What follows belongs to an exercise in optimizing a design on an open flow for small area, a short achievable clock period and few clock cycles; a production flow would make more cautious choices.
Where RTL was checked, it was by simulation tests only, not by an equivalence proof against the original.
Not every run is shown, and edits may drop behaviour that the tests do not exercise.
Function not checked in runs 3 to 5 and 8: the RTL went through the layout flow alone.

File: design/flow/design.v
module CONVCOR(
        clk,
        rst_n,
        in_valid,
        in_a,
        in_b,
        in_mode,
        out_valid,
        out
);
input              clk;
input    	   	   rst_n;
input              in_valid;
input signed  [15:0]    in_a;
input signed  [15:0]    in_b;
input              in_mode;
output  reg        out_valid;
output  reg  [35:0]  out;
reg signed [8:0] a0_r,a1_r,a2_r,b0_r,b1_r,b2_r;
reg signed [8:0] a0_i,a1_i,a2_i,b0_i,b1_i,b2_i;
reg signed [8:0] b0_ic,b1_ic,b2_ic;
reg signed [17:0] out_r,out_i;
reg [3:0] step;
reg mode_tmp,in_finished;
wire last;
assign last = mode_tmp ? (step==4'd4) : (step==4'd8);
always@(posedge clk)
begin	
	if(in_valid)
	begin
		if(step==4'd0||last)
		begin
			a0_r<={{1{in_a[15]}},in_a[15:8]};
			b0_r<={{1{in_b[15]}},in_b[15:8]};
			a0_i<={{1{in_a[7]}},in_a[7:0]};
			b0_i<={{1{in_b[7]}},in_b[7:0]};
			b0_ic<=~{{1{in_b[7]}},in_b[7:0]}+1;			
		end
		if(step==4'd1)
		begin
			a1_r<={{1{in_a[15]}},in_a[15:8]};
			b1_r<={{1{in_b[15]}},in_b[15:8]};
			a1_i<={{1{in_a[7]}},in_a[7:0]};
			b1_i<={{1{in_b[7]}},in_b[7:0]};
			b1_ic<=~{{1{in_b[7]}},in_b[7:0]}+1;			
		end	
		if(step==4'd2)
		begin
			a2_r<={{1{in_a[15]}},in_a[15:8]};
			b2_r<={{1{in_b[15]}},in_b[15:8]};
			a2_i<={{1{in_a[7]}},in_a[7:0]};
			b2_i<={{1{in_b[7]}},in_b[7:0]};
			b2_ic<=~{{1{in_b[7]}},in_b[7:0]}+1;
		end
	end
end
always@(posedge clk)
begin
	if(!rst_n)
		step<=4'd0;
	else if(in_valid&&(step==4'd0||last))
		step<=4'd1;
	else if(last)
		step<=4'd0;
	else if(in_valid&&step<4'd3&&step!=4'd0)
		step<=step+4'd1;
	else if(in_finished)
		step<=step+4'd1;
	else
		step<=step;
end
always@(posedge clk)
begin
	if(in_valid&&(step==4'd0||last))
		mode_tmp<=in_mode;
	else   
		mode_tmp<=mode_tmp;
end
always@(posedge clk)
begin
	if(!rst_n)
		in_finished<=0;
	else if(in_valid&&step==4'd2)  
		in_finished<=1;
	else if(last)
		in_finished<=0;    
	else  
		in_finished<=in_finished;
end
always@(posedge clk)
begin
	if(!rst_n)
		out_valid<=0;
	else if(in_finished&&!mode_tmp&&step>=4'd3&&step<=4'd7)
		out_valid<=1;
	else if(in_finished&&mode_tmp&&step==4'd3)
		out_valid<=1;
	else
		out_valid<=0;
end
always@(*)
begin
	out_r=18'd0;
	out_i=18'd0;
	if(!mode_tmp)
	begin
		if(step==4'd3)
		begin
			out_r=a0_r*b0_r-a0_i*b0_i;
			out_i=a0_r*b0_i+b0_r*a0_i;
		end		
		if(step==4'd4)
		begin
			out_r=(a0_r*b1_r-a0_i*b1_i)+(a1_r*b0_r-a1_i*b0_i);
			out_i=(a0_r*b1_i+b1_r*a0_i)+(a1_r*b0_i+b0_r*a1_i);
		end		
		if(step==4'd5)
		begin
			out_r=(a0_r*b2_r-a0_i*b2_i)+(a1_r*b1_r-a1_i*b1_i)+(a2_r*b0_r-a2_i*b0_i);
			out_i=(a0_r*b2_i+b2_r*a0_i)+(a1_r*b1_i+b1_r*a1_i)+(a2_r*b0_i+b0_r*a2_i);
		end		
		if(step==4'd6)
		begin
			out_r=(a1_r*b2_r-a1_i*b2_i)+(a2_r*b1_r-a2_i*b1_i);
			out_i=(a1_r*b2_i+b2_r*a1_i)+(a2_r*b1_i+b1_r*a2_i);
		end	
		if(step==4'd7)	
		begin
			out_r=(a2_r*b2_r-a2_i*b2_i);
			out_i=(a2_r*b2_i+a2_i*b2_r);	
		end
	end
	else
	begin		
		out_r=(a0_r*b0_r+a1_r*b1_r+a2_r*b2_r)-(a0_i*b0_ic+a1_i*b1_ic+a2_i*b2_ic);
		out_i=(a0_r*b0_ic+b0_r*a0_i)+(a1_r*b1_ic+b1_r*a1_i)+(a2_r*b2_ic+b2_r*a2_i);		
	end	
end
always@(posedge clk)
begin
	if(!rst_n)
		out<=36'b0;
	else if(in_finished&&((!mode_tmp&&step>=4'd3&&step<=4'd7)||(mode_tmp&&step==4'd3)))
		out<={out_r,out_i};
	else
		out<=36'b0;   
end
endmodule
File: design/flow/run.sh
#!/bin/bash
# synth_recipe.tcl (not shown) runs the flow's synth.tcl, then flattens the netlist and writes it again
# the make line also repeats each setting of config.mk as NAME=value (left out here)
make -C /OpenROAD-flow-scripts/flow DESIGN_CONFIG=/design/flow/config.mk WORK_HOME=/design/flow/orfs CLKGATE_MAP_FILE= SYNTH_SCRIPT=/design/flow/synth_recipe.tcl finish
File: design/flow/config.mk
export PLATFORM = sky130hd
export DESIGN_NAME = CONVCOR
export DESIGN_NICKNAME = CONVCOR
export VERILOG_FILES = /design/flow/design.v
export SDC_FILE = /design/flow/constraint.sdc
export NUM_CORES = 4
export LEC_CHECK = 0
export CAP_MARGIN = 20
export CORE_MARGIN = 2
export CORE_UTILIZATION = 40
export SLEW_MARGIN = 20
File: design/flow/constraint.sdc
create_clock -name core_clock -period 12.0 [get_ports {clk}]
set_input_delay 2.4000 -clock core_clock [delete_from_list [all_inputs] [get_ports {clk}]]
set_output_delay 2.4000 -clock core_clock [all_outputs]
set_load 0.01 [all_outputs]
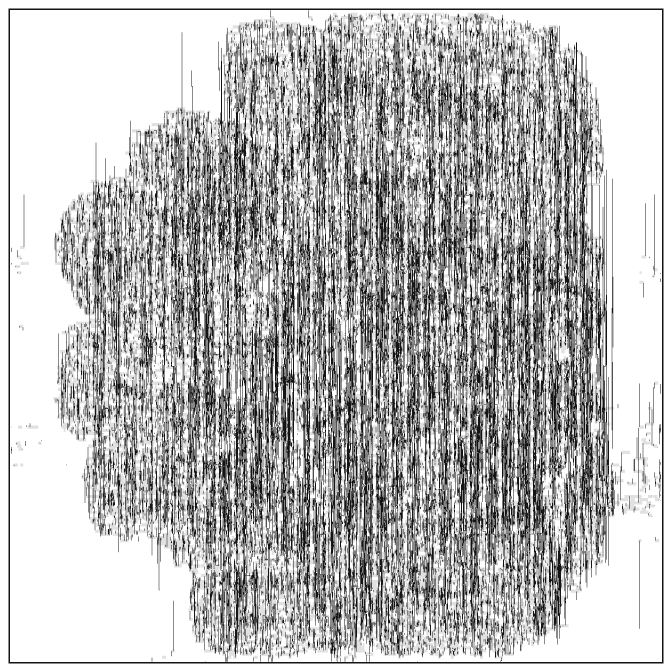
**Above:** run 1 (M2 wires).
Cells faint in the background.
- share of all routed wire: 41%
- longest straight run: 205 um
- main direction: vertical
- wire length on this layer: 193 mm
- nets with wire on the layer: 14258

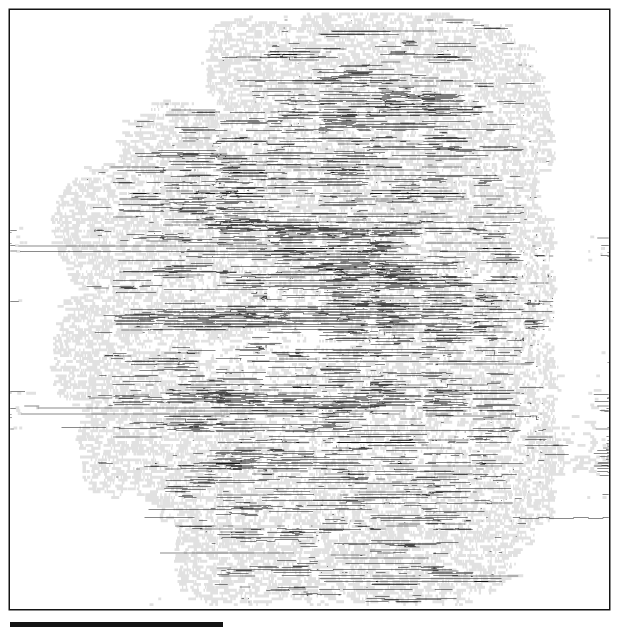
**Above:** run 1 (M3 wires).
Bar = 200 um. Cells faint in the background.
- main direction: horizontal
- longest straight run: 298 um

==> qor.csv, run 1 <==
stage,metric,value,unit
global_route,busiest_layer,met2,
hold_path,worstHoldPathCells,2,
final_layout,fin_area,132100,um^2
final_layout,multi_input_area_share,0.7946,
detailed_routing,vias,88664,
hold_path,min_path_type,register to register,
placed_design,io_buffers,72,
sta,max_freq,87.00,MHz
detailed_routing,drcViolationCount,0,
detailed_routing,met1_length,191900,um
global_route,grt_max_degree,49,
setup_path,critPathRequiredTime,12460,ps
detailed_routing,first_pass_iters,8,
global_route,grt_pass1_vias,92144,
setup_path,startpoint,a2_i[1],
detailed_routing,dr.max_layer_used,met5,
yosys,synth_compound_area_frac,0.03330,
yosys,synth_warnings,1,
sta,setup_viol,0,
sta,hold_viol,0,
final_layout,area_delta_synth_final,5.767,%
final_layout,nMultiInputCombCells,8684,
detailed_routing,dr_wl_met3,53620,um
final_layout,clock_cell_area_share,0.004643,
final_layout,multi_input_area,104900,um^2
detailed_routing,totalWireLength,468000,um
cts,clkSinkCount,163,
setup_path,crit_path_max_incr_delay,910,ps
detailed_routing,wl_met2,193100,um
yosys,ys.flop_type,edfxtp_1,
final_layout,n_antenna_cell,39,
floorplanning,die_h,562.7,um
global_route,grtUsageTotal,0.3055,
final_layout,seq-cell-share,0.03388,
sta,finalCritPeriodShare,0.9579,
final_layout,n_all_inverters,3534,
run_status,outcome,"complete, no violations",
final_layout,instances_no_fill,17010,
cts,cts_buffers,17,
final_layout,layout.nonclk_buf_frac,0.02646,
global_route,grtUsageMet2,0.4344,
setup_path,crit_path_end,out[17],
final_layout,clkbuf_count,17,
global_route,antenna_found_initial,52,
yosys,synth-edff-count,121,
floorplanning,start_util,0.4013,
placed_design,dp_cells,16938,
setup_path,crit_arrival,11950,ps
sta,fin_skew,33.16,ps
placed_design,hpwl,380600,um
cts,cts.clk_slew.worst_paths,100,ps
final_layout,postLayoutCoreUtil,0.4244,
yosys,yosysUniqueCellTypes,75,
yosys,yosys.area_share.simple,0.1267,
floorplanning,die_area,316600,um^2
setup_path,cp_common_cell,fa_1,
setup_path,r2r_cells,39,
setup_path,crit_type,register to register,
hold_path,min-delay-start,in_finished,
setup_path,crit_path_start_kind,register,
yosys,syn_inst,12972,
sta,tightestPinTransition,1338,ps
yosys,yosys.area_share.adder,0.6462,
hold_path,holdPathEnd,in_finished,
placed_design,place_congestion,1.007,
Testbench counts for the RTL of run 1, summed over its fixed seeds: cycles 48,036.
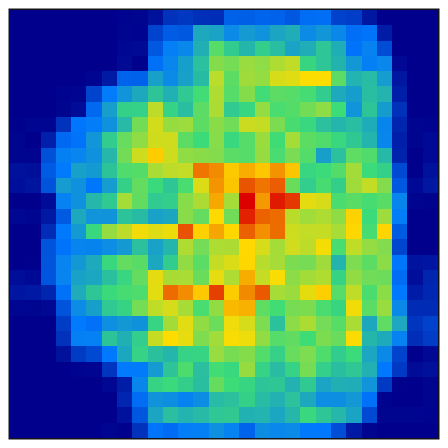
**Above:** run 1 (wiring heat map).
28 x 28 tiles, from dark blue (low) to red (high), scaled to the fullest tile. Values are wire area over tile area, all layers added.
- emptiest ninth of the die: top left
- densest ninth of the die: middle
- tiles over half the peak: 34%
- nearly empty tiles: 21%
- mean over tiles: 0.26

-- run 1: synth_stat cells, types with 11 or more instances --
cell type,number,share of area
inv_1,3530,0.11
fa_1,3293,0.53
and2_1,1337,0.067
ha_1,1179,0.12
nand2_1,1115,0.034
clkbuf_1,577,0.017
xnor2_1,358,0.025
nor2_1,284,0.0085
nand2b_1,188,0.0094
a21oi_1,184,0.0074
edfxtp_1,121,0.029
xor2_1,112,0.0079
o21ai_0,109,0.0044
a21o_1,62,0.0037
nor3_1,48,0.0019
a211oi_1,44,0.0026
dfxtp_1,42,0.0067
o21bai_1,35,0.0021
nand3_1,28,0.0011
a221oi_1,25,0.0018
a31oi_1,23,0.0012
o21a_1,22,0.0013
and3_1,19,0.00095
or3_1,19,0.00095
nor2b_1,17,0.00085
o211ai_1,17,0.0010
or2_2,13,0.00065
buf_1,11,0.00033
-- run 1: flip-flops by register name, indices dropped and copies added, names as in the netlist, 7 cells and up --
name / flops
b2_ic: 9
b1_i: 7
b0_r: 8
a0_r: 8
a2_r: 8
b0_i: 7
a2_i: 8
a1_i: 8
b1_r: 8
a1_r: 8
b1_ic: 9
b0_ic: 9
b2_i: 7
out: 36
a0_i: 8
b2_r: 8
--- run 2 (diff from run 1) ---
==> design/flow/design.v (replaced) <==
module CONVCOR(
        clk,
        rst_n,
        in_valid,
        in_a,
        in_b,
        in_mode,
        out_valid,
        out
);
input              clk;
input              rst_n;
input              in_valid;
input      [15:0]  in_a;
input      [15:0]  in_b;
input              in_mode;
output reg         out_valid;
output reg [35:0]  out;
reg [15:0] a0, a1, a2, b0, b1, b2;
reg [3:0]  st;      
reg        mode;
wire       load_mode = (st == 4'd0) & in_valid;
wire       cur_mode  = (st == 4'd0) ? in_mode : mode;
wire [15:0] in_bx    = {in_b[15:8], in_b[7:0] ^ {8{~cur_mode}}};
always @(posedge clk) begin
    if (!rst_n)
        st <= 4'd0;
    else if (st == 4'd0)
        st <= in_valid ? 4'd1 : 4'd0;
    else if ((mode && st == 4'd3) || st == 4'd9)
        st <= 4'd0;
    else
        st <= st + 4'd1;
end
always @(posedge clk) begin
    if (load_mode) mode <= in_mode;
    if (load_mode) begin a0 <= in_a; b0 <= in_bx; end
    if (st == 4'd1) begin a1 <= in_a; b1 <= in_bx; end
    if (st == 4'd2) begin a2 <= in_a; b2 <= in_bx; end
end
reg [1:0] sa, sb;
reg       acc, last;
always @(*) begin
    sa = 2'd0; sb = 2'd0; acc = 1'b0; last = 1'b0;
    if (mode) begin
        case (st)
            4'd1: begin sa = 2'd0; sb = 2'd0; end
            4'd2: begin sa = 2'd1; sb = 2'd1; acc = 1'b1; end
            4'd3: begin sa = 2'd2; sb = 2'd2; acc = 1'b1; last = 1'b1; end
            default: ;
        endcase
    end else begin
        case (st)
            4'd1: begin sa = 2'd0; sb = 2'd0; last = 1'b1; end
            4'd2: begin sa = 2'd1; sb = 2'd0; end
            4'd3: begin sa = 2'd0; sb = 2'd1; acc = 1'b1; last = 1'b1; end
            4'd4: begin sa = 2'd0; sb = 2'd2; end
            4'd5: begin sa = 2'd1; sb = 2'd1; acc = 1'b1; end
            4'd6: begin sa = 2'd2; sb = 2'd0; acc = 1'b1; last = 1'b1; end
            4'd7: begin sa = 2'd1; sb = 2'd2; end
            4'd8: begin sa = 2'd2; sb = 2'd1; acc = 1'b1; last = 1'b1; end
            4'd9: begin sa = 2'd2; sb = 2'd2; last = 1'b1; end
            default: ;
        endcase
    end
end
wire [15:0] xa = (sa == 2'd0) ? a0 : (sa == 2'd1) ? a1 : a2;
wire [15:0] xb = (sb == 2'd0) ? b0 : (sb == 2'd1) ? b1 : b2;
wire signed [7:0] ar = xa[15:8];
wire signed [7:0] ai = xa[7:0];
wire signed [7:0] br = xb[15:8];
wire signed [7:0] bx = xb[7:0];    
wire signed [7:0] by = ~bx;        
wire signed [17:0] out_r = out[35:18];
wire signed [17:0] out_i = out[17:0];
wire signed [17:0] acc_r = acc ? out_r : 18'sd0;
wire signed [17:0] acc_i = acc ? out_i : 18'sd0;
wire signed [7:0]  cr    = mode ? 8'sd0 : ai;
wire signed [7:0]  ci    = mode ? ar : 8'sd0;
wire signed [17:0] nr = acc_r + ar * br + ai * bx + cr;
wire signed [17:0] ni = acc_i + ai * br + ar * by + ci;
always @(posedge clk) begin
    if (!rst_n)
        out_valid <= 1'b0;
    else
        out_valid <= last;
    out <= {nr, ni};
end
endmodule
==> run 2 against run 1 <==
Synthesized area shrank 85%. Flip-flop and latch count down 25. Non-clock buffer count fell by 331. Synthesized cell count down 87%. Design area shrank 85%. Highest routed layer is now met4. Via count down 87%. Utilization grew 2.1 points. Register-to-register slack improved by 2500 ps. Critical path type unchanged. Cell count fell by 86%. Worst setup slack improved by 2500 ps.
==> qor.csv, run 2 <==
stage,metric,value,unit,change
placed_design,io_buffers,72,,unchanged
placed_design,dp_cells,2317,,-86%
yosys,yosysUniqueCellTypes,64,,-15%
setup_path,crit_path_start_kind,register,,
yosys,yosysTopAreaCell,fa_1,,
final_layout,largest-register,out,,
floorplanning,die_area,47430,um^2,-85%
yosys,ys.flop_type,edfxtp_1,,
global_route,grt_overflow,0,,
sta,max_freq,110.9,MHz,+27%
yosys,yosys.area_share.simple,0.09911,,-0.02761
detailed_routing,vias,11731,,-87%
final_layout,n_all_inverters,338,,-90%
final_layout,final_cell_mix,"fa_1 (362), inv_1 (335), nor2_1 (236)",,
hold_path,worstHoldPathCells,2,,unchanged
final_layout,n_antenna_cell,0,,-100%
placed_design,pre_cts_slack,2980,ps,
global_route,antenna_found_initial,0,,-100%
cts,cts_buffers,17,,unchanged
final_layout,largest_reg_flops,36,,unchanged
setup_path,crit_type,register to register,,
setup_path,critPathRequiredTime,12330,ps,-130 ps
final_layout,nMultiInputCombCells,1154,,-87%
yosys,synth_xor_area_frac,0.03025,,
hold_path,holdPathEnd,st[0],,
yosys,yosys.area_share.adder,0.5025,,-0.1437
final_layout,multi_input_area_share,0.6429,,-0.1517
final_layout,largest_cell_class,multi-input gates,,
yosys,synth-edff-count,97,,-20%
setup_path,end_kind,register,,
final_layout,seq_area,3734,um^2,
final_layout,final_common_cell,fa_1,,
detailed_routing,dr_wl_met3,2575,um,-95%
detailed_routing,drcViolationCount,0,,unchanged
detailed_routing,wl_met2,21320,um,-89%
yosys,synth_warnings,1,,unchanged
yosys,synth_top_family_by_area,adder cells,,
run_status,outcome,"complete, no violations",,
sta,hold_viol,0,,unchanged
cts,cts.clk_slew.worst_paths,70,ps,-30 ps
final_layout,multi_input_area,12970,um^2,-88%
placed_design,place_congestion,0.8341,,-17%
sta,setup_viol,0,,unchanged
final_layout,fin_area,20180,um^2,-85%
final_layout,seq_cell_count,138,,
final_layout,seq-cell-share,0.1850,,+0.1511
hold_path,min-delay-start,st[0],,
final_layout,n_all_buffers,87,,
sta,finalCritPeriodShare,0.7517,,-0.2062
cts,clkSinkCount,138,,-15%
sta,tightestPinTransition,1053,ps,-285.3 ps
yosys,yosysTopAreaCellShare,0.3964,,-0.1316
yosys,syn_inst,1680,,-87%
yosys,synthTopCellsByArea,"fa_1 (40%), edfxtp_1 (16%), ha_1 (11%)",,
cts,cts_tree,done,,
global_route,busiest_layer,met2,,
floorplanning,start_util,0.4037,,+0.002385
detailed_routing,dr.max_layer_used,met4,,
yosys,yosysMostFrequentCell,fa_1,,
final_layout,drive_gt1_frac,0.05603,,
sta,fin_ws,2980,ps,
hold_path,min_path_type,register to register,,
cts,cts_setup_buffers,0,,
final_layout,nets,2289,,
detailed_routing,totalWireLength,44000,um,-91%
cts,clk_path_buf_depth,2,,
final_layout,layout.nonclk_buf_frac,0.04129,,+0.01483
global_route,grtUsageMet2,0.3421,,-0.09230
setup_path,r2r_cells,24,,-38%
final_layout,area_delta_synth_final,10.39,%,
final_layout,postLayoutCoreUtil,0.4456,,+0.02118
floorplanning,die_h,217.8,um,-61%
final_layout,clkbuf_count,20,,+3
placed_design,hpwl,35600,um,-91%
final_layout,clock_cell_area_share,0.03063,,+0.02599
final_layout,instances_no_fill,2349,,-86%
detailed_routing,met1_length,18950,um,-90%
sta,fin_skew,17.76,ps,-15.40 ps
yosys,synthTopCellsByCount,"fa_1 (362), inv_1 (335), nor2_1 (236)",,
global_route,use_met3,0.03835,,
global_route,grt_pass1_vias,13396,,-85%
global_route,grtUsageTotal,0.2018,,-0.1037
detailed_routing,first_pass_iters,6,,-2
setup_path,crit_arrival,9350,ps,-2600 ps
yosys,synth_compound_area_frac,0.05462,,+0.02132
global_route,grt_max_degree,46,,-6.1%
Testbench counts for the RTL of run 2, summed over its fixed seeds: cycles 56,050.
[run 2: cell types whose count changed after synthesis, sizes merged, moves of 169 or more]
cell,delta
xnor2,-316
ha,-1024
and2,-1335
nand2b,-169
nand2,-1036
inv,-3192
clkbuf,-572
fa,-2931
[run 2: how the worst max path moves through the flow]
stage                     startpoint      end  slack [ps]  depth (start not counted)
after floorplan                st[1]  out[17]        4330                         24
after global placement          mode  out[17]        3270                         22
after detailed placement       st[0]  out[17]        2980                         24
after CTS                      st[0]  out[17]        2940                         24
after global routing           st[0]  out[17]        2560                         24
final                          st[0]  out[17]        2980                         24
[run 2: worst max-delay path, cell delays in order, from the launching register on]
cell,delay [ps]
dfxtp_1,470
inv_1,120
ha_1,350
or4b_1,490
nand3_2,90
buf_4,490
nand2b_1,200
and2_1,340
nor2_1,860
fa_1,580
fa_1,530
inv_1,50
fa_1,450
fa_1,510
inv_1,50
fa_1,550
fa_1,430
fa_1,470
ha_1,340
o21ai_0,170
o21ai_0,270
nand4_1,190
a31o_2,260
o21ai_0,190
xnor3_1,420
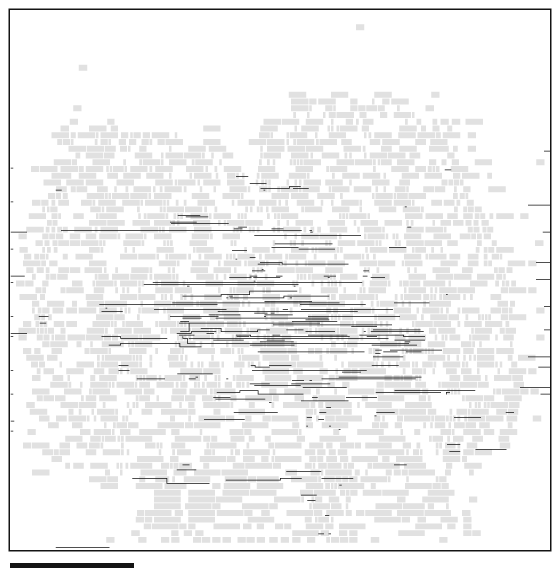
**Above:** run 2 (M3 wires).
Bar = 50 um. Cells faint in the background.
- wire length on this layer: 2580 um
- main direction: horizontal
- share of all routed wire: 5.9%

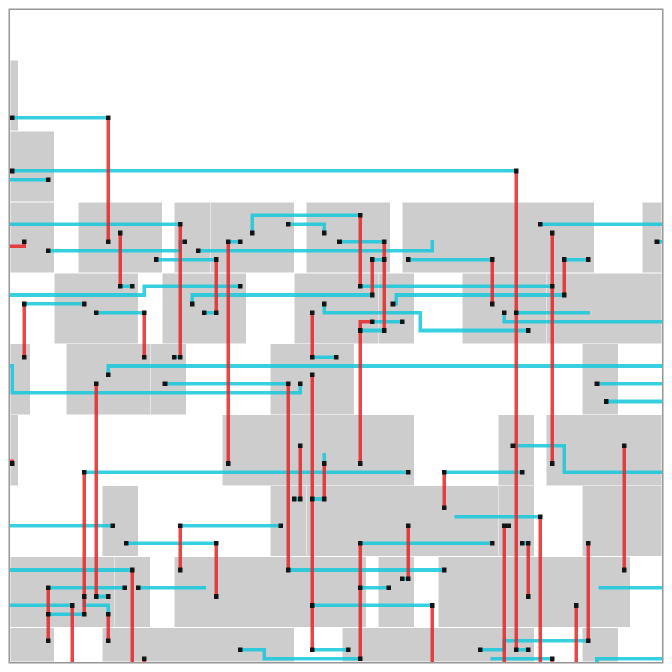
**Above:** run 2 (close-up of the layout).
Window x 42 to 67, y 151 to 176 um. Cells in grey, sequential cells in the stronger grey; small squares are vias.
- M2: red
- M1: cyan
- cells with their middle in the window: 29
- sequential cells in the window: 0
- most frequent: inv_1 (11), xnor2_1 (8), fa_1 (7)

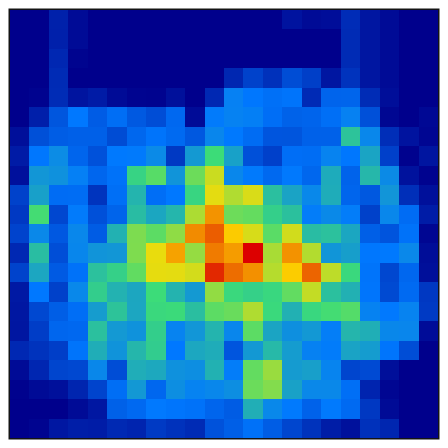
**Above:** run 2 (wiring heat map).
22 x 22 tiles, from dark blue (low) to red (high), scaled to the fullest tile. Values are wire area over tile area, all layers added.
- mean over tiles: 0.15
- densest ninth of the die: middle
- emptiest ninth of the die: top left
- fullest tile: 0.63
- tiles over half the peak: 11%

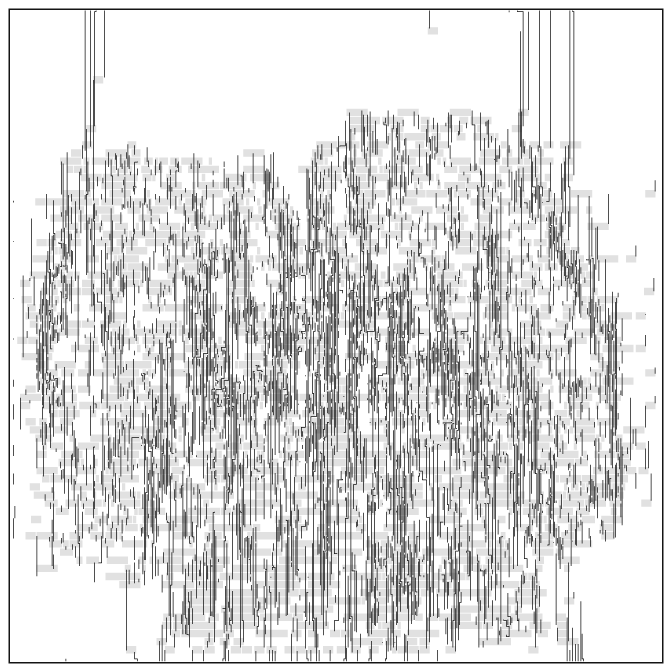
**Above:** run 2 (M2 wires).
Cells faint in the background.
- share of all routed wire: 48%
- nets with wire on the layer: 1946

--- run 3 (changed files replaced; the others as in run 2) ---
removed: design/flow/run.sh
==> design/flow/design.v <==
module CONVCOR(
        clk,
        rst_n,
        in_valid,
        in_a,
        in_b,
        in_mode,
        out_valid,
        out
);
input              clk;
input              rst_n;
input              in_valid;
input      [15:0]  in_a;
input      [15:0]  in_b;
input              in_mode;
output reg         out_valid;
output reg [35:0]  out;
reg [15:0] xa, ra1, ra2, xb, rb1, rb2;
reg [3:0]  st;      
reg        mode;
wire        cur_mode = (st == 4'd0) ? in_mode : mode;
wire [15:0] in_bx    = {in_b[15:8], in_b[7:0] ^ {8{~cur_mode}}};
reg [3:0] st_n;
always @(*) begin
    if (!rst_n)
        st_n = 4'd0;
    else if (st == 4'd0)
        st_n = in_valid ? 4'd1 : 4'd0;
    else if ((mode && st == 4'd3) || st == 4'd9)
        st_n = 4'd0;
    else
        st_n = st + 4'd1;
end
wire s0 = (st == 4'd0), s1 = (st == 4'd1), s2 = (st == 4'd2), s3 = (st == 4'd3);
wire s4 = (st == 4'd4), s5 = (st == 4'd5), s6 = (st == 4'd6), s7 = (st == 4'd7);
wire s8 = (st == 4'd8);
wire xa_pins = s0 | (mode & (s1 | s2));
wire xa_ra2  = ~mode & (s2 | s4 | s5 | s6 | s7);
wire xb_pins = s0 | s1 | (mode & s2);
wire xb_rb2  = ~mode & (s2 | s3 | s4 | s7 | s8);
wire xb_rb1  = ~mode & s5;
always @(posedge clk) begin
    st <= st_n;
    if (s0 & in_valid) mode <= in_mode;
    if (xa_pins)     xa <= in_a;
    else if (xa_ra2) xa <= ra2;
    if (~s3) ra1 <= xa;
    if (~s3) ra2 <= (s1 | s2) ? in_a : ra1;
    if (xb_pins)     xb <= in_bx;
    else if (xb_rb2) xb <= rb2;
    else if (xb_rb1) xb <= rb1;
    if (s2) rb1 <= in_bx;
    if (~(s5 | s6)) rb2 <= xb;
end
reg acc_n, ov_n;
always @(*) begin
    acc_n = 1'b0; ov_n = 1'b0;
    if (s0)
        ov_n = in_valid & ~in_mode;
    else if (mode) begin
        acc_n = s1 | s2;
        ov_n  = s2;
    end else begin
        acc_n = s2 | s4 | s5 | s7;
        ov_n  = s2 | s5 | s7 | s8;
    end
end
reg        acc, ov, m0;      
always @(posedge clk) begin
    acc <= acc_n;
    ov  <= ov_n & rst_n;
    m0  <= ~cur_mode;
end
wire [7:0] ar = xa[15:8];
wire [7:0] ai = xa[7:0];
wire [7:0] br = xb[15:8];
wire [7:0] bx = xb[7:0];    
wire [7:0] by = ~bx;        
wire [7:0] cr = ai & {8{m0}};     
wire [7:0] ci = ar & {8{~m0}};    
wire [17:0] acc_r = out[35:18] & {18{acc}};
wire [17:0] acc_i = out[17:0]  & {18{acc}};
wire tr_1 = ~(~(ar[0] & br[5]) ^ ~(ar[1] & br[4]));
wire tr_2 = ~(ar[0] & br[5]) | ~(ar[1] & br[4]);
wire tr_3, tr_4;
CONVCOR_fa u_tr_3 (.a(~(ar[0] & br[6])), .b(~(ar[1] & br[5])), .c(~(ar[2] & br[4])), .s(tr_3), .co(tr_4));
wire tr_5, tr_6;
CONVCOR_fa u_tr_5 (.a(~(ar[3] & br[3])), .b(~(ar[4] & br[2])), .c(~(ar[5] & br[1])), .s(tr_5), .co(tr_6));
wire tr_7, tr_8;
CONVCOR_fa u_tr_7 (.a((ar[0] & br[7])), .b(~(ar[1] & br[6])), .c(~(ar[2] & br[5])), .s(tr_7), .co(tr_8));
wire tr_9, tr_10;
CONVCOR_fa u_tr_9 (.a(~(ar[3] & br[4])), .b(~(ar[4] & br[3])), .c(~(ar[5] & br[2])), .s(tr_9), .co(tr_10));
wire tr_11, tr_12;
CONVCOR_fa u_tr_11 (.a(~(ar[6] & br[1])), .b((ar[7] & br[0])), .c((ai[0] & bx[7])), .s(tr_11), .co(tr_12));
wire tr_13, tr_14;
CONVCOR_fa u_tr_13 (.a(~(ai[1] & bx[6])), .b(~(ai[2] & bx[5])), .c(~(ai[3] & bx[4])), .s(tr_13), .co(tr_14));
wire tr_15, tr_16;
CONVCOR_fa u_tr_15 (.a((ar[1] & br[7])), .b(~(ar[2] & br[6])), .c(~(ar[3] & br[5])), .s(tr_15), .co(tr_16));
wire tr_17, tr_18;
CONVCOR_fa u_tr_17 (.a(~(ar[4] & br[4])), .b(~(ar[5] & br[3])), .c(~(ar[6] & br[2])), .s(tr_17), .co(tr_18));
wire tr_19, tr_20;
CONVCOR_fa u_tr_19 (.a((ar[7] & br[1])), .b((ai[1] & bx[7])), .c(~(ai[2] & bx[6])), .s(tr_19), .co(tr_20));
wire tr_21 = ~(~(ai[3] & bx[5]) ^ ~(ai[4] & bx[4]));
wire tr_22 = ~(ai[3] & bx[5]) | ~(ai[4] & bx[4]);
wire tr_23, tr_24;
CONVCOR_fa u_tr_23 (.a((ar[2] & br[7])), .b(~(ar[3] & br[6])), .c(~(ar[4] & br[5])), .s(tr_23), .co(tr_24));
wire tr_25, tr_26;
CONVCOR_fa u_tr_25 (.a(~(ar[5] & br[4])), .b(~(ar[6] & br[3])), .c((ar[7] & br[2])), .s(tr_25), .co(tr_26));
wire tr_27 = ~(~(ar[0] & br[3]) ^ ~(ar[1] & br[2]));
wire tr_28 = ~(ar[0] & br[3]) | ~(ar[1] & br[2]);
wire tr_29, tr_30;
CONVCOR_fa u_tr_29 (.a(~(ar[0] & br[4])), .b(~(ar[1] & br[3])), .c(~(ar[2] & br[2])), .s(tr_29), .co(tr_30));
wire tr_31, tr_32;
CONVCOR_fa u_tr_31 (.a(~(ar[3] & br[1])), .b(~(ar[4] & br[0])), .c(~(ai[0] & bx[4])), .s(tr_31), .co(tr_32));
wire tr_33, tr_34;
CONVCOR_fa u_tr_33 (.a(~(ar[2] & br[3])), .b(~(ar[3] & br[2])), .c(~(ar[4] & br[1])), .s(tr_33), .co(tr_34));
wire tr_35, tr_36;
CONVCOR_fa u_tr_35 (.a(~(ar[5] & br[0])), .b(~(ai[0] & bx[5])), .c(~(ai[1] & bx[4])), .s(tr_35), .co(tr_36));
wire tr_37, tr_38;
CONVCOR_fa u_tr_37 (.a(~(ai[2] & bx[3])), .b(~(ai[3] & bx[2])), .c(~(ai[4] & bx[1])), .s(tr_37), .co(tr_38));
wire tr_39, tr_40;
CONVCOR_fa u_tr_39 (.a(~(ar[6] & br[0])), .b(~(ai[0] & bx[6])), .c(~(ai[1] & bx[5])), .s(tr_39), .co(tr_40));
wire tr_41, tr_42;
CONVCOR_fa u_tr_41 (.a(~(ai[2] & bx[4])), .b(~(ai[3] & bx[3])), .c(~(ai[4] & bx[2])), .s(tr_41), .co(tr_42));
wire tr_43, tr_44;
CONVCOR_fa u_tr_43 (.a(~(ai[5] & bx[1])), .b(~(ai[6] & bx[0])), .c(~cr[6]), .s(tr_43), .co(tr_44));
wire tr_45 = ~(~acc_r[6] ^ tr_3);
wire tr_46 = ~acc_r[6] | tr_3;
wire tr_47, tr_48;
CONVCOR_fa u_tr_47 (.a(~(ai[4] & bx[3])), .b(~(ai[5] & bx[2])), .c(~(ai[6] & bx[1])), .s(tr_47), .co(tr_48));
wire tr_49, tr_50;
CONVCOR_fa u_tr_49 (.a((ai[7] & bx[0])), .b(cr[7]), .c(~acc_r[7]), .s(tr_49), .co(tr_50));
wire tr_51, tr_52;
CONVCOR_ha u_tr_51 (.a(tr_7), .b(tr_9), .s(tr_51), .co(tr_52));
wire tr_53, tr_54;
CONVCOR_fa u_tr_53 (.a(tr_11), .b(tr_13), .c(tr_4), .s(tr_53), .co(tr_54));
wire tr_55, tr_56;
CONVCOR_fa u_tr_55 (.a(~(ai[5] & bx[3])), .b(~(ai[6] & bx[2])), .c((ai[7] & bx[1])), .s(tr_55), .co(tr_56));
wire tr_57, tr_58;
CONVCOR_ha u_tr_57 (.a(~acc_r[8]), .b(tr_15), .s(tr_57), .co(tr_58));
wire tr_59, tr_60;
CONVCOR_fa u_tr_59 (.a(tr_17), .b(tr_19), .c(tr_21), .s(tr_59), .co(tr_60));
wire tr_61, tr_62;
CONVCOR_fa u_tr_61 (.a(tr_8), .b(tr_10), .c(tr_12), .s(tr_61), .co(tr_62));
wire tr_63, tr_64;
CONVCOR_fa u_tr_63 (.a((ai[2] & bx[7])), .b(~(ai[3] & bx[6])), .c(~(ai[4] & bx[5])), .s(tr_63), .co(tr_64));
wire tr_65, tr_66;
CONVCOR_fa u_tr_65 (.a(~(ai[5] & bx[4])), .b(~(ai[6] & bx[3])), .c((ai[7] & bx[2])), .s(tr_65), .co(tr_66));
wire tr_67, tr_68;
CONVCOR_fa u_tr_67 (.a(~acc_r[9]), .b(tr_23), .c(tr_25), .s(tr_67), .co(tr_68));
wire tr_69, tr_70;
CONVCOR_fa u_tr_69 (.a(tr_16), .b(tr_18), .c(tr_20), .s(tr_69), .co(tr_70));
wire tr_71, tr_72;
CONVCOR_fa u_tr_71 (.a((ar[3] & br[7])), .b(~(ar[4] & br[6])), .c(~(ar[5] & br[5])), .s(tr_71), .co(tr_72));
wire tr_73, tr_74;
CONVCOR_fa u_tr_73 (.a(~(ar[6] & br[4])), .b((ar[7] & br[3])), .c((ai[3] & bx[7])), .s(tr_73), .co(tr_74));
wire tr_75, tr_76;
CONVCOR_fa u_tr_75 (.a(~(ai[4] & bx[6])), .b(~(ai[5] & bx[5])), .c(~(ai[6] & bx[4])), .s(tr_75), .co(tr_76));
wire tr_77, tr_78;
CONVCOR_fa u_tr_77 (.a((ai[7] & bx[3])), .b(~acc_r[10]), .c(tr_24), .s(tr_77), .co(tr_78));
wire tr_79, tr_80;
CONVCOR_fa u_tr_79 (.a((ar[4] & br[7])), .b(~(ar[5] & br[6])), .c(~(ar[6] & br[5])), .s(tr_79), .co(tr_80));
wire tr_81, tr_82;
CONVCOR_fa u_tr_81 (.a((ar[7] & br[4])), .b((ai[4] & bx[7])), .c(~(ai[5] & bx[6])), .s(tr_81), .co(tr_82));
wire tr_83, tr_84;
CONVCOR_fa u_tr_83 (.a(~(ar[0] & br[2])), .b(~(ar[1] & br[1])), .c(~(ar[2] & br[0])), .s(tr_83), .co(tr_84));
wire tr_85, tr_86;
CONVCOR_fa u_tr_85 (.a(~(ar[2] & br[1])), .b(~(ar[3] & br[0])), .c(~(ai[0] & bx[3])), .s(tr_85), .co(tr_86));
wire tr_87, tr_88;
CONVCOR_fa u_tr_87 (.a(~(ai[1] & bx[2])), .b(~(ai[2] & bx[1])), .c(~(ai[3] & bx[0])), .s(tr_87), .co(tr_88));
wire tr_89, tr_90;
CONVCOR_fa u_tr_89 (.a(~(ai[1] & bx[3])), .b(~(ai[2] & bx[2])), .c(~(ai[3] & bx[1])), .s(tr_89), .co(tr_90));
wire tr_91, tr_92;
CONVCOR_fa u_tr_91 (.a(~(ai[4] & bx[0])), .b(~cr[4]), .c(~acc_r[4]), .s(tr_91), .co(tr_92));
wire tr_93 = ~(tr_29 ^ tr_31);
wire tr_94 = tr_29 | tr_31;
wire tr_95, tr_96;
CONVCOR_fa u_tr_95 (.a(~(ai[5] & bx[0])), .b(~cr[5]), .c(~acc_r[5]), .s(tr_95), .co(tr_96));
wire tr_97, tr_98;
CONVCOR_fa u_tr_97 (.a(tr_1), .b(tr_33), .c(tr_35), .s(tr_97), .co(tr_98));
wire tr_99, tr_100;
CONVCOR_fa u_tr_99 (.a(tr_37), .b(tr_30), .c(tr_32), .s(tr_99), .co(tr_100));
wire tr_101, tr_102;
CONVCOR_fa u_tr_101 (.a(tr_5), .b(tr_2), .c(tr_39), .s(tr_101), .co(tr_102));
wire tr_103, tr_104;
CONVCOR_fa u_tr_103 (.a(tr_41), .b(tr_43), .c(tr_34), .s(tr_103), .co(tr_104));
wire tr_105, tr_106;
CONVCOR_fa u_tr_105 (.a(tr_36), .b(tr_38), .c(tr_45), .s(tr_105), .co(tr_106));
wire tr_107, tr_108;
CONVCOR_fa u_tr_107 (.a(tr_6), .b(tr_47), .c(tr_49), .s(tr_107), .co(tr_108));
wire tr_109, tr_110;
CONVCOR_fa u_tr_109 (.a(tr_40), .b(tr_42), .c(tr_44), .s(tr_109), .co(tr_110));
wire tr_111, tr_112;
CONVCOR_fa u_tr_111 (.a(tr_51), .b(tr_53), .c(tr_46), .s(tr_111), .co(tr_112));
wire tr_113, tr_114;
CONVCOR_fa u_tr_113 (.a(tr_14), .b(tr_55), .c(tr_48), .s(tr_113), .co(tr_114));
wire tr_115, tr_116;
CONVCOR_fa u_tr_115 (.a(tr_50), .b(tr_57), .c(tr_59), .s(tr_115), .co(tr_116));
wire tr_117, tr_118;
CONVCOR_fa u_tr_117 (.a(tr_61), .b(tr_52), .c(tr_54), .s(tr_117), .co(tr_118));
wire tr_119, tr_120;
CONVCOR_fa u_tr_119 (.a(tr_22), .b(tr_63), .c(tr_65), .s(tr_119), .co(tr_120));
wire tr_121, tr_122;
CONVCOR_fa u_tr_121 (.a(tr_56), .b(tr_67), .c(tr_69), .s(tr_121), .co(tr_122));
wire tr_123, tr_124;
CONVCOR_fa u_tr_123 (.a(tr_58), .b(tr_60), .c(tr_62), .s(tr_123), .co(tr_124));
wire tr_125, tr_126;
CONVCOR_fa u_tr_125 (.a(tr_26), .b(tr_71), .c(tr_73), .s(tr_125), .co(tr_126));
wire tr_127, tr_128;
CONVCOR_fa u_tr_127 (.a(tr_75), .b(tr_64), .c(tr_66), .s(tr_127), .co(tr_128));
wire tr_129, tr_130;
CONVCOR_fa u_tr_129 (.a(tr_77), .b(tr_68), .c(tr_70), .s(tr_129), .co(tr_130));
wire tr_131, tr_132;
CONVCOR_fa u_tr_131 (.a(~(ai[6] & bx[5])), .b((ai[7] & bx[4])), .c(~acc_r[11]), .s(tr_131), .co(tr_132));
wire tr_133, tr_134;
CONVCOR_fa u_tr_133 (.a(tr_79), .b(tr_81), .c(tr_72), .s(tr_133), .co(tr_134));
wire tr_135, tr_136;
CONVCOR_fa u_tr_135 (.a(tr_74), .b(tr_76), .c(tr_78), .s(tr_135), .co(tr_136));
wire tr_137, tr_138;
CONVCOR_fa u_tr_137 (.a((ar[5] & br[7])), .b(~(ar[6] & br[6])), .c((ar[7] & br[5])), .s(tr_137), .co(tr_138));
wire tr_139, tr_140;
CONVCOR_fa u_tr_139 (.a((ai[5] & bx[7])), .b(~(ai[6] & bx[6])), .c((ai[7] & bx[5])), .s(tr_139), .co(tr_140));
wire tr_141, tr_142;
CONVCOR_fa u_tr_141 (.a(~acc_r[12]), .b(tr_80), .c(tr_82), .s(tr_141), .co(tr_142));
wire tr_143, tr_144;
CONVCOR_fa u_tr_143 (.a((ar[6] & br[7])), .b((ar[7] & br[6])), .c((ai[6] & bx[7])), .s(tr_143), .co(tr_144));
wire tr_145, tr_146;
CONVCOR_fa u_tr_145 (.a(~(ar[0] & br[1])), .b(~(ar[1] & br[0])), .c(~(ai[0] & bx[1])), .s(tr_145), .co(tr_146));
wire tr_147, tr_148;
CONVCOR_fa u_tr_147 (.a(~(ai[0] & bx[2])), .b(~(ai[1] & bx[1])), .c(~(ai[2] & bx[0])), .s(tr_147), .co(tr_148));
wire tr_149 = ~(~cr[2] ^ ~acc_r[2]);
wire tr_150 = ~cr[2] | ~acc_r[2];
wire tr_151, tr_152;
CONVCOR_fa u_tr_151 (.a(~cr[3]), .b(~acc_r[3]), .c(tr_27), .s(tr_151), .co(tr_152));
wire tr_153, tr_154;
CONVCOR_fa u_tr_153 (.a(tr_85), .b(tr_87), .c(tr_84), .s(tr_153), .co(tr_154));
wire tr_155, tr_156;
CONVCOR_fa u_tr_155 (.a(tr_28), .b(tr_89), .c(tr_91), .s(tr_155), .co(tr_156));
wire tr_157, tr_158;
CONVCOR_fa u_tr_157 (.a(tr_86), .b(tr_88), .c(tr_93), .s(tr_157), .co(tr_158));
wire tr_159, tr_160;
CONVCOR_fa u_tr_159 (.a(tr_95), .b(tr_90), .c(tr_92), .s(tr_159), .co(tr_160));
wire tr_161, tr_162;
CONVCOR_fa u_tr_161 (.a(tr_97), .b(tr_99), .c(tr_94), .s(tr_161), .co(tr_162));
wire tr_163, tr_164;
CONVCOR_fa u_tr_163 (.a(tr_96), .b(tr_101), .c(tr_103), .s(tr_163), .co(tr_164));
wire tr_165, tr_166;
CONVCOR_fa u_tr_165 (.a(tr_98), .b(tr_100), .c(tr_105), .s(tr_165), .co(tr_166));
wire tr_167, tr_168;
CONVCOR_fa u_tr_167 (.a(tr_107), .b(tr_109), .c(tr_102), .s(tr_167), .co(tr_168));
wire tr_169, tr_170;
CONVCOR_fa u_tr_169 (.a(tr_104), .b(tr_111), .c(tr_106), .s(tr_169), .co(tr_170));
wire tr_171, tr_172;
CONVCOR_fa u_tr_171 (.a(tr_113), .b(tr_108), .c(tr_110), .s(tr_171), .co(tr_172));
wire tr_173, tr_174;
CONVCOR_fa u_tr_173 (.a(tr_115), .b(tr_117), .c(tr_112), .s(tr_173), .co(tr_174));
wire tr_175, tr_176;
CONVCOR_fa u_tr_175 (.a(tr_119), .b(tr_114), .c(tr_121), .s(tr_175), .co(tr_176));
wire tr_177, tr_178;
CONVCOR_fa u_tr_177 (.a(tr_123), .b(tr_116), .c(tr_118), .s(tr_177), .co(tr_178));
wire tr_179, tr_180;
CONVCOR_fa u_tr_179 (.a(tr_125), .b(tr_127), .c(tr_120), .s(tr_179), .co(tr_180));
wire tr_181, tr_182;
CONVCOR_fa u_tr_181 (.a(tr_129), .b(tr_122), .c(tr_124), .s(tr_181), .co(tr_182));
wire tr_183, tr_184;
CONVCOR_fa u_tr_183 (.a(tr_131), .b(tr_133), .c(tr_126), .s(tr_183), .co(tr_184));
wire tr_185, tr_186;
CONVCOR_fa u_tr_185 (.a(tr_128), .b(tr_135), .c(tr_130), .s(tr_185), .co(tr_186));
wire tr_187, tr_188;
CONVCOR_fa u_tr_187 (.a(tr_137), .b(tr_139), .c(tr_132), .s(tr_187), .co(tr_188));
wire tr_189, tr_190;
CONVCOR_fa u_tr_189 (.a(tr_141), .b(tr_134), .c(tr_136), .s(tr_189), .co(tr_190));
wire tr_191, tr_192;
CONVCOR_fa u_tr_191 (.a((ai[7] & bx[6])), .b(~acc_r[13]), .c(tr_143), .s(tr_191), .co(tr_192));
wire tr_193, tr_194;
CONVCOR_fa u_tr_193 (.a(tr_138), .b(tr_140), .c(tr_142), .s(tr_193), .co(tr_194));
wire tr_195, tr_196;
CONVCOR_fa u_tr_195 (.a(~(ar[7] & br[7])), .b(~(ai[7] & bx[7])), .c(~acc_r[14]), .s(tr_195), .co(tr_196));
wire tr_197 = ~(~(ar[0] & br[0]) ^ ~(ai[0] & bx[0]));
wire tr_198 = ~(ar[0] & br[0]) | ~(ai[0] & bx[0]);
wire tr_199, tr_200;
CONVCOR_fa u_tr_199 (.a(~(ai[1] & bx[0])), .b(~cr[1]), .c(~acc_r[1]), .s(tr_199), .co(tr_200));
wire tr_201, tr_202;
CONVCOR_fa u_tr_201 (.a(tr_83), .b(tr_147), .c(tr_149), .s(tr_201), .co(tr_202));
wire tr_203, tr_204;
CONVCOR_fa u_tr_203 (.a(tr_148), .b(tr_150), .c(tr_151), .s(tr_203), .co(tr_204));
wire tr_205, tr_206;
CONVCOR_fa u_tr_205 (.a(tr_155), .b(tr_152), .c(tr_154), .s(tr_205), .co(tr_206));
wire tr_207, tr_208;
CONVCOR_fa u_tr_207 (.a(tr_159), .b(tr_156), .c(tr_161), .s(tr_207), .co(tr_208));
wire tr_209, tr_210;
CONVCOR_fa u_tr_209 (.a(tr_160), .b(tr_163), .c(tr_162), .s(tr_209), .co(tr_210));
wire tr_211, tr_212;
CONVCOR_fa u_tr_211 (.a(tr_167), .b(tr_164), .c(tr_169), .s(tr_211), .co(tr_212));
wire tr_213, tr_214;
CONVCOR_fa u_tr_213 (.a(tr_171), .b(tr_168), .c(tr_173), .s(tr_213), .co(tr_214));
wire tr_215, tr_216;
CONVCOR_fa u_tr_215 (.a(tr_172), .b(tr_175), .c(tr_177), .s(tr_215), .co(tr_216));
wire tr_217, tr_218;
CONVCOR_fa u_tr_217 (.a(tr_179), .b(tr_181), .c(tr_176), .s(tr_217), .co(tr_218));
wire tr_219, tr_220;
CONVCOR_fa u_tr_219 (.a(tr_183), .b(tr_180), .c(tr_185), .s(tr_219), .co(tr_220));
wire tr_221, tr_222;
CONVCOR_fa u_tr_221 (.a(tr_187), .b(tr_184), .c(tr_189), .s(tr_221), .co(tr_222));
wire tr_223, tr_224;
CONVCOR_fa u_tr_223 (.a(tr_191), .b(tr_188), .c(tr_193), .s(tr_223), .co(tr_224));
wire tr_225, tr_226;
CONVCOR_fa u_tr_225 (.a(tr_144), .b(tr_195), .c(tr_192), .s(tr_225), .co(tr_226));
wire tr_227 = ~(~cr[0] ^ ~acc_r[0]);
wire tr_228 = ~cr[0] | ~acc_r[0];
wire tr_229, tr_230;
CONVCOR_fa u_tr_229 (.a(tr_145), .b(tr_199), .c(tr_198), .s(tr_229), .co(tr_230));
wire tr_231, tr_232;
CONVCOR_fa u_tr_231 (.a(tr_146), .b(tr_200), .c(tr_201), .s(tr_231), .co(tr_232));
wire tr_233, tr_234;
CONVCOR_fa u_tr_233 (.a(tr_153), .b(tr_202), .c(tr_203), .s(tr_233), .co(tr_234));
wire tr_235, tr_236;
CONVCOR_fa u_tr_235 (.a(tr_157), .b(tr_205), .c(tr_204), .s(tr_235), .co(tr_236));
wire tr_237, tr_238;
CONVCOR_fa u_tr_237 (.a(tr_158), .b(tr_206), .c(tr_207), .s(tr_237), .co(tr_238));
wire tr_239, tr_240;
CONVCOR_fa u_tr_239 (.a(tr_165), .b(tr_209), .c(tr_208), .s(tr_239), .co(tr_240));
wire tr_241, tr_242;
CONVCOR_fa u_tr_241 (.a(tr_166), .b(tr_210), .c(tr_211), .s(tr_241), .co(tr_242));
wire tr_243, tr_244;
CONVCOR_fa u_tr_243 (.a(tr_170), .b(tr_213), .c(tr_212), .s(tr_243), .co(tr_244));
wire tr_245, tr_246;
CONVCOR_fa u_tr_245 (.a(tr_174), .b(tr_215), .c(tr_214), .s(tr_245), .co(tr_246));
wire tr_247, tr_248;
CONVCOR_fa u_tr_247 (.a(tr_178), .b(tr_217), .c(tr_216), .s(tr_247), .co(tr_248));
wire tr_249, tr_250;
CONVCOR_fa u_tr_249 (.a(tr_182), .b(tr_219), .c(tr_218), .s(tr_249), .co(tr_250));
wire tr_251, tr_252;
CONVCOR_fa u_tr_251 (.a(tr_186), .b(tr_221), .c(tr_220), .s(tr_251), .co(tr_252));
wire tr_253, tr_254;
CONVCOR_fa u_tr_253 (.a(tr_190), .b(tr_223), .c(tr_222), .s(tr_253), .co(tr_254));
wire tr_255, tr_256;
CONVCOR_fa u_tr_255 (.a(tr_194), .b(tr_225), .c(tr_224), .s(tr_255), .co(tr_256));
wire tr_257, tr_258;
CONVCOR_fa u_tr_257 (.a(~acc_r[15]), .b(tr_196), .c(tr_226), .s(tr_257), .co(tr_258));
wire tr_259 = ~(~acc_r[16]);
wire tr_260 = ~acc_r[16];
wire tr_261 = ~(~acc_r[17]);
wire tr_262 = ~acc_r[17];
wire [17:0] nr_x = {tr_261, tr_259, tr_257, tr_255, tr_253, tr_251, tr_249, tr_247, tr_245, tr_243, tr_241, tr_239, tr_237, tr_235, tr_233, tr_231, tr_229, tr_197};
wire [17:0] nr_y = {tr_260, tr_258, tr_256, tr_254, tr_252, tr_250, tr_248, tr_246, tr_244, tr_242, tr_240, tr_238, tr_236, tr_234, tr_232, tr_230, tr_228, tr_227};
wire [17:0] nr = ~(nr_x + nr_y + 18'd1);    
wire ti_1 = ~(~(ai[0] & br[5]) ^ ~(ai[1] & br[4]));
wire ti_2 = ~(ai[0] & br[5]) | ~(ai[1] & br[4]);
wire ti_3, ti_4;
CONVCOR_fa u_ti_3 (.a(~(ai[0] & br[6])), .b(~(ai[1] & br[5])), .c(~(ai[2] & br[4])), .s(ti_3), .co(ti_4));
wire ti_5, ti_6;
CONVCOR_fa u_ti_5 (.a(~(ai[3] & br[3])), .b(~(ai[4] & br[2])), .c(~(ai[5] & br[1])), .s(ti_5), .co(ti_6));
wire ti_7, ti_8;
CONVCOR_fa u_ti_7 (.a((ai[0] & br[7])), .b(~(ai[1] & br[6])), .c(~(ai[2] & br[5])), .s(ti_7), .co(ti_8));
wire ti_9, ti_10;
CONVCOR_fa u_ti_9 (.a(~(ai[3] & br[4])), .b(~(ai[4] & br[3])), .c(~(ai[5] & br[2])), .s(ti_9), .co(ti_10));
wire ti_11, ti_12;
CONVCOR_fa u_ti_11 (.a(~(ai[6] & br[1])), .b((ai[7] & br[0])), .c((ar[0] & by[7])), .s(ti_11), .co(ti_12));
wire ti_13, ti_14;
CONVCOR_fa u_ti_13 (.a(~(ar[1] & by[6])), .b(~(ar[2] & by[5])), .c(~(ar[3] & by[4])), .s(ti_13), .co(ti_14));
wire ti_15, ti_16;
CONVCOR_fa u_ti_15 (.a((ai[1] & br[7])), .b(~(ai[2] & br[6])), .c(~(ai[3] & br[5])), .s(ti_15), .co(ti_16));
wire ti_17, ti_18;
CONVCOR_fa u_ti_17 (.a(~(ai[4] & br[4])), .b(~(ai[5] & br[3])), .c(~(ai[6] & br[2])), .s(ti_17), .co(ti_18));
wire ti_19, ti_20;
CONVCOR_fa u_ti_19 (.a((ai[7] & br[1])), .b((ar[1] & by[7])), .c(~(ar[2] & by[6])), .s(ti_19), .co(ti_20));
wire ti_21 = ~(~(ar[3] & by[5]) ^ ~(ar[4] & by[4]));
wire ti_22 = ~(ar[3] & by[5]) | ~(ar[4] & by[4]);
wire ti_23, ti_24;
CONVCOR_fa u_ti_23 (.a((ai[2] & br[7])), .b(~(ai[3] & br[6])), .c(~(ai[4] & br[5])), .s(ti_23), .co(ti_24));
wire ti_25, ti_26;
CONVCOR_fa u_ti_25 (.a(~(ai[5] & br[4])), .b(~(ai[6] & br[3])), .c((ai[7] & br[2])), .s(ti_25), .co(ti_26));
wire ti_27 = ~(~(ai[0] & br[3]) ^ ~(ai[1] & br[2]));
wire ti_28 = ~(ai[0] & br[3]) | ~(ai[1] & br[2]);
wire ti_29, ti_30;
CONVCOR_fa u_ti_29 (.a(~(ai[0] & br[4])), .b(~(ai[1] & br[3])), .c(~(ai[2] & br[2])), .s(ti_29), .co(ti_30));
wire ti_31, ti_32;
CONVCOR_fa u_ti_31 (.a(~(ai[3] & br[1])), .b(~(ai[4] & br[0])), .c(~(ar[0] & by[4])), .s(ti_31), .co(ti_32));
wire ti_33, ti_34;
CONVCOR_fa u_ti_33 (.a(~(ai[2] & br[3])), .b(~(ai[3] & br[2])), .c(~(ai[4] & br[1])), .s(ti_33), .co(ti_34));
wire ti_35, ti_36;
CONVCOR_fa u_ti_35 (.a(~(ai[5] & br[0])), .b(~(ar[0] & by[5])), .c(~(ar[1] & by[4])), .s(ti_35), .co(ti_36));
wire ti_37, ti_38;
CONVCOR_fa u_ti_37 (.a(~(ar[2] & by[3])), .b(~(ar[3] & by[2])), .c(~(ar[4] & by[1])), .s(ti_37), .co(ti_38));
wire ti_39, ti_40;
CONVCOR_fa u_ti_39 (.a(~(ai[6] & br[0])), .b(~(ar[0] & by[6])), .c(~(ar[1] & by[5])), .s(ti_39), .co(ti_40));
wire ti_41, ti_42;
CONVCOR_fa u_ti_41 (.a(~(ar[2] & by[4])), .b(~(ar[3] & by[3])), .c(~(ar[4] & by[2])), .s(ti_41), .co(ti_42));
wire ti_43, ti_44;
CONVCOR_fa u_ti_43 (.a(~(ar[5] & by[1])), .b(~(ar[6] & by[0])), .c(~ci[6]), .s(ti_43), .co(ti_44));
wire ti_45 = ~(~acc_i[6] ^ ti_3);
wire ti_46 = ~acc_i[6] | ti_3;
wire ti_47, ti_48;
CONVCOR_fa u_ti_47 (.a(~(ar[4] & by[3])), .b(~(ar[5] & by[2])), .c(~(ar[6] & by[1])), .s(ti_47), .co(ti_48));
wire ti_49, ti_50;
CONVCOR_fa u_ti_49 (.a((ar[7] & by[0])), .b(ci[7]), .c(~acc_i[7]), .s(ti_49), .co(ti_50));
wire ti_51, ti_52;
CONVCOR_ha u_ti_51 (.a(ti_7), .b(ti_9), .s(ti_51), .co(ti_52));
wire ti_53, ti_54;
CONVCOR_fa u_ti_53 (.a(ti_11), .b(ti_13), .c(ti_4), .s(ti_53), .co(ti_54));
wire ti_55, ti_56;
CONVCOR_fa u_ti_55 (.a(~(ar[5] & by[3])), .b(~(ar[6] & by[2])), .c((ar[7] & by[1])), .s(ti_55), .co(ti_56));
wire ti_57, ti_58;
CONVCOR_ha u_ti_57 (.a(~acc_i[8]), .b(ti_15), .s(ti_57), .co(ti_58));
wire ti_59, ti_60;
CONVCOR_fa u_ti_59 (.a(ti_17), .b(ti_19), .c(ti_21), .s(ti_59), .co(ti_60));
wire ti_61, ti_62;
CONVCOR_fa u_ti_61 (.a(ti_8), .b(ti_10), .c(ti_12), .s(ti_61), .co(ti_62));
wire ti_63, ti_64;
CONVCOR_fa u_ti_63 (.a((ar[2] & by[7])), .b(~(ar[3] & by[6])), .c(~(ar[4] & by[5])), .s(ti_63), .co(ti_64));
wire ti_65, ti_66;
CONVCOR_fa u_ti_65 (.a(~(ar[5] & by[4])), .b(~(ar[6] & by[3])), .c((ar[7] & by[2])), .s(ti_65), .co(ti_66));
wire ti_67, ti_68;
CONVCOR_fa u_ti_67 (.a(~acc_i[9]), .b(ti_23), .c(ti_25), .s(ti_67), .co(ti_68));
wire ti_69, ti_70;
CONVCOR_fa u_ti_69 (.a(ti_16), .b(ti_18), .c(ti_20), .s(ti_69), .co(ti_70));
wire ti_71, ti_72;
CONVCOR_fa u_ti_71 (.a((ai[3] & br[7])), .b(~(ai[4] & br[6])), .c(~(ai[5] & br[5])), .s(ti_71), .co(ti_72));
wire ti_73, ti_74;
CONVCOR_fa u_ti_73 (.a(~(ai[6] & br[4])), .b((ai[7] & br[3])), .c((ar[3] & by[7])), .s(ti_73), .co(ti_74));
wire ti_75, ti_76;
CONVCOR_fa u_ti_75 (.a(~(ar[4] & by[6])), .b(~(ar[5] & by[5])), .c(~(ar[6] & by[4])), .s(ti_75), .co(ti_76));
wire ti_77, ti_78;
CONVCOR_fa u_ti_77 (.a((ar[7] & by[3])), .b(~acc_i[10]), .c(ti_24), .s(ti_77), .co(ti_78));
wire ti_79, ti_80;
CONVCOR_fa u_ti_79 (.a((ai[4] & br[7])), .b(~(ai[5] & br[6])), .c(~(ai[6] & br[5])), .s(ti_79), .co(ti_80));
wire ti_81, ti_82;
CONVCOR_fa u_ti_81 (.a((ai[7] & br[4])), .b((ar[4] & by[7])), .c(~(ar[5] & by[6])), .s(ti_81), .co(ti_82));
wire ti_83, ti_84;
CONVCOR_fa u_ti_83 (.a(~(ai[0] & br[2])), .b(~(ai[1] & br[1])), .c(~(ai[2] & br[0])), .s(ti_83), .co(ti_84));
wire ti_85, ti_86;
CONVCOR_fa u_ti_85 (.a(~(ai[2] & br[1])), .b(~(ai[3] & br[0])), .c(~(ar[0] & by[3])), .s(ti_85), .co(ti_86));
wire ti_87, ti_88;
CONVCOR_fa u_ti_87 (.a(~(ar[1] & by[2])), .b(~(ar[2] & by[1])), .c(~(ar[3] & by[0])), .s(ti_87), .co(ti_88));
wire ti_89, ti_90;
CONVCOR_fa u_ti_89 (.a(~(ar[1] & by[3])), .b(~(ar[2] & by[2])), .c(~(ar[3] & by[1])), .s(ti_89), .co(ti_90));
wire ti_91, ti_92;
CONVCOR_fa u_ti_91 (.a(~(ar[4] & by[0])), .b(~ci[4]), .c(~acc_i[4]), .s(ti_91), .co(ti_92));
wire ti_93 = ~(ti_29 ^ ti_31);
wire ti_94 = ti_29 | ti_31;
wire ti_95, ti_96;
CONVCOR_fa u_ti_95 (.a(~(ar[5] & by[0])), .b(~ci[5]), .c(~acc_i[5]), .s(ti_95), .co(ti_96));
wire ti_97, ti_98;
CONVCOR_fa u_ti_97 (.a(ti_1), .b(ti_33), .c(ti_35), .s(ti_97), .co(ti_98));
wire ti_99, ti_100;
CONVCOR_fa u_ti_99 (.a(ti_37), .b(ti_30), .c(ti_32), .s(ti_99), .co(ti_100));
wire ti_101, ti_102;
CONVCOR_fa u_ti_101 (.a(ti_5), .b(ti_2), .c(ti_39), .s(ti_101), .co(ti_102));
wire ti_103, ti_104;
CONVCOR_fa u_ti_103 (.a(ti_41), .b(ti_43), .c(ti_34), .s(ti_103), .co(ti_104));
wire ti_105, ti_106;
CONVCOR_fa u_ti_105 (.a(ti_36), .b(ti_38), .c(ti_45), .s(ti_105), .co(ti_106));
wire ti_107, ti_108;
CONVCOR_fa u_ti_107 (.a(ti_6), .b(ti_47), .c(ti_49), .s(ti_107), .co(ti_108));
wire ti_109, ti_110;
CONVCOR_fa u_ti_109 (.a(ti_40), .b(ti_42), .c(ti_44), .s(ti_109), .co(ti_110));
wire ti_111, ti_112;
CONVCOR_fa u_ti_111 (.a(ti_51), .b(ti_53), .c(ti_46), .s(ti_111), .co(ti_112));
wire ti_113, ti_114;
CONVCOR_fa u_ti_113 (.a(ti_14), .b(ti_55), .c(ti_48), .s(ti_113), .co(ti_114));
wire ti_115, ti_116;
CONVCOR_fa u_ti_115 (.a(ti_50), .b(ti_57), .c(ti_59), .s(ti_115), .co(ti_116));
wire ti_117, ti_118;
CONVCOR_fa u_ti_117 (.a(ti_61), .b(ti_52), .c(ti_54), .s(ti_117), .co(ti_118));
wire ti_119, ti_120;
CONVCOR_fa u_ti_119 (.a(ti_22), .b(ti_63), .c(ti_65), .s(ti_119), .co(ti_120));
wire ti_121, ti_122;
CONVCOR_fa u_ti_121 (.a(ti_56), .b(ti_67), .c(ti_69), .s(ti_121), .co(ti_122));
wire ti_123, ti_124;
CONVCOR_fa u_ti_123 (.a(ti_58), .b(ti_60), .c(ti_62), .s(ti_123), .co(ti_124));
wire ti_125, ti_126;
CONVCOR_fa u_ti_125 (.a(ti_26), .b(ti_71), .c(ti_73), .s(ti_125), .co(ti_126));
wire ti_127, ti_128;
CONVCOR_fa u_ti_127 (.a(ti_75), .b(ti_64), .c(ti_66), .s(ti_127), .co(ti_128));
wire ti_129, ti_130;
CONVCOR_fa u_ti_129 (.a(ti_77), .b(ti_68), .c(ti_70), .s(ti_129), .co(ti_130));
wire ti_131, ti_132;
CONVCOR_fa u_ti_131 (.a(~(ar[6] & by[5])), .b((ar[7] & by[4])), .c(~acc_i[11]), .s(ti_131), .co(ti_132));
wire ti_133, ti_134;
CONVCOR_fa u_ti_133 (.a(ti_79), .b(ti_81), .c(ti_72), .s(ti_133), .co(ti_134));
wire ti_135, ti_136;
CONVCOR_fa u_ti_135 (.a(ti_74), .b(ti_76), .c(ti_78), .s(ti_135), .co(ti_136));
wire ti_137, ti_138;
CONVCOR_fa u_ti_137 (.a((ai[5] & br[7])), .b(~(ai[6] & br[6])), .c((ai[7] & br[5])), .s(ti_137), .co(ti_138));
wire ti_139, ti_140;
CONVCOR_fa u_ti_139 (.a((ar[5] & by[7])), .b(~(ar[6] & by[6])), .c((ar[7] & by[5])), .s(ti_139), .co(ti_140));
wire ti_141, ti_142;
CONVCOR_fa u_ti_141 (.a(~acc_i[12]), .b(ti_80), .c(ti_82), .s(ti_141), .co(ti_142));
wire ti_143, ti_144;
CONVCOR_fa u_ti_143 (.a((ai[6] & br[7])), .b((ai[7] & br[6])), .c((ar[6] & by[7])), .s(ti_143), .co(ti_144));
wire ti_145, ti_146;
CONVCOR_fa u_ti_145 (.a(~(ai[0] & br[1])), .b(~(ai[1] & br[0])), .c(~(ar[0] & by[1])), .s(ti_145), .co(ti_146));
wire ti_147, ti_148;
CONVCOR_fa u_ti_147 (.a(~(ar[0] & by[2])), .b(~(ar[1] & by[1])), .c(~(ar[2] & by[0])), .s(ti_147), .co(ti_148));
wire ti_149 = ~(~ci[2] ^ ~acc_i[2]);
wire ti_150 = ~ci[2] | ~acc_i[2];
wire ti_151, ti_152;
CONVCOR_fa u_ti_151 (.a(~ci[3]), .b(~acc_i[3]), .c(ti_27), .s(ti_151), .co(ti_152));
wire ti_153, ti_154;
CONVCOR_fa u_ti_153 (.a(ti_85), .b(ti_87), .c(ti_84), .s(ti_153), .co(ti_154));
wire ti_155, ti_156;
CONVCOR_fa u_ti_155 (.a(ti_28), .b(ti_89), .c(ti_91), .s(ti_155), .co(ti_156));
wire ti_157, ti_158;
CONVCOR_fa u_ti_157 (.a(ti_86), .b(ti_88), .c(ti_93), .s(ti_157), .co(ti_158));
wire ti_159, ti_160;
CONVCOR_fa u_ti_159 (.a(ti_95), .b(ti_90), .c(ti_92), .s(ti_159), .co(ti_160));
wire ti_161, ti_162;
CONVCOR_fa u_ti_161 (.a(ti_97), .b(ti_99), .c(ti_94), .s(ti_161), .co(ti_162));
wire ti_163, ti_164;
CONVCOR_fa u_ti_163 (.a(ti_96), .b(ti_101), .c(ti_103), .s(ti_163), .co(ti_164));
wire ti_165, ti_166;
CONVCOR_fa u_ti_165 (.a(ti_98), .b(ti_100), .c(ti_105), .s(ti_165), .co(ti_166));
wire ti_167, ti_168;
CONVCOR_fa u_ti_167 (.a(ti_107), .b(ti_109), .c(ti_102), .s(ti_167), .co(ti_168));
wire ti_169, ti_170;
CONVCOR_fa u_ti_169 (.a(ti_104), .b(ti_111), .c(ti_106), .s(ti_169), .co(ti_170));
wire ti_171, ti_172;
CONVCOR_fa u_ti_171 (.a(ti_113), .b(ti_108), .c(ti_110), .s(ti_171), .co(ti_172));
wire ti_173, ti_174;
CONVCOR_fa u_ti_173 (.a(ti_115), .b(ti_117), .c(ti_112), .s(ti_173), .co(ti_174));
wire ti_175, ti_176;
CONVCOR_fa u_ti_175 (.a(ti_119), .b(ti_114), .c(ti_121), .s(ti_175), .co(ti_176));
wire ti_177, ti_178;
CONVCOR_fa u_ti_177 (.a(ti_123), .b(ti_116), .c(ti_118), .s(ti_177), .co(ti_178));
wire ti_179, ti_180;
CONVCOR_fa u_ti_179 (.a(ti_125), .b(ti_127), .c(ti_120), .s(ti_179), .co(ti_180));
wire ti_181, ti_182;
CONVCOR_fa u_ti_181 (.a(ti_129), .b(ti_122), .c(ti_124), .s(ti_181), .co(ti_182));
wire ti_183, ti_184;
CONVCOR_fa u_ti_183 (.a(ti_131), .b(ti_133), .c(ti_126), .s(ti_183), .co(ti_184));
wire ti_185, ti_186;
CONVCOR_fa u_ti_185 (.a(ti_128), .b(ti_135), .c(ti_130), .s(ti_185), .co(ti_186));
wire ti_187, ti_188;
CONVCOR_fa u_ti_187 (.a(ti_137), .b(ti_139), .c(ti_132), .s(ti_187), .co(ti_188));
wire ti_189, ti_190;
CONVCOR_fa u_ti_189 (.a(ti_141), .b(ti_134), .c(ti_136), .s(ti_189), .co(ti_190));
wire ti_191, ti_192;
CONVCOR_fa u_ti_191 (.a((ar[7] & by[6])), .b(~acc_i[13]), .c(ti_143), .s(ti_191), .co(ti_192));
wire ti_193, ti_194;
CONVCOR_fa u_ti_193 (.a(ti_138), .b(ti_140), .c(ti_142), .s(ti_193), .co(ti_194));
wire ti_195, ti_196;
CONVCOR_fa u_ti_195 (.a(~(ai[7] & br[7])), .b(~(ar[7] & by[7])), .c(~acc_i[14]), .s(ti_195), .co(ti_196));
wire ti_197 = ~(~(ai[0] & br[0]) ^ ~(ar[0] & by[0]));
wire ti_198 = ~(ai[0] & br[0]) | ~(ar[0] & by[0]);
wire ti_199, ti_200;
CONVCOR_fa u_ti_199 (.a(~(ar[1] & by[0])), .b(~ci[1]), .c(~acc_i[1]), .s(ti_199), .co(ti_200));
wire ti_201, ti_202;
CONVCOR_fa u_ti_201 (.a(ti_83), .b(ti_147), .c(ti_149), .s(ti_201), .co(ti_202));
wire ti_203, ti_204;
CONVCOR_fa u_ti_203 (.a(ti_148), .b(ti_150), .c(ti_151), .s(ti_203), .co(ti_204));
wire ti_205, ti_206;
CONVCOR_fa u_ti_205 (.a(ti_155), .b(ti_152), .c(ti_154), .s(ti_205), .co(ti_206));
wire ti_207, ti_208;
CONVCOR_fa u_ti_207 (.a(ti_159), .b(ti_156), .c(ti_161), .s(ti_207), .co(ti_208));
wire ti_209, ti_210;
CONVCOR_fa u_ti_209 (.a(ti_160), .b(ti_163), .c(ti_162), .s(ti_209), .co(ti_210));
wire ti_211, ti_212;
CONVCOR_fa u_ti_211 (.a(ti_167), .b(ti_164), .c(ti_169), .s(ti_211), .co(ti_212));
wire ti_213, ti_214;
CONVCOR_fa u_ti_213 (.a(ti_171), .b(ti_168), .c(ti_173), .s(ti_213), .co(ti_214));
wire ti_215, ti_216;
CONVCOR_fa u_ti_215 (.a(ti_172), .b(ti_175), .c(ti_177), .s(ti_215), .co(ti_216));
wire ti_217, ti_218;
CONVCOR_fa u_ti_217 (.a(ti_179), .b(ti_181), .c(ti_176), .s(ti_217), .co(ti_218));
wire ti_219, ti_220;
CONVCOR_fa u_ti_219 (.a(ti_183), .b(ti_180), .c(ti_185), .s(ti_219), .co(ti_220));
wire ti_221, ti_222;
CONVCOR_fa u_ti_221 (.a(ti_187), .b(ti_184), .c(ti_189), .s(ti_221), .co(ti_222));
wire ti_223, ti_224;
CONVCOR_fa u_ti_223 (.a(ti_191), .b(ti_188), .c(ti_193), .s(ti_223), .co(ti_224));
wire ti_225, ti_226;
CONVCOR_fa u_ti_225 (.a(ti_144), .b(ti_195), .c(ti_192), .s(ti_225), .co(ti_226));
wire ti_227 = ~(~ci[0] ^ ~acc_i[0]);
wire ti_228 = ~ci[0] | ~acc_i[0];
wire ti_229, ti_230;
CONVCOR_fa u_ti_229 (.a(ti_145), .b(ti_199), .c(ti_198), .s(ti_229), .co(ti_230));
wire ti_231, ti_232;
CONVCOR_fa u_ti_231 (.a(ti_146), .b(ti_200), .c(ti_201), .s(ti_231), .co(ti_232));
wire ti_233, ti_234;
CONVCOR_fa u_ti_233 (.a(ti_153), .b(ti_202), .c(ti_203), .s(ti_233), .co(ti_234));
wire ti_235, ti_236;
CONVCOR_fa u_ti_235 (.a(ti_157), .b(ti_205), .c(ti_204), .s(ti_235), .co(ti_236));
wire ti_237, ti_238;
CONVCOR_fa u_ti_237 (.a(ti_158), .b(ti_206), .c(ti_207), .s(ti_237), .co(ti_238));
wire ti_239, ti_240;
CONVCOR_fa u_ti_239 (.a(ti_165), .b(ti_209), .c(ti_208), .s(ti_239), .co(ti_240));
wire ti_241, ti_242;
CONVCOR_fa u_ti_241 (.a(ti_166), .b(ti_210), .c(ti_211), .s(ti_241), .co(ti_242));
wire ti_243, ti_244;
CONVCOR_fa u_ti_243 (.a(ti_170), .b(ti_213), .c(ti_212), .s(ti_243), .co(ti_244));
wire ti_245, ti_246;
CONVCOR_fa u_ti_245 (.a(ti_174), .b(ti_215), .c(ti_214), .s(ti_245), .co(ti_246));
wire ti_247, ti_248;
CONVCOR_fa u_ti_247 (.a(ti_178), .b(ti_217), .c(ti_216), .s(ti_247), .co(ti_248));
wire ti_249, ti_250;
CONVCOR_fa u_ti_249 (.a(ti_182), .b(ti_219), .c(ti_218), .s(ti_249), .co(ti_250));
wire ti_251, ti_252;
CONVCOR_fa u_ti_251 (.a(ti_186), .b(ti_221), .c(ti_220), .s(ti_251), .co(ti_252));
wire ti_253, ti_254;
CONVCOR_fa u_ti_253 (.a(ti_190), .b(ti_223), .c(ti_222), .s(ti_253), .co(ti_254));
wire ti_255, ti_256;
CONVCOR_fa u_ti_255 (.a(ti_194), .b(ti_225), .c(ti_224), .s(ti_255), .co(ti_256));
wire ti_257, ti_258;
CONVCOR_fa u_ti_257 (.a(~acc_i[15]), .b(ti_196), .c(ti_226), .s(ti_257), .co(ti_258));
wire ti_259 = ~(~acc_i[16]);
wire ti_260 = ~acc_i[16];
wire ti_261 = ~(~acc_i[17]);
wire ti_262 = ~acc_i[17];
wire [17:0] ni_x = {ti_261, ti_259, ti_257, ti_255, ti_253, ti_251, ti_249, ti_247, ti_245, ti_243, ti_241, ti_239, ti_237, ti_235, ti_233, ti_231, ti_229, ti_197};
wire [17:0] ni_y = {ti_260, ti_258, ti_256, ti_254, ti_252, ti_250, ti_248, ti_246, ti_244, ti_242, ti_240, ti_238, ti_236, ti_234, ti_232, ti_230, ti_228, ti_227};
wire [17:0] ni = ~(ni_x + ni_y + 18'd1);    
always @(posedge clk) begin
    if (!rst_n)
        out_valid <= 1'b0;
    else
        out_valid <= ov;
    out <= {nr, ni};
end
endmodule
module CONVCOR_fa(a, b, c, s, co);
input  a, b, c;
output s, co;
assign s  = a ^ b ^ c;
assign co = (a & b) | (a & c) | (b & c);
endmodule
module CONVCOR_ha(a, b, s, co);
input  a, b;
output s, co;
assign s  = a ^ b;
assign co = a & b;
endmodule
==> design/flow/flow/run.sh <==
#!/bin/bash
# Standard ORFS layout, with repair_timing aiming for extra setup slack so the
# layout is sized for a shorter period than the 12 ns constraint, plain
# buffers on the ports, larger clock sink clusters and no dummy clock loads.
set -euo pipefail
bash standard.sh SETUP_SLACK_MARGIN=8.0 \
  "BUFFER_PORTS_ARGS=-buffer_cell sky130_fd_sc_hd__buf_1" \
  "CTS_ARGS=-sink_clustering_enable -repair_clock_nets -dont_use_dummy_load -sink_clustering_size 24 -sink_clustering_max_diameter 150" \
  finish > flow_standard.log 2>&1
==> design/flow/standard.sh <==
#!/bin/bash
# synth_recipe.tcl (not shown) runs the flow's synth.tcl, then flattens the netlist and writes it again
# the make line also repeats each setting of config.mk as NAME=value (left out here)
make -C /OpenROAD-flow-scripts/flow DESIGN_CONFIG=/design/flow/config.mk WORK_HOME=/design/flow/orfs CLKGATE_MAP_FILE= SYNTH_SCRIPT=/design/flow/synth_recipe.tcl "${@:-finish}"
==> design/flow/config.mk <==
export PLATFORM = sky130hd
export DESIGN_NAME = CONVCOR
export DESIGN_NICKNAME = CONVCOR
export VERILOG_FILES = /design/flow/design.v
export SDC_FILE = /design/flow/constraint.sdc
export NUM_CORES = 4
export LEC_CHECK = 0
export CAP_MARGIN = 20
export CORE_MARGIN = 2
export CORE_UTILIZATION = 40
export SLEW_MARGIN = 20
export SYNTH_HIERARCHICAL = 1
==> run 3 against run 2 <==
Clock skew increased by 12 ps. Global-route usage up 1.4 points. Count of clock-buffer cells in the layout down 3. Flip-flop and latch count rose by 3. Maximum frequency grew 70%. Hold slack got worse by 220 ps. Critical path depth down 10. First-iteration DRC count is 6.6% higher. Cell count is 24% lower. Sequential share of layout area is 4.5 points higher.
==> qor.csv, run 3 <==
stage,metric,value,unit,change
sta,hold_viol,0,,unchanged
final_layout,drive_gt1_frac,0.2419,,+0.1859
yosys,synthTopCellsByCount,"fa_1 (240), nand2_1 (207), edfxtp_1 (97)",,
hold_path,min-delay-start,ov,,
global_route,grt_max_degree,34,,-26%
detailed_routing,first_pass_iters,5,,-1
cts,cts_buffers,17,,unchanged
placed_design,io_buffers,72,,unchanged
cts,cts_tree,done,,
cts,clk_path_buf_depth,2,,unchanged
global_route,antenna_found_initial,0,,unchanged
floorplanning,core,32780,um^2,
yosys,syn_inst,1162,,-31%
global_route,grt_overflow,0,,unchanged
hold_path,worstHoldPathCells,1,,-1
setup_path,end_kind,register,,
setup_path,cp_slowest_cell,fa_2,,
sta,max_freq,188.0,MHz,+70%
setup_path,critical_path.max_fanout,5,,
final_layout,instances_no_fill,1777,,-24%
final_layout,largest-register,out,,
setup_path,cp_num_buf_inv,0,,-4
global_route,grtUsageMet2,0.3462,,+0.004009
detailed_routing,totalWireLength,37240,um,-15%
hold_path,holdPathEnd,out_valid,,
sta,fin_skew,30.16,ps,+12.40 ps
yosys,synthTopCellsByArea,"fa_1 (36%), edfxtp_1 (22%), dfxtp_1 (6.6%)",,
cts,clkSinkCount,141,,+2.2%
final_layout,largest_reg_flops,36,,unchanged
yosys,ys.flop_type,edfxtp_1,,
yosys,yosysMostFrequentCell,fa_1,,
setup_path,path_depth,14,,-42%
placed_design,dp_cells,1627,,-30%
placed_design,place_congestion,0.8450,,+1.3%
setup_path,startpoint,xa[15],,
yosys,synth-edff-count,97,,unchanged
floorplanning,die_area,34950,um^2,-26%
yosys,yosys.area_share.simple,0.1492,,+0.05005
setup_path,cp_common_cell,fa_2,,
setup_path,crit_path_start_kind,register,,
sta,tightestPinTransition,1036,ps,-16.25 ps
setup_path,r2r_cells,14,,-42%
setup_path,crit_path_max_incr_delay,570,ps,-290 ps
placed_design,hpwl,23810,um,-33%
sta,finalCritPeriodShare,0.4432,,-0.3085
global_route,grtUsageTotal,0.2161,,+0.01434
yosys,synth_mux_area_frac,0.04037,,
final_layout,final_common_cell,fa_1,,
yosys,synth_compound_area_frac,0.05738,,+0.002763
setup_path,crit_type,register to register,,
yosys,yosys.area_share.adder,0.4131,,-0.08945
global_route,busiest_layer,met2,,
detailed_routing,vias,9333,,-20%
detailed_routing,met1_length,16320,um,-14%
sta,setup_viol,0,,unchanged
setup_path,crit_path_end,out[35],,
setup_path,critPathRequiredTime,12350,ps,+20 ps
detailed_routing,drcViolationCount,0,,unchanged
floorplanning,start_util,0.4084,,+0.004685
cts,cts.clk_slew.worst_paths,70,ps,about the same
yosys,yosysUniqueCellTypes,58,,-9.4%
setup_path,cp_top_family,adder cells,,
final_layout,postLayoutCoreUtil,0.5034,,+0.05774
detailed_routing,dr.max_layer_used,met4,,
yosys,synth_xor_area_frac,0.02617,,-0.004085
detailed_routing,dr_wl_met3,2316,um,-10%
yosys,synth_warnings,7,,+6
final_layout,area_delta_synth_final,23.26,%,
yosys,yosysTopAreaCellShare,0.3589,,-0.03756
global_route,grt_pass1_vias,10051,,-25%
floorplanning,die_h,186.9,um,-14%
final_layout,nets,1671,,-27%
final_layout,fin_area,16500,um^2,-18%
global_route,use_met3,0.04090,,+0.002546
placed_design,pre_cts_slack,6340,ps,+3360 ps
final_layout,final_cell_mix,"fa_1 (209), nand2_1 (195), buf_4 (109)",,
run_status,outcome,"complete, no violations",,
detailed_routing,wl_met2,17660,um,-17%
run 3: changes by cell type after synthesis, sizes merged, moves of 27 or more:
| cell | previous run | this run |
|---|---|---|
| nand2 | 79 | 207 |
| and2 | 4 | 70 |
| clkbuf | 6 | 50 |
| buf | 44 | 9 |
| nand2b | 19 | 57 |
| nor2 | 240 | 18 |
| ha | 155 | 58 |
| mux2 | 5 | 32 |
| inv | 338 | 44 |
| fa | 362 | 240 |
run 3: area by class of cell:
type	count	area, um^2
Clock buffer	17	425.4
Tap cell	442	553.0
Fill cell	2929	16280
Sequential cell	141	3799
Inverter	44	165.2
Multi-Input combinational cell	918	9945
Timing Repair Buffer	215	1615
run 3: repair_timing:
item / CTS / global route
pin swaps: 44 / 48
hold endpoints to repair: 0 / 0
gates resized for setup: 53 / 66
setup endpoints to repair: 29 / 26
cloned: 0 / 1
hold buffers: 0 / 0
setup buffers: 106 / 26
run 3: modules after synthesis (local to each module, per instance):
module | cell area (um^2) | cells inside
CONVCOR | 8573 | 920
CONVCOR_fa | 20.02 | 1
CONVCOR_ha | 12.51 | 1
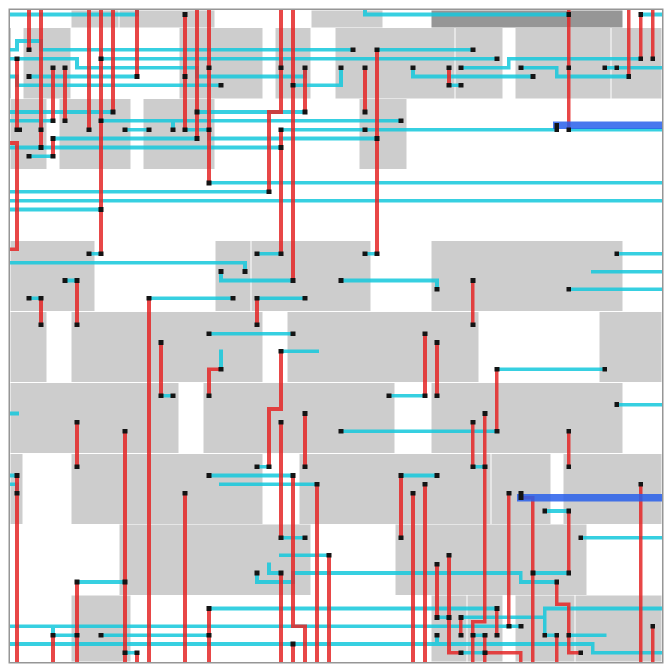
**Above:** run 3 (close-up of the layout).
Window x 34 to 59, y 128 to 153 um. Cells in grey, sequential cells in the stronger grey; small squares are vias.
- M1: cyan
- M3: blue
- M2: red
- most frequent: fa_1 (11), and2_1 (3), nand2_1 (3)
- cells with their middle in the window: 30
- sequential cells in the window: 0

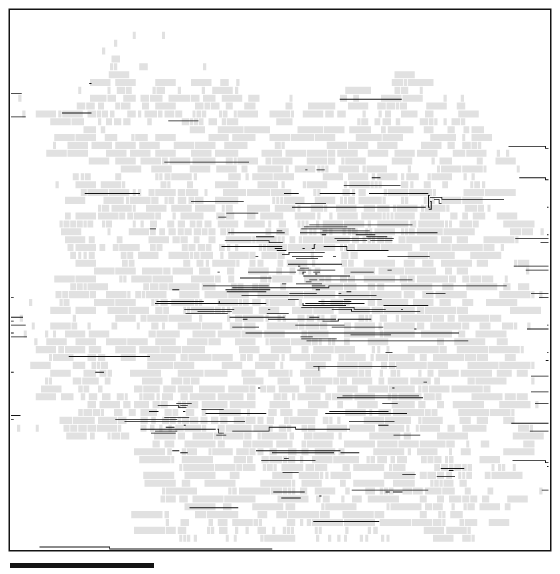
**Above:** run 3 (M3 wires).
Bar = 50 um. Cells faint in the background.
- longest straight run: 73.6 um
- wire length on this layer: 2320 um

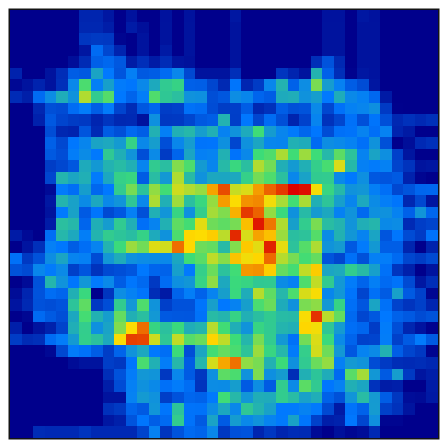
**Above:** run 3 (wiring heat map).
37 x 37 tiles, from dark blue (low) to red (high), scaled to the fullest tile. Values are wire area over tile area, all layers added.
- fullest tile: 0.69
- tiles over half the peak: 13%
- nearly empty tiles: 19%
- emptiest ninth of the die: top right
- densest ninth of the die: middle
- mean over tiles: 0.17

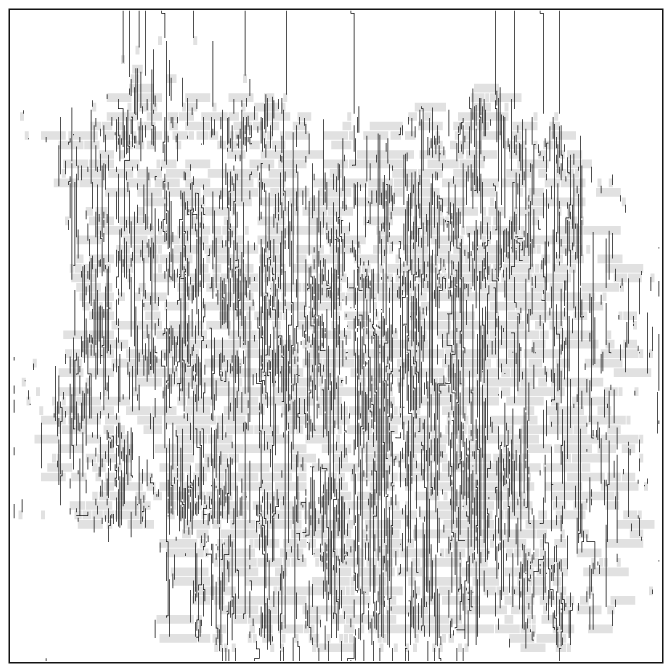
**Above:** run 3 (M2 wires).
Cells faint in the background.
- nets with wire on the layer: 1491
- longest straight run: 96.6 um
- share of all routed wire: 47%
- main direction: vertical
- wire length on this layer: 17700 um

==> run 4: too many edits to list; what changed since run 3 <==
design/flow/design.v: 633 -> 624 lines; modules unchanged: 0
  CONVCOR: edited, 621 -> 624 lines
  removed: CONVCOR_fa, CONVCOR_ha
==> design/flow/flow/run.sh (replaced) <==
#!/bin/bash
# Standard ORFS layout, with repair_timing aiming for extra setup slack so the
# layout is sized for a shorter period than the 12 ns constraint.
set -euo pipefail
bash standard.sh SETUP_SLACK_MARGIN=8 finish > flow_standard.log 2>&1
--- a/design/flow/config.mk
+++ b/design/flow/config.mk
@@ -10,3 +10,2 @@
 export CORE_UTILIZATION = 40
 export SLEW_MARGIN = 20
-export SYNTH_HIERARCHICAL = 1
==> run 4 against run 3 <==
Still clean. Count of clock-buffer cells in the layout unchanged. Critical path depth up 1. First-iteration DRC count down 27%. Register-to-register slack better by 190 ps.
==> qor.csv, run 4 <==
stage,metric,value,unit,change
run_status,outcome,"complete, no violations",,
global_route,busiest_layer,met2,,
yosys,yosysTopAreaCellShare,0.3217,,-0.03716
yosys,yosys.area_share.adder,0.3745,,-0.03859
detailed_routing,vias,10345,,+11%
final_layout,area_delta_synth_final,25.94,%,
floorplanning,start_util,0.4070,,-0.001410
global_route,grt_pass1_vias,11168,,+11%
final_layout,instances_no_fill,2042,,+15%
final_layout,final_cell_mix,"inv_1 (241), fa_1 (222), and2_1 (137)",,
setup_path,critical_path.max_fanout,5,,unchanged
floorplanning,die_area,38900,um^2,+11%
global_route,use_met3,0.02305,,-0.01785
detailed_routing,first_pass_iters,5,,unchanged
yosys,synth-edff-count,97,,unchanged
placed_design,place_congestion,0.8320,,-1.5%
detailed_routing,met1_length,16200,um,-0.77%
detailed_routing,drcViolationCount,0,,unchanged
final_layout,fin_area,18810,um^2,+14%
hold_path,min-delay-start,ov,,
sta,hold_viol,0,,unchanged
final_layout,final_common_cell,inv_1,,
cts,cts_buffers,17,,unchanged
yosys,synth_warnings,1,,-6
final_layout,drive_gt1_frac,0.2166,,-0.02530
sta,fin_skew,18.41,ps,-11.74 ps
setup_path,crit_type,register to register,,
yosys,syn_inst,1387,,+19%
yosys,ys.flop_type,edfxtp_1,,
final_layout,seq_area,4552,um^2,+20%
global_route,grt_max_degree,37,,+8.8%
hold_path,holdPathEnd,out_valid,,
cts,clk_path_buf_depth,2,,unchanged
detailed_routing,dr.max_layer_used,met4,,
yosys,yosysUniqueCellTypes,47,,-19%
final_layout,postLayoutCoreUtil,0.5125,,+0.009154
final_layout,nets,1900,,+14%
cts,clkSinkCount,173,,+23%
cts,cts_tree,done,,
yosys,synth_xor_area_frac,0.02346,,-0.002710
detailed_routing,dr_wl_met3,1198,um,-48%
floorplanning,die_h,197.2,um,+5.5%
detailed_routing,wl_met2,19400,um,+9.9%
sta,finalCritPeriodShare,0.4277,,-0.01550
final_layout,largest_reg_flops,36,,unchanged
-- run 4: worst max-delay path by stage --
stage	cells past startpoint	endpoint	startpoint
after floorplan	16	out[14]	xb[9]
after global placement	10	xa[1]	rst_n
after detailed placement	15	out[14]	xb[8]
after CTS	15	out[14]	xa[6]
after global routing	17	out[35]	xa[2]
final	15	out[14]	xb[9]
-- run 4: area by class of cell --
| class | count | share of cell area |
|---|---|---|
| tap | 468 | 0.03113 |
| clock inverter | 15 | 0.009779 |
| inverter | 257 | 0.05156 |
| sequential | 173 | 0.2420 |
| clock buffer | 17 | 0.02262 |
| timing repair buffer | 203 | 0.1024 |
| multi-input combinational | 909 | 0.5404 |
-- run 4: critical path, stage by stage, from the launching register on --
cell and delay (ps):
dfxtp_4 370, and2_4 160, fa_1 520, inv_1 50, fa_1 530, fa_2 440, fa_1 500, inv_1 50
fa_1 490, fa_1 460, ha_4 180, or4_4 450, o211ai_1 330, o221ai_1 170, a21oi_1 190, xnor2_1 140
-- run 4: timing repair --
action / CTS / global route
setup buffers: 99 / 23
resized for setup: 116 / 92
setup endpoints to repair: 61 / 44
pin swaps: 45 / 67
gates cloned: 2 / 1
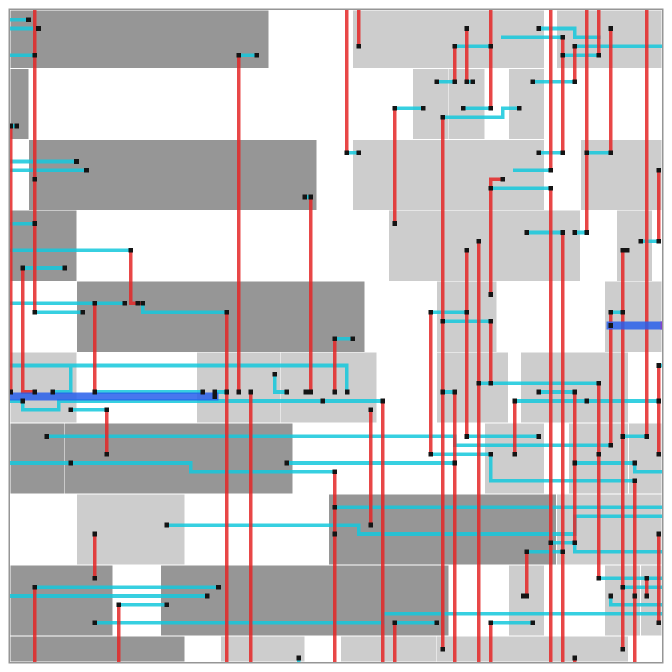
**Above:** run 4 (close-up of the layout).
Window x 37 to 62, y 135 to 160 um. Cells in grey, sequential cells in the stronger grey; small squares are vias.
- M1: cyan
- M4: purple
- M2: red
- M3: blue
- netlist names of flops here include: a0 (2), xa (2)
- sequential cells in the window: 6
- most frequent: inv_1 (5), fa_1 (5)
- cells with their middle in the window: 29

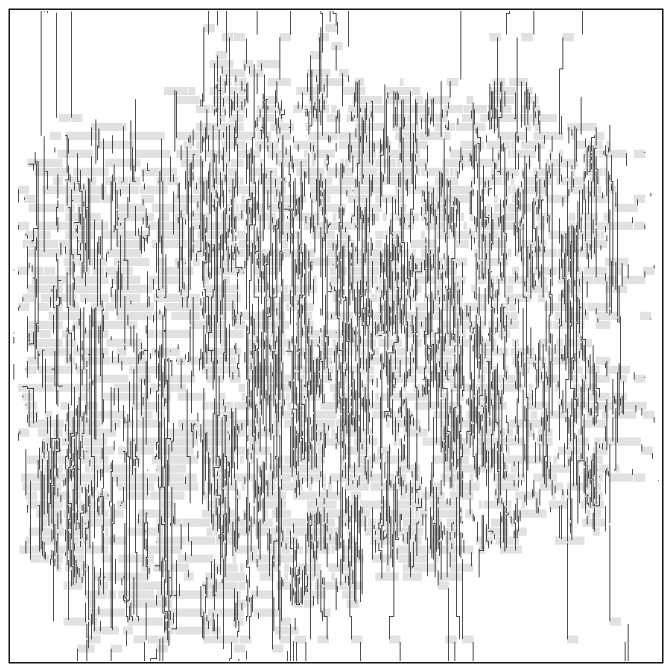
**Above:** run 4 (M2 wires).
Cells faint in the background.
met2 usage: 0.3575
final WL: 37340 um

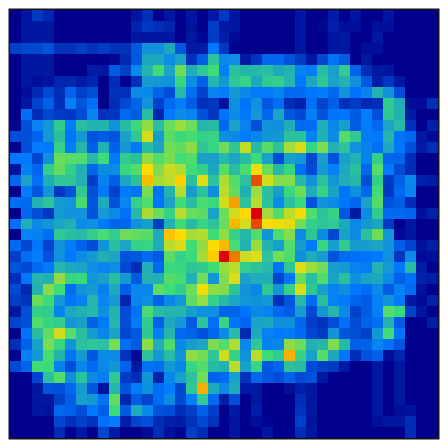
**Above:** run 4 (wiring heat map).
39 x 39 tiles, from dark blue (low) to red (high), scaled to the fullest tile. Values are wire area over tile area, all layers added.
- emptiest ninth of the die: bottom right
- densest ninth of the die: middle
- mean over tiles: 0.15
- nearly empty tiles: 17%

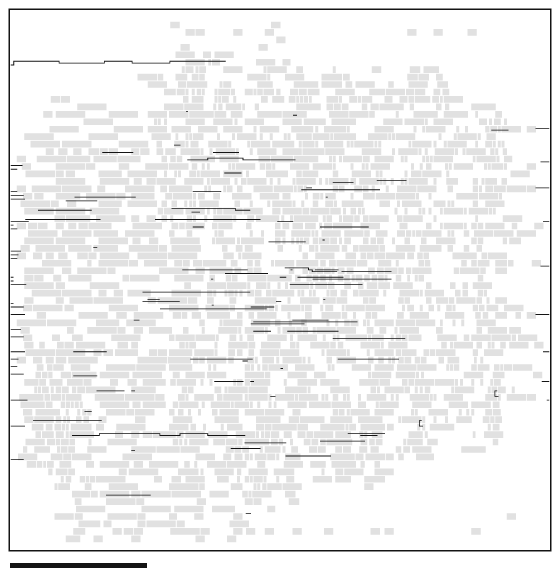
**Above:** run 4 (M3 wires).
Bar = 50 um. Cells faint in the background.
- main direction: horizontal
- nets with wire on the layer: 84
- longest straight run: 39.1 um

--- run 5 (diff from run 4) ---
==> design/flow/run.sh (new file) <==
#!/bin/bash
# synth_recipe.tcl (not shown) runs the flow's synth.tcl, then flattens the netlist and writes it again
# the make line also repeats each setting of config.mk as NAME=value (left out here)
make -C /OpenROAD-flow-scripts/flow DESIGN_CONFIG=/design/flow/config.mk WORK_HOME=/design/flow/orfs CLKGATE_MAP_FILE= SYNTH_SCRIPT=/design/flow/synth_recipe.tcl finish
removed: design/flow/flow/run.sh
removed: design/flow/standard.sh
==> run 5 against run 4 <==
Maximum frequency shrank 16%. Synthesized area is the same. Synthesized cell count is the same. Critical endpoint is now out[35].
==> qor.csv, run 5 <==
stage,metric,value,unit,change
floorplanning,start_util,0.4070,,unchanged
final_layout,multi_input_area_share,0.5580,,+0.01759
setup_path,cp_top_family,adder cells,,
final_layout,seq_area,4434,um^2,-2.6%
floorplanning,fp.dieW,197.2,um,
yosys,syn_inst,1387,,unchanged
final_layout,multi_input_area,9330,um^2,
cts,cts_resized,0,,-100%
final_layout,clkbuf_count,17,,unchanged
yosys,yosysUniqueCellTypes,47,,unchanged
hold_path,min-delay-start,ov,,
setup_path,path_depth,16,,+1
final_layout,largest_cell_class,multi-input gates,,
final_layout,clock_cell_area_share,0.03555,,+0.003148
final_layout,instances_no_fill,1921,,-5.9%
yosys,synthTopCellsByCount,"inv_1 (257), fa_1 (240), and2_1 (148)",,
setup_path,cp_num_buf_inv,2,,unchanged
floorplanning,taps,468,,unchanged
detailed_routing,first_pass_iters,5,,unchanged
cts,cts_tree,done,,
final_layout,seq-cell-share,0.2652,,+0.02319
sta,fin_skew,13.61,ps,-4.808 ps
placed_design,dpl_cell_area,16130,um^2,
global_route,grt_max_degree,37,,unchanged
placed_design,place_congestion,0.8338,,+0.22%
hold_path,holdPathEnd,out_valid,,
global_route,grt_pass1_wl,56350,um,
sta,hold_viol,0,,unchanged
cts,clk_path_buf_depth,2,,unchanged
cts,cts_buffers,17,,unchanged
sta,max-slew-margin-rel,0.3824,,
yosys,yosysTopAreaCellShare,0.3217,,unchanged
setup_path,crit_type,register to register,,
sta,fin_crit,6132,ps,
final_layout,postLayoutCoreUtil,0.4556,,-0.05690
final_layout,nMultiInputCombCells,907,,-0.22%
final_layout,largest_reg_flops,36,,unchanged
final_layout,n_all_inverters,257,,unchanged
cts,clkSinkCount,173,,unchanged
floorplanning,die_h,197.2,um,unchanged
final_layout,layout.nonclk_buf_frac,0.04849,,-0.05396
detailed_routing,drcViolationCount,0,,unchanged
setup_path,crit_chain,nand2_1 -> fa_1 -> inv_1 -> fa_1 -> fa_1 -> fa_1 -> inv_1 -> fa_1 -> fa_1 -> ha_1 -> nand2_1 -> nor2_1 -> a211oi_1 -> o31ai_1 -> a31oi_1 -> xnor2_1,,
final_layout,drive_gt1_frac,0.03304,,-0.1836
yosys,synthArstFlopShare,0,,
yosys,synth-seq-cells,173,,
final_layout,fin_area,16720,um^2,-11%
run_status,outcome,"complete, no violations",,
yosys,synth-edff-count,97,,unchanged
final_layout,n_all_buffers,84,,-59%
cts,cts_setup_buffers,0,,-100%
global_route,grt_overflow,0,,
setup_path,crit_path_end,out[35],,
final_layout,final_cell_mix,"inv_1 (257), fa_1 (240), and2_1 (148)",,
final_layout,seq_cell_count,173,,unchanged
yosys,synth_warnings,1,,unchanged
setup_path,cp_common_cell,fa_1,,
setup_path,startpoint,xa[15],,
final_layout,area_delta_synth_final,11.96,%,
yosys,ys.flop_type,edfxtp_1,,
final_layout,final_common_cell,inv_1,,
sta,finalCritPeriodShare,0.5110,,+0.08327
global_route,grt_pass1_vias,10670,,-4.5%
final_layout,nets,1779,,-6.4%
setup_path,crit_path_max_incr_delay,850,ps,+320 ps
setup_path,cp_slowest_cell,dfxtp_1,,
run 5: cell types whose count changed in the layout (fill, tap and decap cells not counted), moves of 16 or more:
| cell | previous run | this run |
|---|---|---|
| buf_4 | 89 | 12 |
| buf_6 | 32 | 0 |
| dfxtp_1 | 44 | 76 |
| dfxtp_4 | 31 | 0 |
| fa_1 | 222 | 240 |
| fa_2 | 18 | 0 |
| ha_1 | 41 | 63 |
| ha_4 | 20 | 0 |
| inv_1 | 241 | 257 |
run 5: routing by layer:
metal | GRT usage | wire length, um | vias to the layer above
li1 | - | - | 4475
met1 | 0.2410 | 14950 | 5011
met2 | 0.3286 | 17120 | 177
met3 | 0.02663 | 1033 | 44
met4 | 0.06433 | 833 | 0
met5 | 0 | 0 | -
run 5: cell families (layout without fill, tap and decap cells):
logic type	Yosys count	after routing	synth area share
and+or+nand+nor	407	407	0.1454
buffers and inverters	307	373	0.07900
adders and majority gates	303	303	0.3745
AOI/OAI and AO/OA	154	154	0.07850
xor gates and xnor gates	40	40	0.02346
DFF	173	173	0.2969
muxes	3	3	0.002262
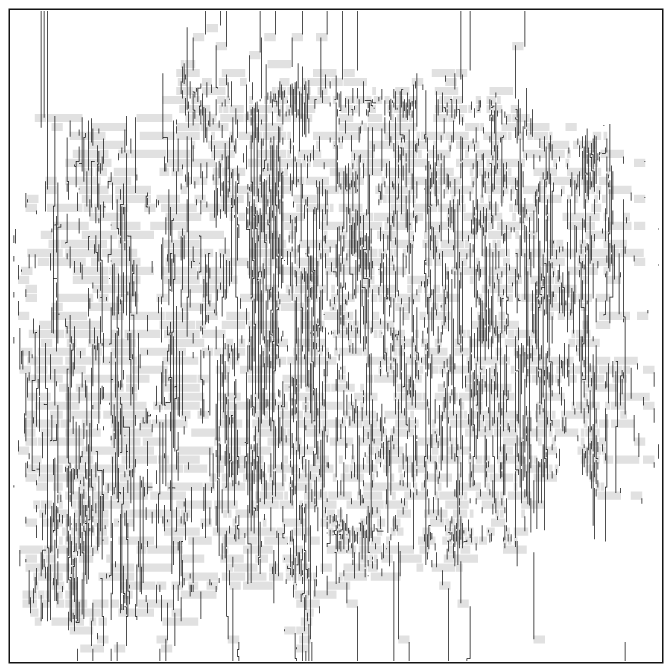
**Above:** run 5 (M2 wires).
Cells faint in the background.
- wire length on this layer: 17100 um
- longest straight run: 65.3 um

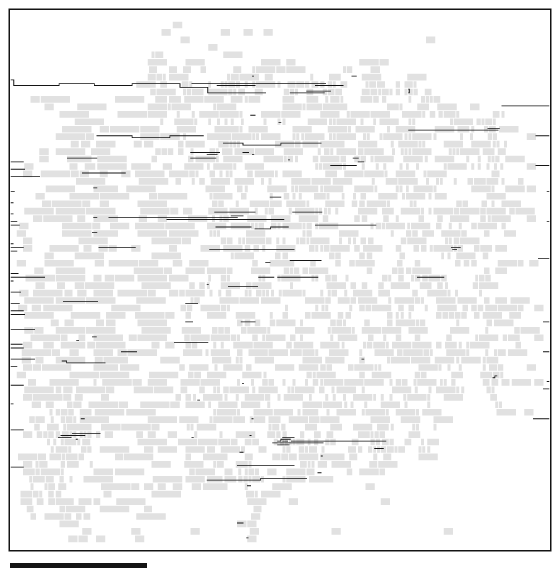
**Above:** run 5 (M3 wires).
Bar = 50 um. Cells faint in the background.
GR Layer Usage met3: 0.02663
vias: 9707
final WL: 33930 um

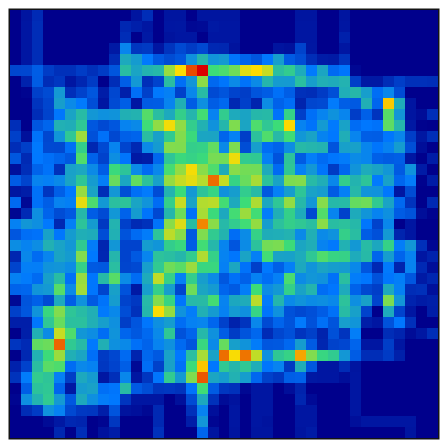
**Above:** run 5 (wiring heat map).
39 x 39 tiles, from dark blue (low) to red (high), scaled to the fullest tile. Values are wire area over tile area, all layers added.
Total GRT Usage: 0.1886
average wire per standard cell: 17.66 um

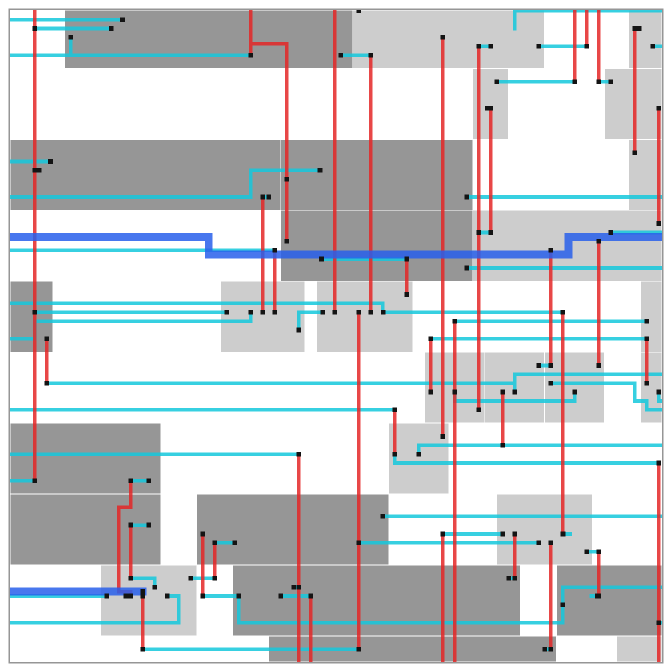
**Above:** run 5 (close-up of the layout).
Window x 37 to 62, y 135 to 160 um. Cells in grey, sequential cells in the stronger grey; small squares are vias.
- M3: blue
- M1: cyan
- M2: red
- netlist names of flops here include: xa (4), a0 (2), a1 (2)
- cells with their middle in the window: 21
- sequential cells in the window: 9
- most frequent: edfxtp_1 (5), and2_1 (4), dfxtp_1 (4)

--- run 6: outline of the changes from run 5 ---
design/flow/design.v: 624 -> 733 lines; modules unchanged: 0
  CONVCOR: edited, 624 -> 733 lines
==> run 6 against run 5 <==
Critical path depth is 15 lower. Hold slack got worse by 110 ps. Clock skew increased by 17 ps. Via count grew 12%. Register-to-register slack better by 2400 ps. Worst setup slack better by 2200 ps. Sequential share of layout area is 5.8 points higher. Critical path type is now register to output port.
==> qor.csv, run 6 <==
stage,metric,value,unit,change
yosys,synth-seq-cells,267,,+54%
setup_path,crit_chain,clkdlybuf4s50_1,,
detailed_routing,post_drt_wl_per_cell,16.57,um,-6.2%
floorplanning,die_h,211.4,um,+7.2%
yosys,yosysMostFrequentCell,inv_1,,
setup_path,critical_path.max_fanout,3,,
final_layout,final_common_cell,inv_1,,
final_layout,clock_cell_area_share,0.05764,,+0.02209
final_layout,final_cell_mix,"inv_1 (333), fa_1 (240), nand2_1 (180)",,
yosys,ys.flop_type,dfxtp_1,,
floorplanning,taps,539,,+15%
setup_path,r2r_start,xb[15],,
yosys,synth_compound_area_frac,0.06275,,-0.01575
setup_path,crit_path_max_incr_delay,550,ps,-300 ps
final_layout,largest_cell_class,multi-input gates,,
detailed_routing,totalWireLength,36750,um,+8.3%
final_layout,fin_area,19560,um^2,+17%
global_route,grt_pass1_wl,61110,um,+8.4%
final_layout,seq-cell-share,0.3229,,+0.05772
cts,cts_resized,0,,unchanged
setup_path,r2r_cells,8,,
final_layout,seq_cell_count,267,,+54%
detailed_routing,drt-initial-drc-count,667,,
cts,clkSinkCount,267,,+54%
global_route,grtUsageTotal,0.1742,,-0.01433
global_route,grt_pass1_vias,11817,,+11%
yosys,synth_mux_area_frac,0.001309,,-0.0009532
final_layout,instances_no_fill,2218,,+15%
final_layout,seq_area,6316,um^2,+42%
final_layout,drive_gt1_frac,0.04824,,+0.01521
sta,finalCritPeriodShare,0.3251,,-0.1859
placed_design,io_buffers,72,,
floorplanning,fp.dieW,211.4,um,+7.2%
final_layout,n_antenna_cell,0,,
final_layout,postLayoutCoreUtil,0.4632,,+0.007561
placed_design,hpwl,26410,um,
sta,hold_viol,0,,unchanged
detailed_routing,vias,10874,,+12%
cts,clk_path_buf_depth,3,,+1
sta,max-slew-margin-rel,0.2832,,-0.09916
sta,fin_crit,3901,ps,-2231 ps
floorplanning,num_rows,75,,
yosys,yosys.area_share.simple,0.1391,,-0.006252
detailed_routing,first_pass_iters,5,,unchanged
yosys,yosys.area_share.adder,0.3258,,-0.04873
setup_path,rrSetupSlack,8270,ps,
cts,cts_tree,done,,
cts,root_buffer,clkbuf_16,,
run_status,outcome,"complete, no violations",,
final_layout,n_all_inverters,333,,+30%
yosys,synth_xor_area_frac,0.01731,,-0.006152
final_layout,n_all_buffers,80,,-4.8%
setup_path,cp_num_buf_inv,1,,-1
placed_design,place_congestion,0.8637,,+3.6%
final_layout,multi_input_area,9410,um^2,+0.86%
setup_path,startpoint,out[16],,
yosys,synth_top_family_by_area,adder cells,,
run,drv_cap,0,,
final_layout,largest_reg_flops,36,,unchanged
final_layout,area_delta_synth_final,13.67,%,
setup_path,end_kind,output port,,
final_layout,layout.nonclk_buf_frac,0.03992,,-0.008574
cts,cts_setup_buffers,0,,unchanged
yosys,yosysUniqueCellTypes,60,,+28%
hold_path,holdPathEnd,acc2,,
final_layout,clkbuf_count,35,,+18
yosys,yosysTopAreaCellShare,0.2792,,-0.04248
global_route,grt_max_degree,37,,unchanged
global_route,grt_overflow,0,,unchanged
setup_path,crit_path_end,out[16],,
final_layout,multi_input_area_share,0.4811,,-0.07691
cts,ctsHoldBuffers,0,,
setup_path,crit_path_start_kind,register,,
setup_path,cp_slowest_cell,clkdlybuf4s50_1,,
final_layout,nets,1995,,+12%
final_layout,fill_cells,3927,,
setup_path,path_depth,1,,-15
final_layout,nMultiInputCombCells,943,,+4.0%
sta,fin_skew,30.98,ps,+17.38 ps
detailed_routing,drcViolationCount,0,,unchanged
floorplanning,die_area,44690,um^2,
cts,cts_buffers,30,,+13
detailed_routing,via_per_inst,4.903,,
yosys,synthTopCellsByCount,"inv_1 (333), fa_1 (240), nand2_1 (180)",,
yosys,synth_warnings,1,,unchanged
floorplanning,start_util,0.4075,,+0.0005113
yosys,synth_nets,1941,,
placed_design,dpl_cell_area,18430,um^2,+14%
yosys,synthArstFlopShare,0,,unchanged
yosys,syn_inst,1601,,+15%
setup_path,cp_top_family,buffers and inverters,,
setup_path,crit_type,register to output port,,
yosys,synth-edff-count,97,,unchanged
placed_design,pre_cts_slack,7724,ps,
hold_path,min-delay-start,acc,,
Testbench counts for the RTL of run 6, summed over its fixed seeds: cycles 64,050.
[run 6: cell count changes in the layout (fill, tap and decap cells not counted), moves of 13 or more]
cell	delta
a222oi_1	+32
nand2_1	+60
dfxtp_1	+94
inv_1	+76
a221o_1	-32
nor2b_1	+14
a22o_1	-32
clkbuf_16	+13
[run 6: per-layer routing]
metal | vias to the layer above | track usage | routed length, um
li1 | 5048 | - | -
met1 | 5507 | 0.2270 | 15910
met2 | 258 | 0.3017 | 17930
met3 | 61 | 0.02997 | 2031
met4 | 0 | 0.04395 | 875
met5 | - | 0 | 0
[run 6: logic make-up after synthesis]
kind of cell,after synthesis
fa+ha+maj,304
flops,267
buf+inv,391
mux,1
compound gates,140
xor+xnor,34
simple gates,464
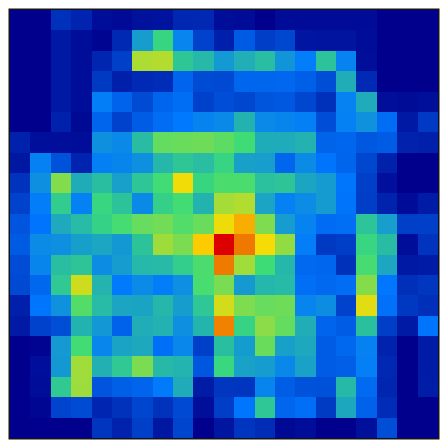
**Above:** run 6 (wiring heat map).
21 x 21 tiles, from dark blue (low) to red (high), scaled to the fullest tile. Values are wire area over tile area, all layers added.
- fullest tile: 0.53
- mean over tiles: 0.13
- nearly empty tiles: 12%

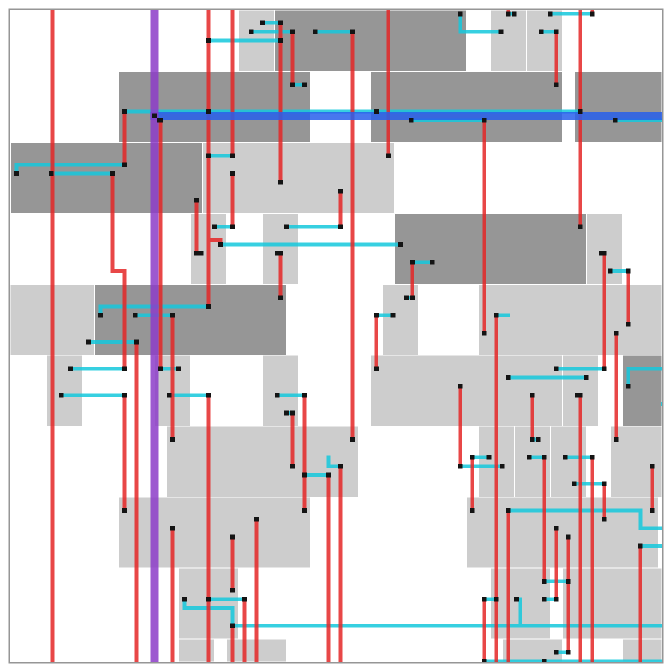
**Above:** run 6 (close-up of the layout).
Window x 40 to 65, y 146 to 171 um. Cells in grey, sequential cells in the stronger grey; small squares are vias.

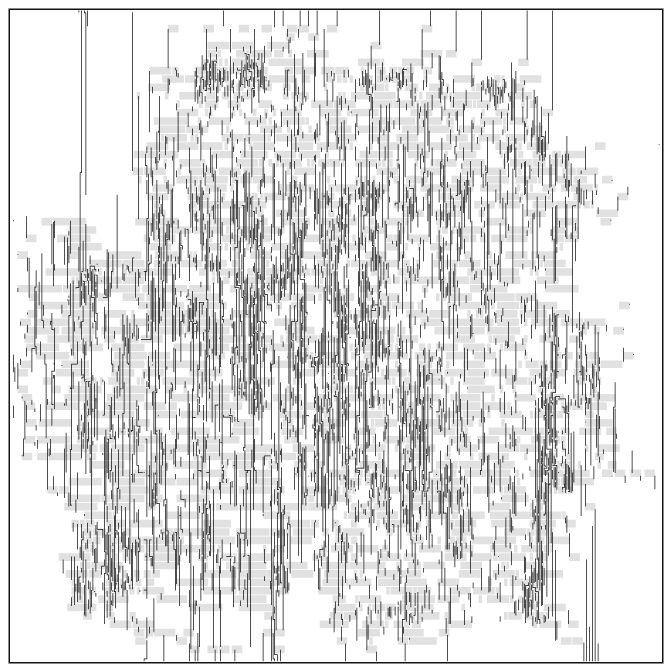
**Above:** run 6 (M2 wires).
Cells faint in the background.
- main direction: vertical
- longest straight run: 78.0 um
- wire length on this layer: 17900 um

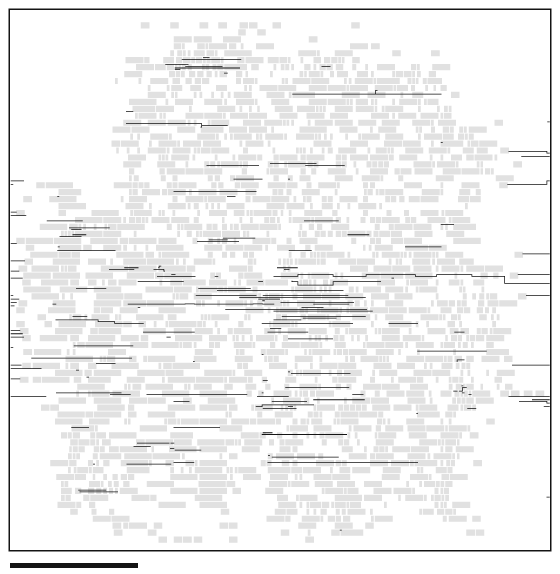
**Above:** run 6 (M3 wires).
Bar = 50 um. Cells faint in the background.
- nets with wire on the layer: 106
- main direction: horizontal
- share of all routed wire: 5.5%

--- run 7 (diff from run 6) ---
==> design/flow/flow/run.sh (new file) <==
#!/bin/bash
# Standard ORFS layout, with repair_timing aiming for extra setup slack so the
# layout is sized for a shorter period than the 12 ns constraint.
set -euo pipefail
bash standard.sh SETUP_SLACK_MARGIN=8.7 finish > flow_standard.log 2>&1
==> design/flow/standard.sh (new file) <==
#!/bin/bash
# synth_recipe.tcl (not shown) runs the flow's synth.tcl, then flattens the netlist and writes it again
# the make line also repeats each setting of config.mk as NAME=value (left out here)
make -C /OpenROAD-flow-scripts/flow DESIGN_CONFIG=/design/flow/config.mk WORK_HOME=/design/flow/orfs CLKGATE_MAP_FILE= SYNTH_SCRIPT=/design/flow/synth_recipe.tcl "${@:-finish}"
removed: design/flow/run.sh
==> run 7 against run 6 <==
Largest cell class unchanged. Worst setup slack gained 470 ps. Non-clock buffer count grew 76. Die area is the same. Hold slack gained 1.0 ps. Register-to-register slack gained 470 ps.
==> qor.csv, run 7 <==
stage,metric,value,unit,change
setup_path,cp_num_buf_inv,1,,unchanged
yosys,synthTopCellsByCount,"inv_1 (333), fa_1 (240), nand2_1 (180)",,
setup_path,crit_chain,buf_6,,
detailed_routing,drcViolationCount,0,,unchanged
final_layout,clock_cell_area_share,0.05145,,-0.006191
final_layout,multi_input_area,9525,um^2,+1.2%
detailed_routing,totalWireLength,38430,um,+4.6%
yosys,synth-seq-cells,267,,unchanged
cts,ctsHoldBuffers,0,,unchanged
yosys,syn_inst,1601,,unchanged
final_layout,area_delta_synth_final,18.59,%,
setup_path,crit_path_start_kind,register,,
cts,cts_resized,266,,+266
sta,fin_crit,3427,ps,-473.2 ps
placed_design,place_congestion,0.8552,,-0.98%
run_status,outcome,"complete, no violations",,
final_layout,fill_cells,3868,,-1.5%
sta,hold_viol,0,,unchanged
yosys,yosysMostFrequentCell,inv_1,,
global_route,grtUsageTotal,0.1793,,+0.005090
final_layout,n_all_inverters,334,,+0.30%
floorplanning,fp.dieW,211.4,um,unchanged
yosys,synth_nets,1941,,unchanged
yosys,synth_compound_area_frac,0.06275,,unchanged
final_layout,final_cell_mix,"inv_1 (332), fa_1 (237), nand2_1 (179)",,
setup_path,r2r_start,xb[14],,
detailed_routing,post_drt_wl_per_cell,16.77,um,+1.2%
cts,clkSinkCount,267,,unchanged
yosys,yosysTopAreaCellShare,0.2792,,unchanged
floorplanning,die_h,211.4,um,unchanged
final_layout,seq_cell_count,267,,unchanged
yosys,yosysUniqueCellTypes,60,,unchanged
global_route,grt_pass1_vias,11986,,+1.4%
placed_design,dpl_cell_area,18430,um^2,about the same
yosys,synth_top_family_by_area,adder cells,,
setup_path,rrSetupSlack,8740,ps,+470 ps
setup_path,crit_path_max_incr_delay,330,ps,-220 ps
setup_path,end_kind,output port,,
final_layout,instances_no_fill,2292,,+3.3%
floorplanning,start_util,0.4075,,unchanged
cts,cts_tree,done,,
final_layout,largest_reg_flops,36,,unchanged
sta,max-slew-margin-rel,0.3464,,+0.06321
hold_path,min-delay-start,acc,,
yosys,synthArstFlopShare,0,,unchanged
setup_path,cp_slowest_cell,dfxtp_2,,
final_layout,multi_input_area_share,0.4668,,-0.01430
yosys,synth-edff-count,97,,unchanged
cts,root_buffer,clkbuf_16,,
final_layout,postLayoutCoreUtil,0.4832,,+0.02003
setup_path,cp_top_family,flip-flops,,
cts,cts_buffers,29,,-3.3%
run 7: cell types whose count changed in the layout (fill, tap and decap cells not counted), moves of 3 or more:
cell | previous run | this run
clkbuf_1 | 0 | 6
dfxtp_4 | 0 | 24
dfxtp_1 | 170 | 104
buf_4 | 8 | 75
fa_2 | 0 | 3
dfxtp_2 | 0 | 42
clkinv_4 | 3 | 0
clkdlybuf4s50_1 | 72 | 35
o21ai_0 | 16 | 13
buf_6 | 0 | 40
fa_1 | 240 | 237
run 7: per-layer routing:
metal	global-route usage	wire length, um	vias to the layer above
li1	-	-	5206
met1	0.2330	16540	5563
met2	0.3139	18830	274
met3	0.02670	2200	67
met4	0.04638	858	0
met5	0	0	-
run 7: worst reg2reg max path: cells and delay by family (launching register included):
family                     cells  cell delay [ps]
adders and majority gates      5             2210
DFF                            1              370
buffers and inverters          3              350
and+or+nand+nor                1              190
run 7: worst paths after layout:
path	to	depth (start not counted)
setup / recovery	out[30]	1
setup reg to reg	tr_p9_1	9
hold reg to reg	acc2	0
hold / removal	acc2	0
run 7: stage by stage:
stage               worst slack [ps]
detailed placement              7829
floorplan                       8704
global placement                7847
finish                          8573
global route                    8529
CTS                             8431
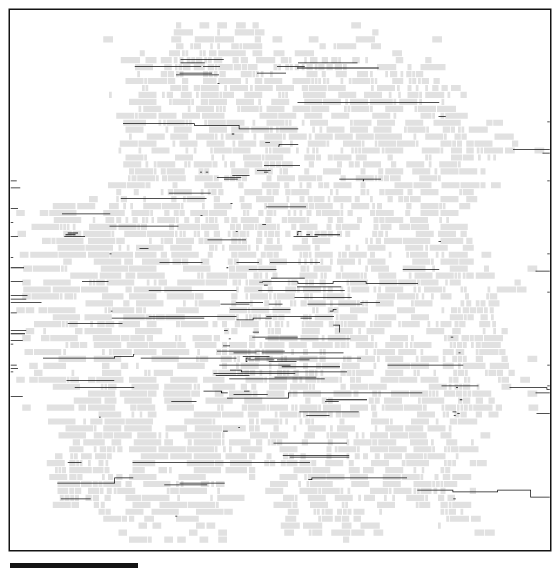
**Above:** run 7 (M3 wires).
Bar = 50 um. Cells faint in the background.
- nets with wire on the layer: 105
- share of all routed wire: 5.7%
- longest straight run: 69.2 um

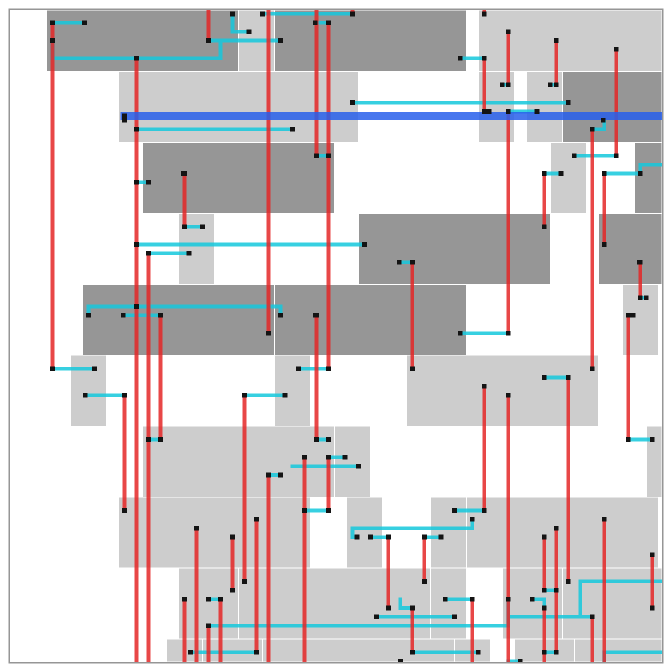
**Above:** run 7 (close-up of the layout).
Window x 40 to 65, y 146 to 171 um. Cells in grey, sequential cells in the stronger grey; small squares are vias.
- M1: cyan
- M3: blue
- M2: red
- cells with their middle in the window: 29
- most frequent: inv_1 (12), fa_1 (7), dfxtp_1 (7)
- sequential cells in the window: 7

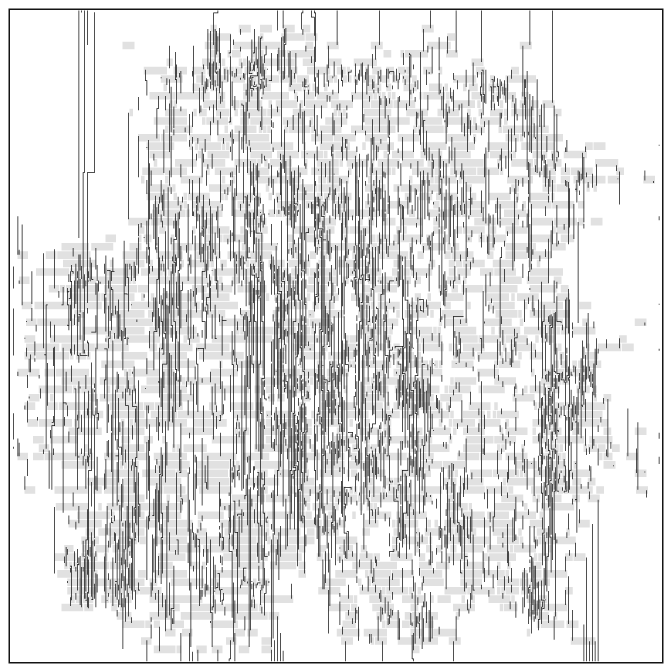
**Above:** run 7 (M2 wires).
Cells faint in the background.
- longest straight run: 73.6 um
- wire length on this layer: 18800 um
- nets with wire on the layer: 1736
- share of all routed wire: 49%

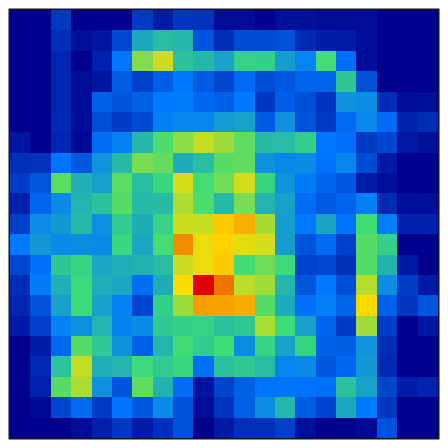
**Above:** run 7 (wiring heat map).
21 x 21 tiles, from dark blue (low) to red (high), scaled to the fullest tile. Values are wire area over tile area, all layers added.
- tiles over half the peak: 14%
- densest ninth of the die: middle
- emptiest ninth of the die: top left
- mean over tiles: 0.14
- nearly empty tiles: 13%

==> run 8: too many edits to list; what changed since run 7 <==
design/flow/design.v: 733 -> 745 lines; modules unchanged: 0
  CONVCOR: edited, 733 -> 733 lines
  CONVCOR_fa: new, 6 lines
  CONVCOR_ha: new, 6 lines
==> module CONVCOR_fa as of run 8 <==
module CONVCOR_fa(a, b, c, s, co);
input  a, b, c;
output s, co;
assign s  = a ^ b ^ c;
assign co = (a & b) | (a & c) | (b & c);
endmodule
==> module CONVCOR_ha as of run 8 <==
module CONVCOR_ha(a, b, s, co);
input  a, b;
output s, co;
assign s  = a ^ b;
assign co = a & b;
endmodule
==> design/flow/flow/run.sh (replaced) <==
#!/bin/bash
# Standard ORFS layout, with repair_timing aiming for extra setup slack so the
# layout is sized for a shorter period than the 12 ns constraint, plain
# buffers on the ports, and no dummy clock-tree loads.
set -euo pipefail
bash standard.sh SETUP_SLACK_MARGIN=8.7 \
  "BUFFER_PORTS_ARGS=-buffer_cell sky130_fd_sc_hd__buf_1" \
  "CTS_ARGS=-sink_clustering_enable -repair_clock_nets -dont_use_dummy_load" \
  finish > flow_standard.log 2>&1
--- a/design/flow/config.mk
+++ b/design/flow/config.mk
@@ -10,2 +10,3 @@
 export CORE_UTILIZATION = 40
 export SLEW_MARGIN = 20
+export SYNTH_HIERARCHICAL = 1
==> run 8 against run 7 <==
Synthesized area down 6.4%. Still clean on timing, DRC and antenna. Flip-flop and latch count unchanged. Sequential share of layout area up 3.4 points. Design area down 9.9%. Clock skew up 5.8 ps.
==> qor.csv, run 8 <==
stage,metric,value,unit,change
run_status,outcome,"complete, no violations",,
yosys,synth-seq-cells,267,,unchanged
final_layout,instances_no_fill,1973,,-14%
setup_path,crit_path_max_incr_delay,350,ps,+20 ps
cts,clkSinkCount,267,,unchanged
setup_path,cp_slowest_cell,dfxtp_2,,
yosys,syn_inst,1353,,-15%
setup_path,r2r_start,ti_p1_0,,
sta,hold_viol,0,,unchanged
setup_path,end_kind,output port,,
floorplanning,die_h,204.7,um,-3.2%
yosys,synthArstFlopShare,0,,unchanged
setup_path,path_depth,1,,unchanged
setup_path,rrSetupSlack,8720,ps,-20 ps
final_layout,fill_cells,3656,,-5.5%
cts,root_buffer,clkbuf_16,,
hold_path,holdPathEnd,acc2,,
global_route,grtUsageTotal,0.1716,,-0.007690
placed_design,pre_cts_slack,8197,ps,+368.3 ps
yosys,yosysTopAreaCellShare,0.2982,,+0.01895
final_layout,largest_reg_flops,36,,unchanged
cts,ctsHoldBuffers,0,,unchanged
detailed_routing,drcViolationCount,0,,unchanged
final_layout,final_cell_mix,"fa_1 (239), nand2_1 (232), dfxtp_1 (106)",,
yosys,yosysMostFrequentCell,fa_1,,
hold_path,worstHoldPathCells,0,,unchanged
hold_path,min-delay-start,acc,,
detailed_routing,totalWireLength,34650,um,-9.8%
yosys,synth_nets,1692,,-13%
setup_path,crit_path_start_kind,register,,
setup_path,cp_top_family,flip-flops,,
setup_path,r2r_cells,9,,unchanged
sta,fin_crit,3410,ps,-17.23 ps
final_layout,area_delta_synth_final,14.05,%,
final_layout,postLayoutCoreUtil,0.4625,,-0.02066
setup_path,crit_path_end,out[33],,
cts,cts_buffers,29,,unchanged
yosys,synth-edff-count,97,,unchanged
setup_path,r2r_end,out[14],,
sta,fin_ws,8590,ps,+17.23 ps
run 8: cell count changes after synthesis, sizes merged, moves of 8 or more:
cell    change
nand2      +53
a21o        -8
inv       -263
nand2b     +34
o21ai      +19
and2       -72
nor2b      -31
run 8: kinds of logic after synthesis:
logic type / Yosys count / synth area share
and+or+nand+nor: 451 / 0.1359
adders and majority gates: 303 / 0.3471
DFF: 267 / 0.3920
AOI/OAI and AO/OA: 163 / 0.07160
buffers and inverters: 129 / 0.03067
xor gates and xnor gates: 37 / 0.02011
muxes: 3 / 0.002640
run 8: timing repair:
action / in CTS / in global routing
setup buffers: 23 / 24
pin swaps: 0 / 7
cloned: 0 / 0
gates resized for setup: 139 / 26
setup endpoints to repair: 56 / 53
run 8: routing by layer:
layer,GRT usage,up-vias,share of wire
met5,0,-,0
met4,0.03468,0,0.016
met3,0.02609,47,0.052
met2,0.2957,253,0.50
met1,0.2302,5162,0.43
li1,-,4654,-
run 8: area by class of cell:
type	instances	area [um^2]	share of cell area
multi-input combinational	957	9338	0.5081
antenna	1	2.502	0.0001362
sequential	267	6444	0.3506
timing repair buffer	124	944.7	0.05140
inverter	70	266.5	0.01450
tap	525	656.9	0.03574
clock buffer	29	725.7	0.03949
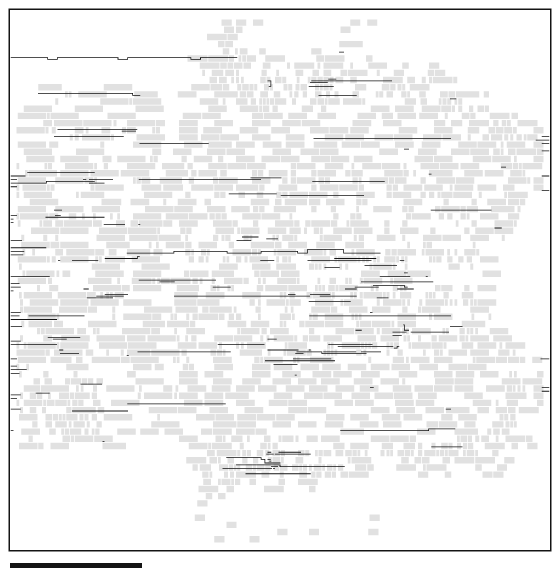
**Above:** run 8 (M3 wires).
Bar = 50 um. Cells faint in the background.
- main direction: horizontal
- share of all routed wire: 5.2%
- wire length on this layer: 1810 um
- nets with wire on the layer: 111
- longest straight run: 53.4 um

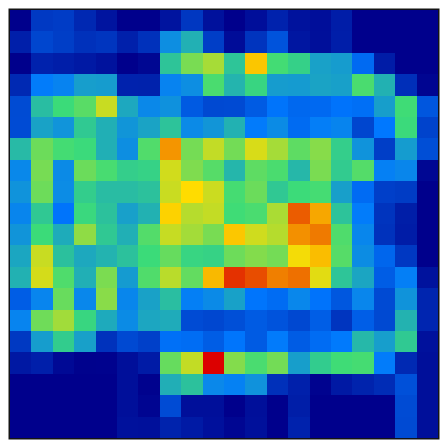
**Above:** run 8 (wiring heat map).
20 x 20 tiles, from dark blue (low) to red (high), scaled to the fullest tile. Values are wire area over tile area, all layers added.
- densest ninth of the die: middle
- mean over tiles: 0.13
- fullest tile: 0.44
- tiles over half the peak: 22%

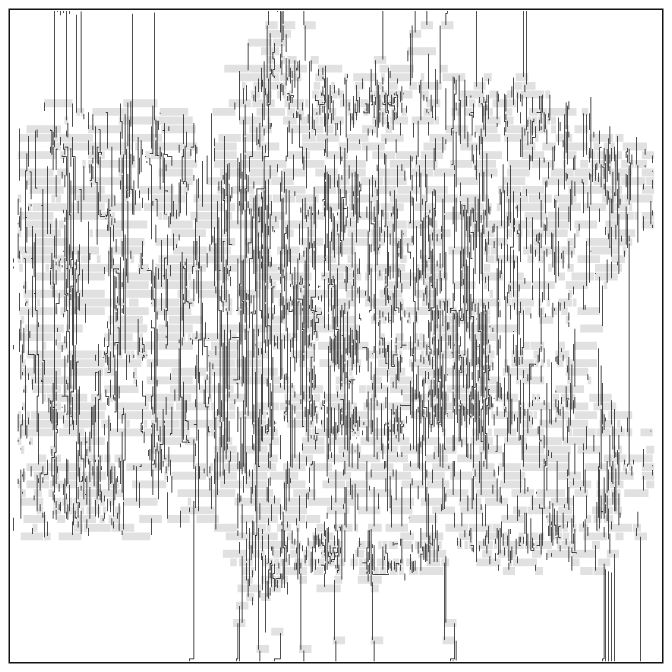
**Above:** run 8 (M2 wires).
Cells faint in the background.
- share of all routed wire: 50%
- main direction: vertical
- nets with wire on the layer: 1568

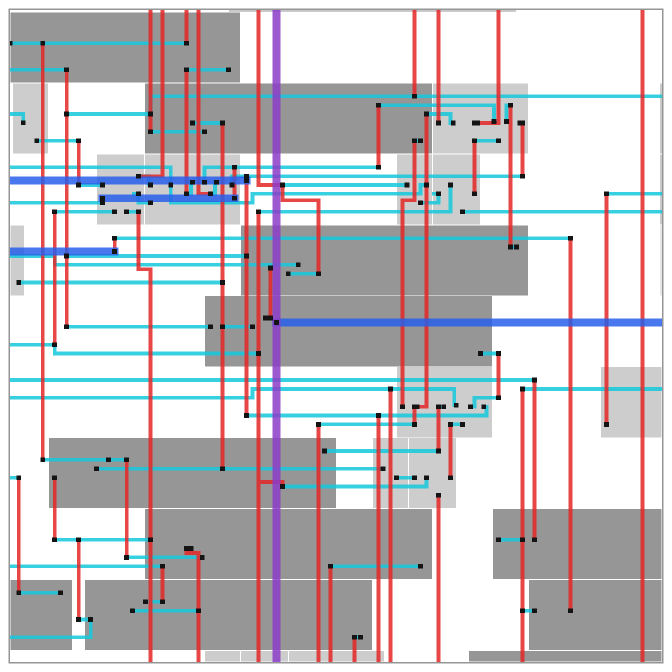
**Above:** run 8 (close-up of the layout).
Window x 39 to 64, y 141 to 166 um. Cells in grey, sequential cells in the stronger grey; small squares are vias.

==> re-timing with driven ports <==
Ports are ideal in the flow. The routed layouts listed here were re-timed in OpenROAD. Step 1 sets driving cells, clkbuf_16 on the clock port and buf_2 on the other inputs (assumed; they add their load-dependent delay and slew). Step 2 times the ports against the registers' clock, not the clock port: input delays grow and output delays shrink by t, the midpoint of the rising clock arrivals with the driver on. Three values: no drivers, after step 1, after step 2; two values: the first two.
| run | shift t [ns] | setup slack, ns | hold WS [ns] | pins driven straight from the clock port |
|---|---|---|---|---|
| run 1 | 0.695 | 0.506 / 0.506 / 0.506 | 0.575 / 0.575 / 0.575 | 1 |
| run 2 | 0.493 | 2.980 / 2.980 / 2.980 | 0.662 / 0.662 / 0.662 | 1 |
| run 3 | 0.467 | 6.681 / 6.681 / 6.681 | 0.438 / 0.438 / 0.438 | 1 |
| run 4 | 0.502 | 6.867 / 6.867 / 6.867 | 0.464 / 0.465 / 0.465 | 1 |
| run 5 | 0.500 | 5.868 / 5.868 / 5.868 | 0.441 / 0.441 / 0.441 | 1 |
| run 6 | 0.619 | 8.099 / 8.048 / 7.778 | 0.327 / 0.327 / 0.327 | 1 |
| run 7 | 0.627 | 8.573 / 8.517 / 8.142 | 0.328 / 0.328 / 0.328 | 1 |
| run 8 | 0.593 | 8.590 / 8.541 / 8.245 | 0.326 / 0.326 / 0.326 | 1 |
After both steps every run listed still meets setup and hold. The setup slack of run 7, which loses most, moves by -0.056 ns with the drivers and by -0.431 ns with both steps.
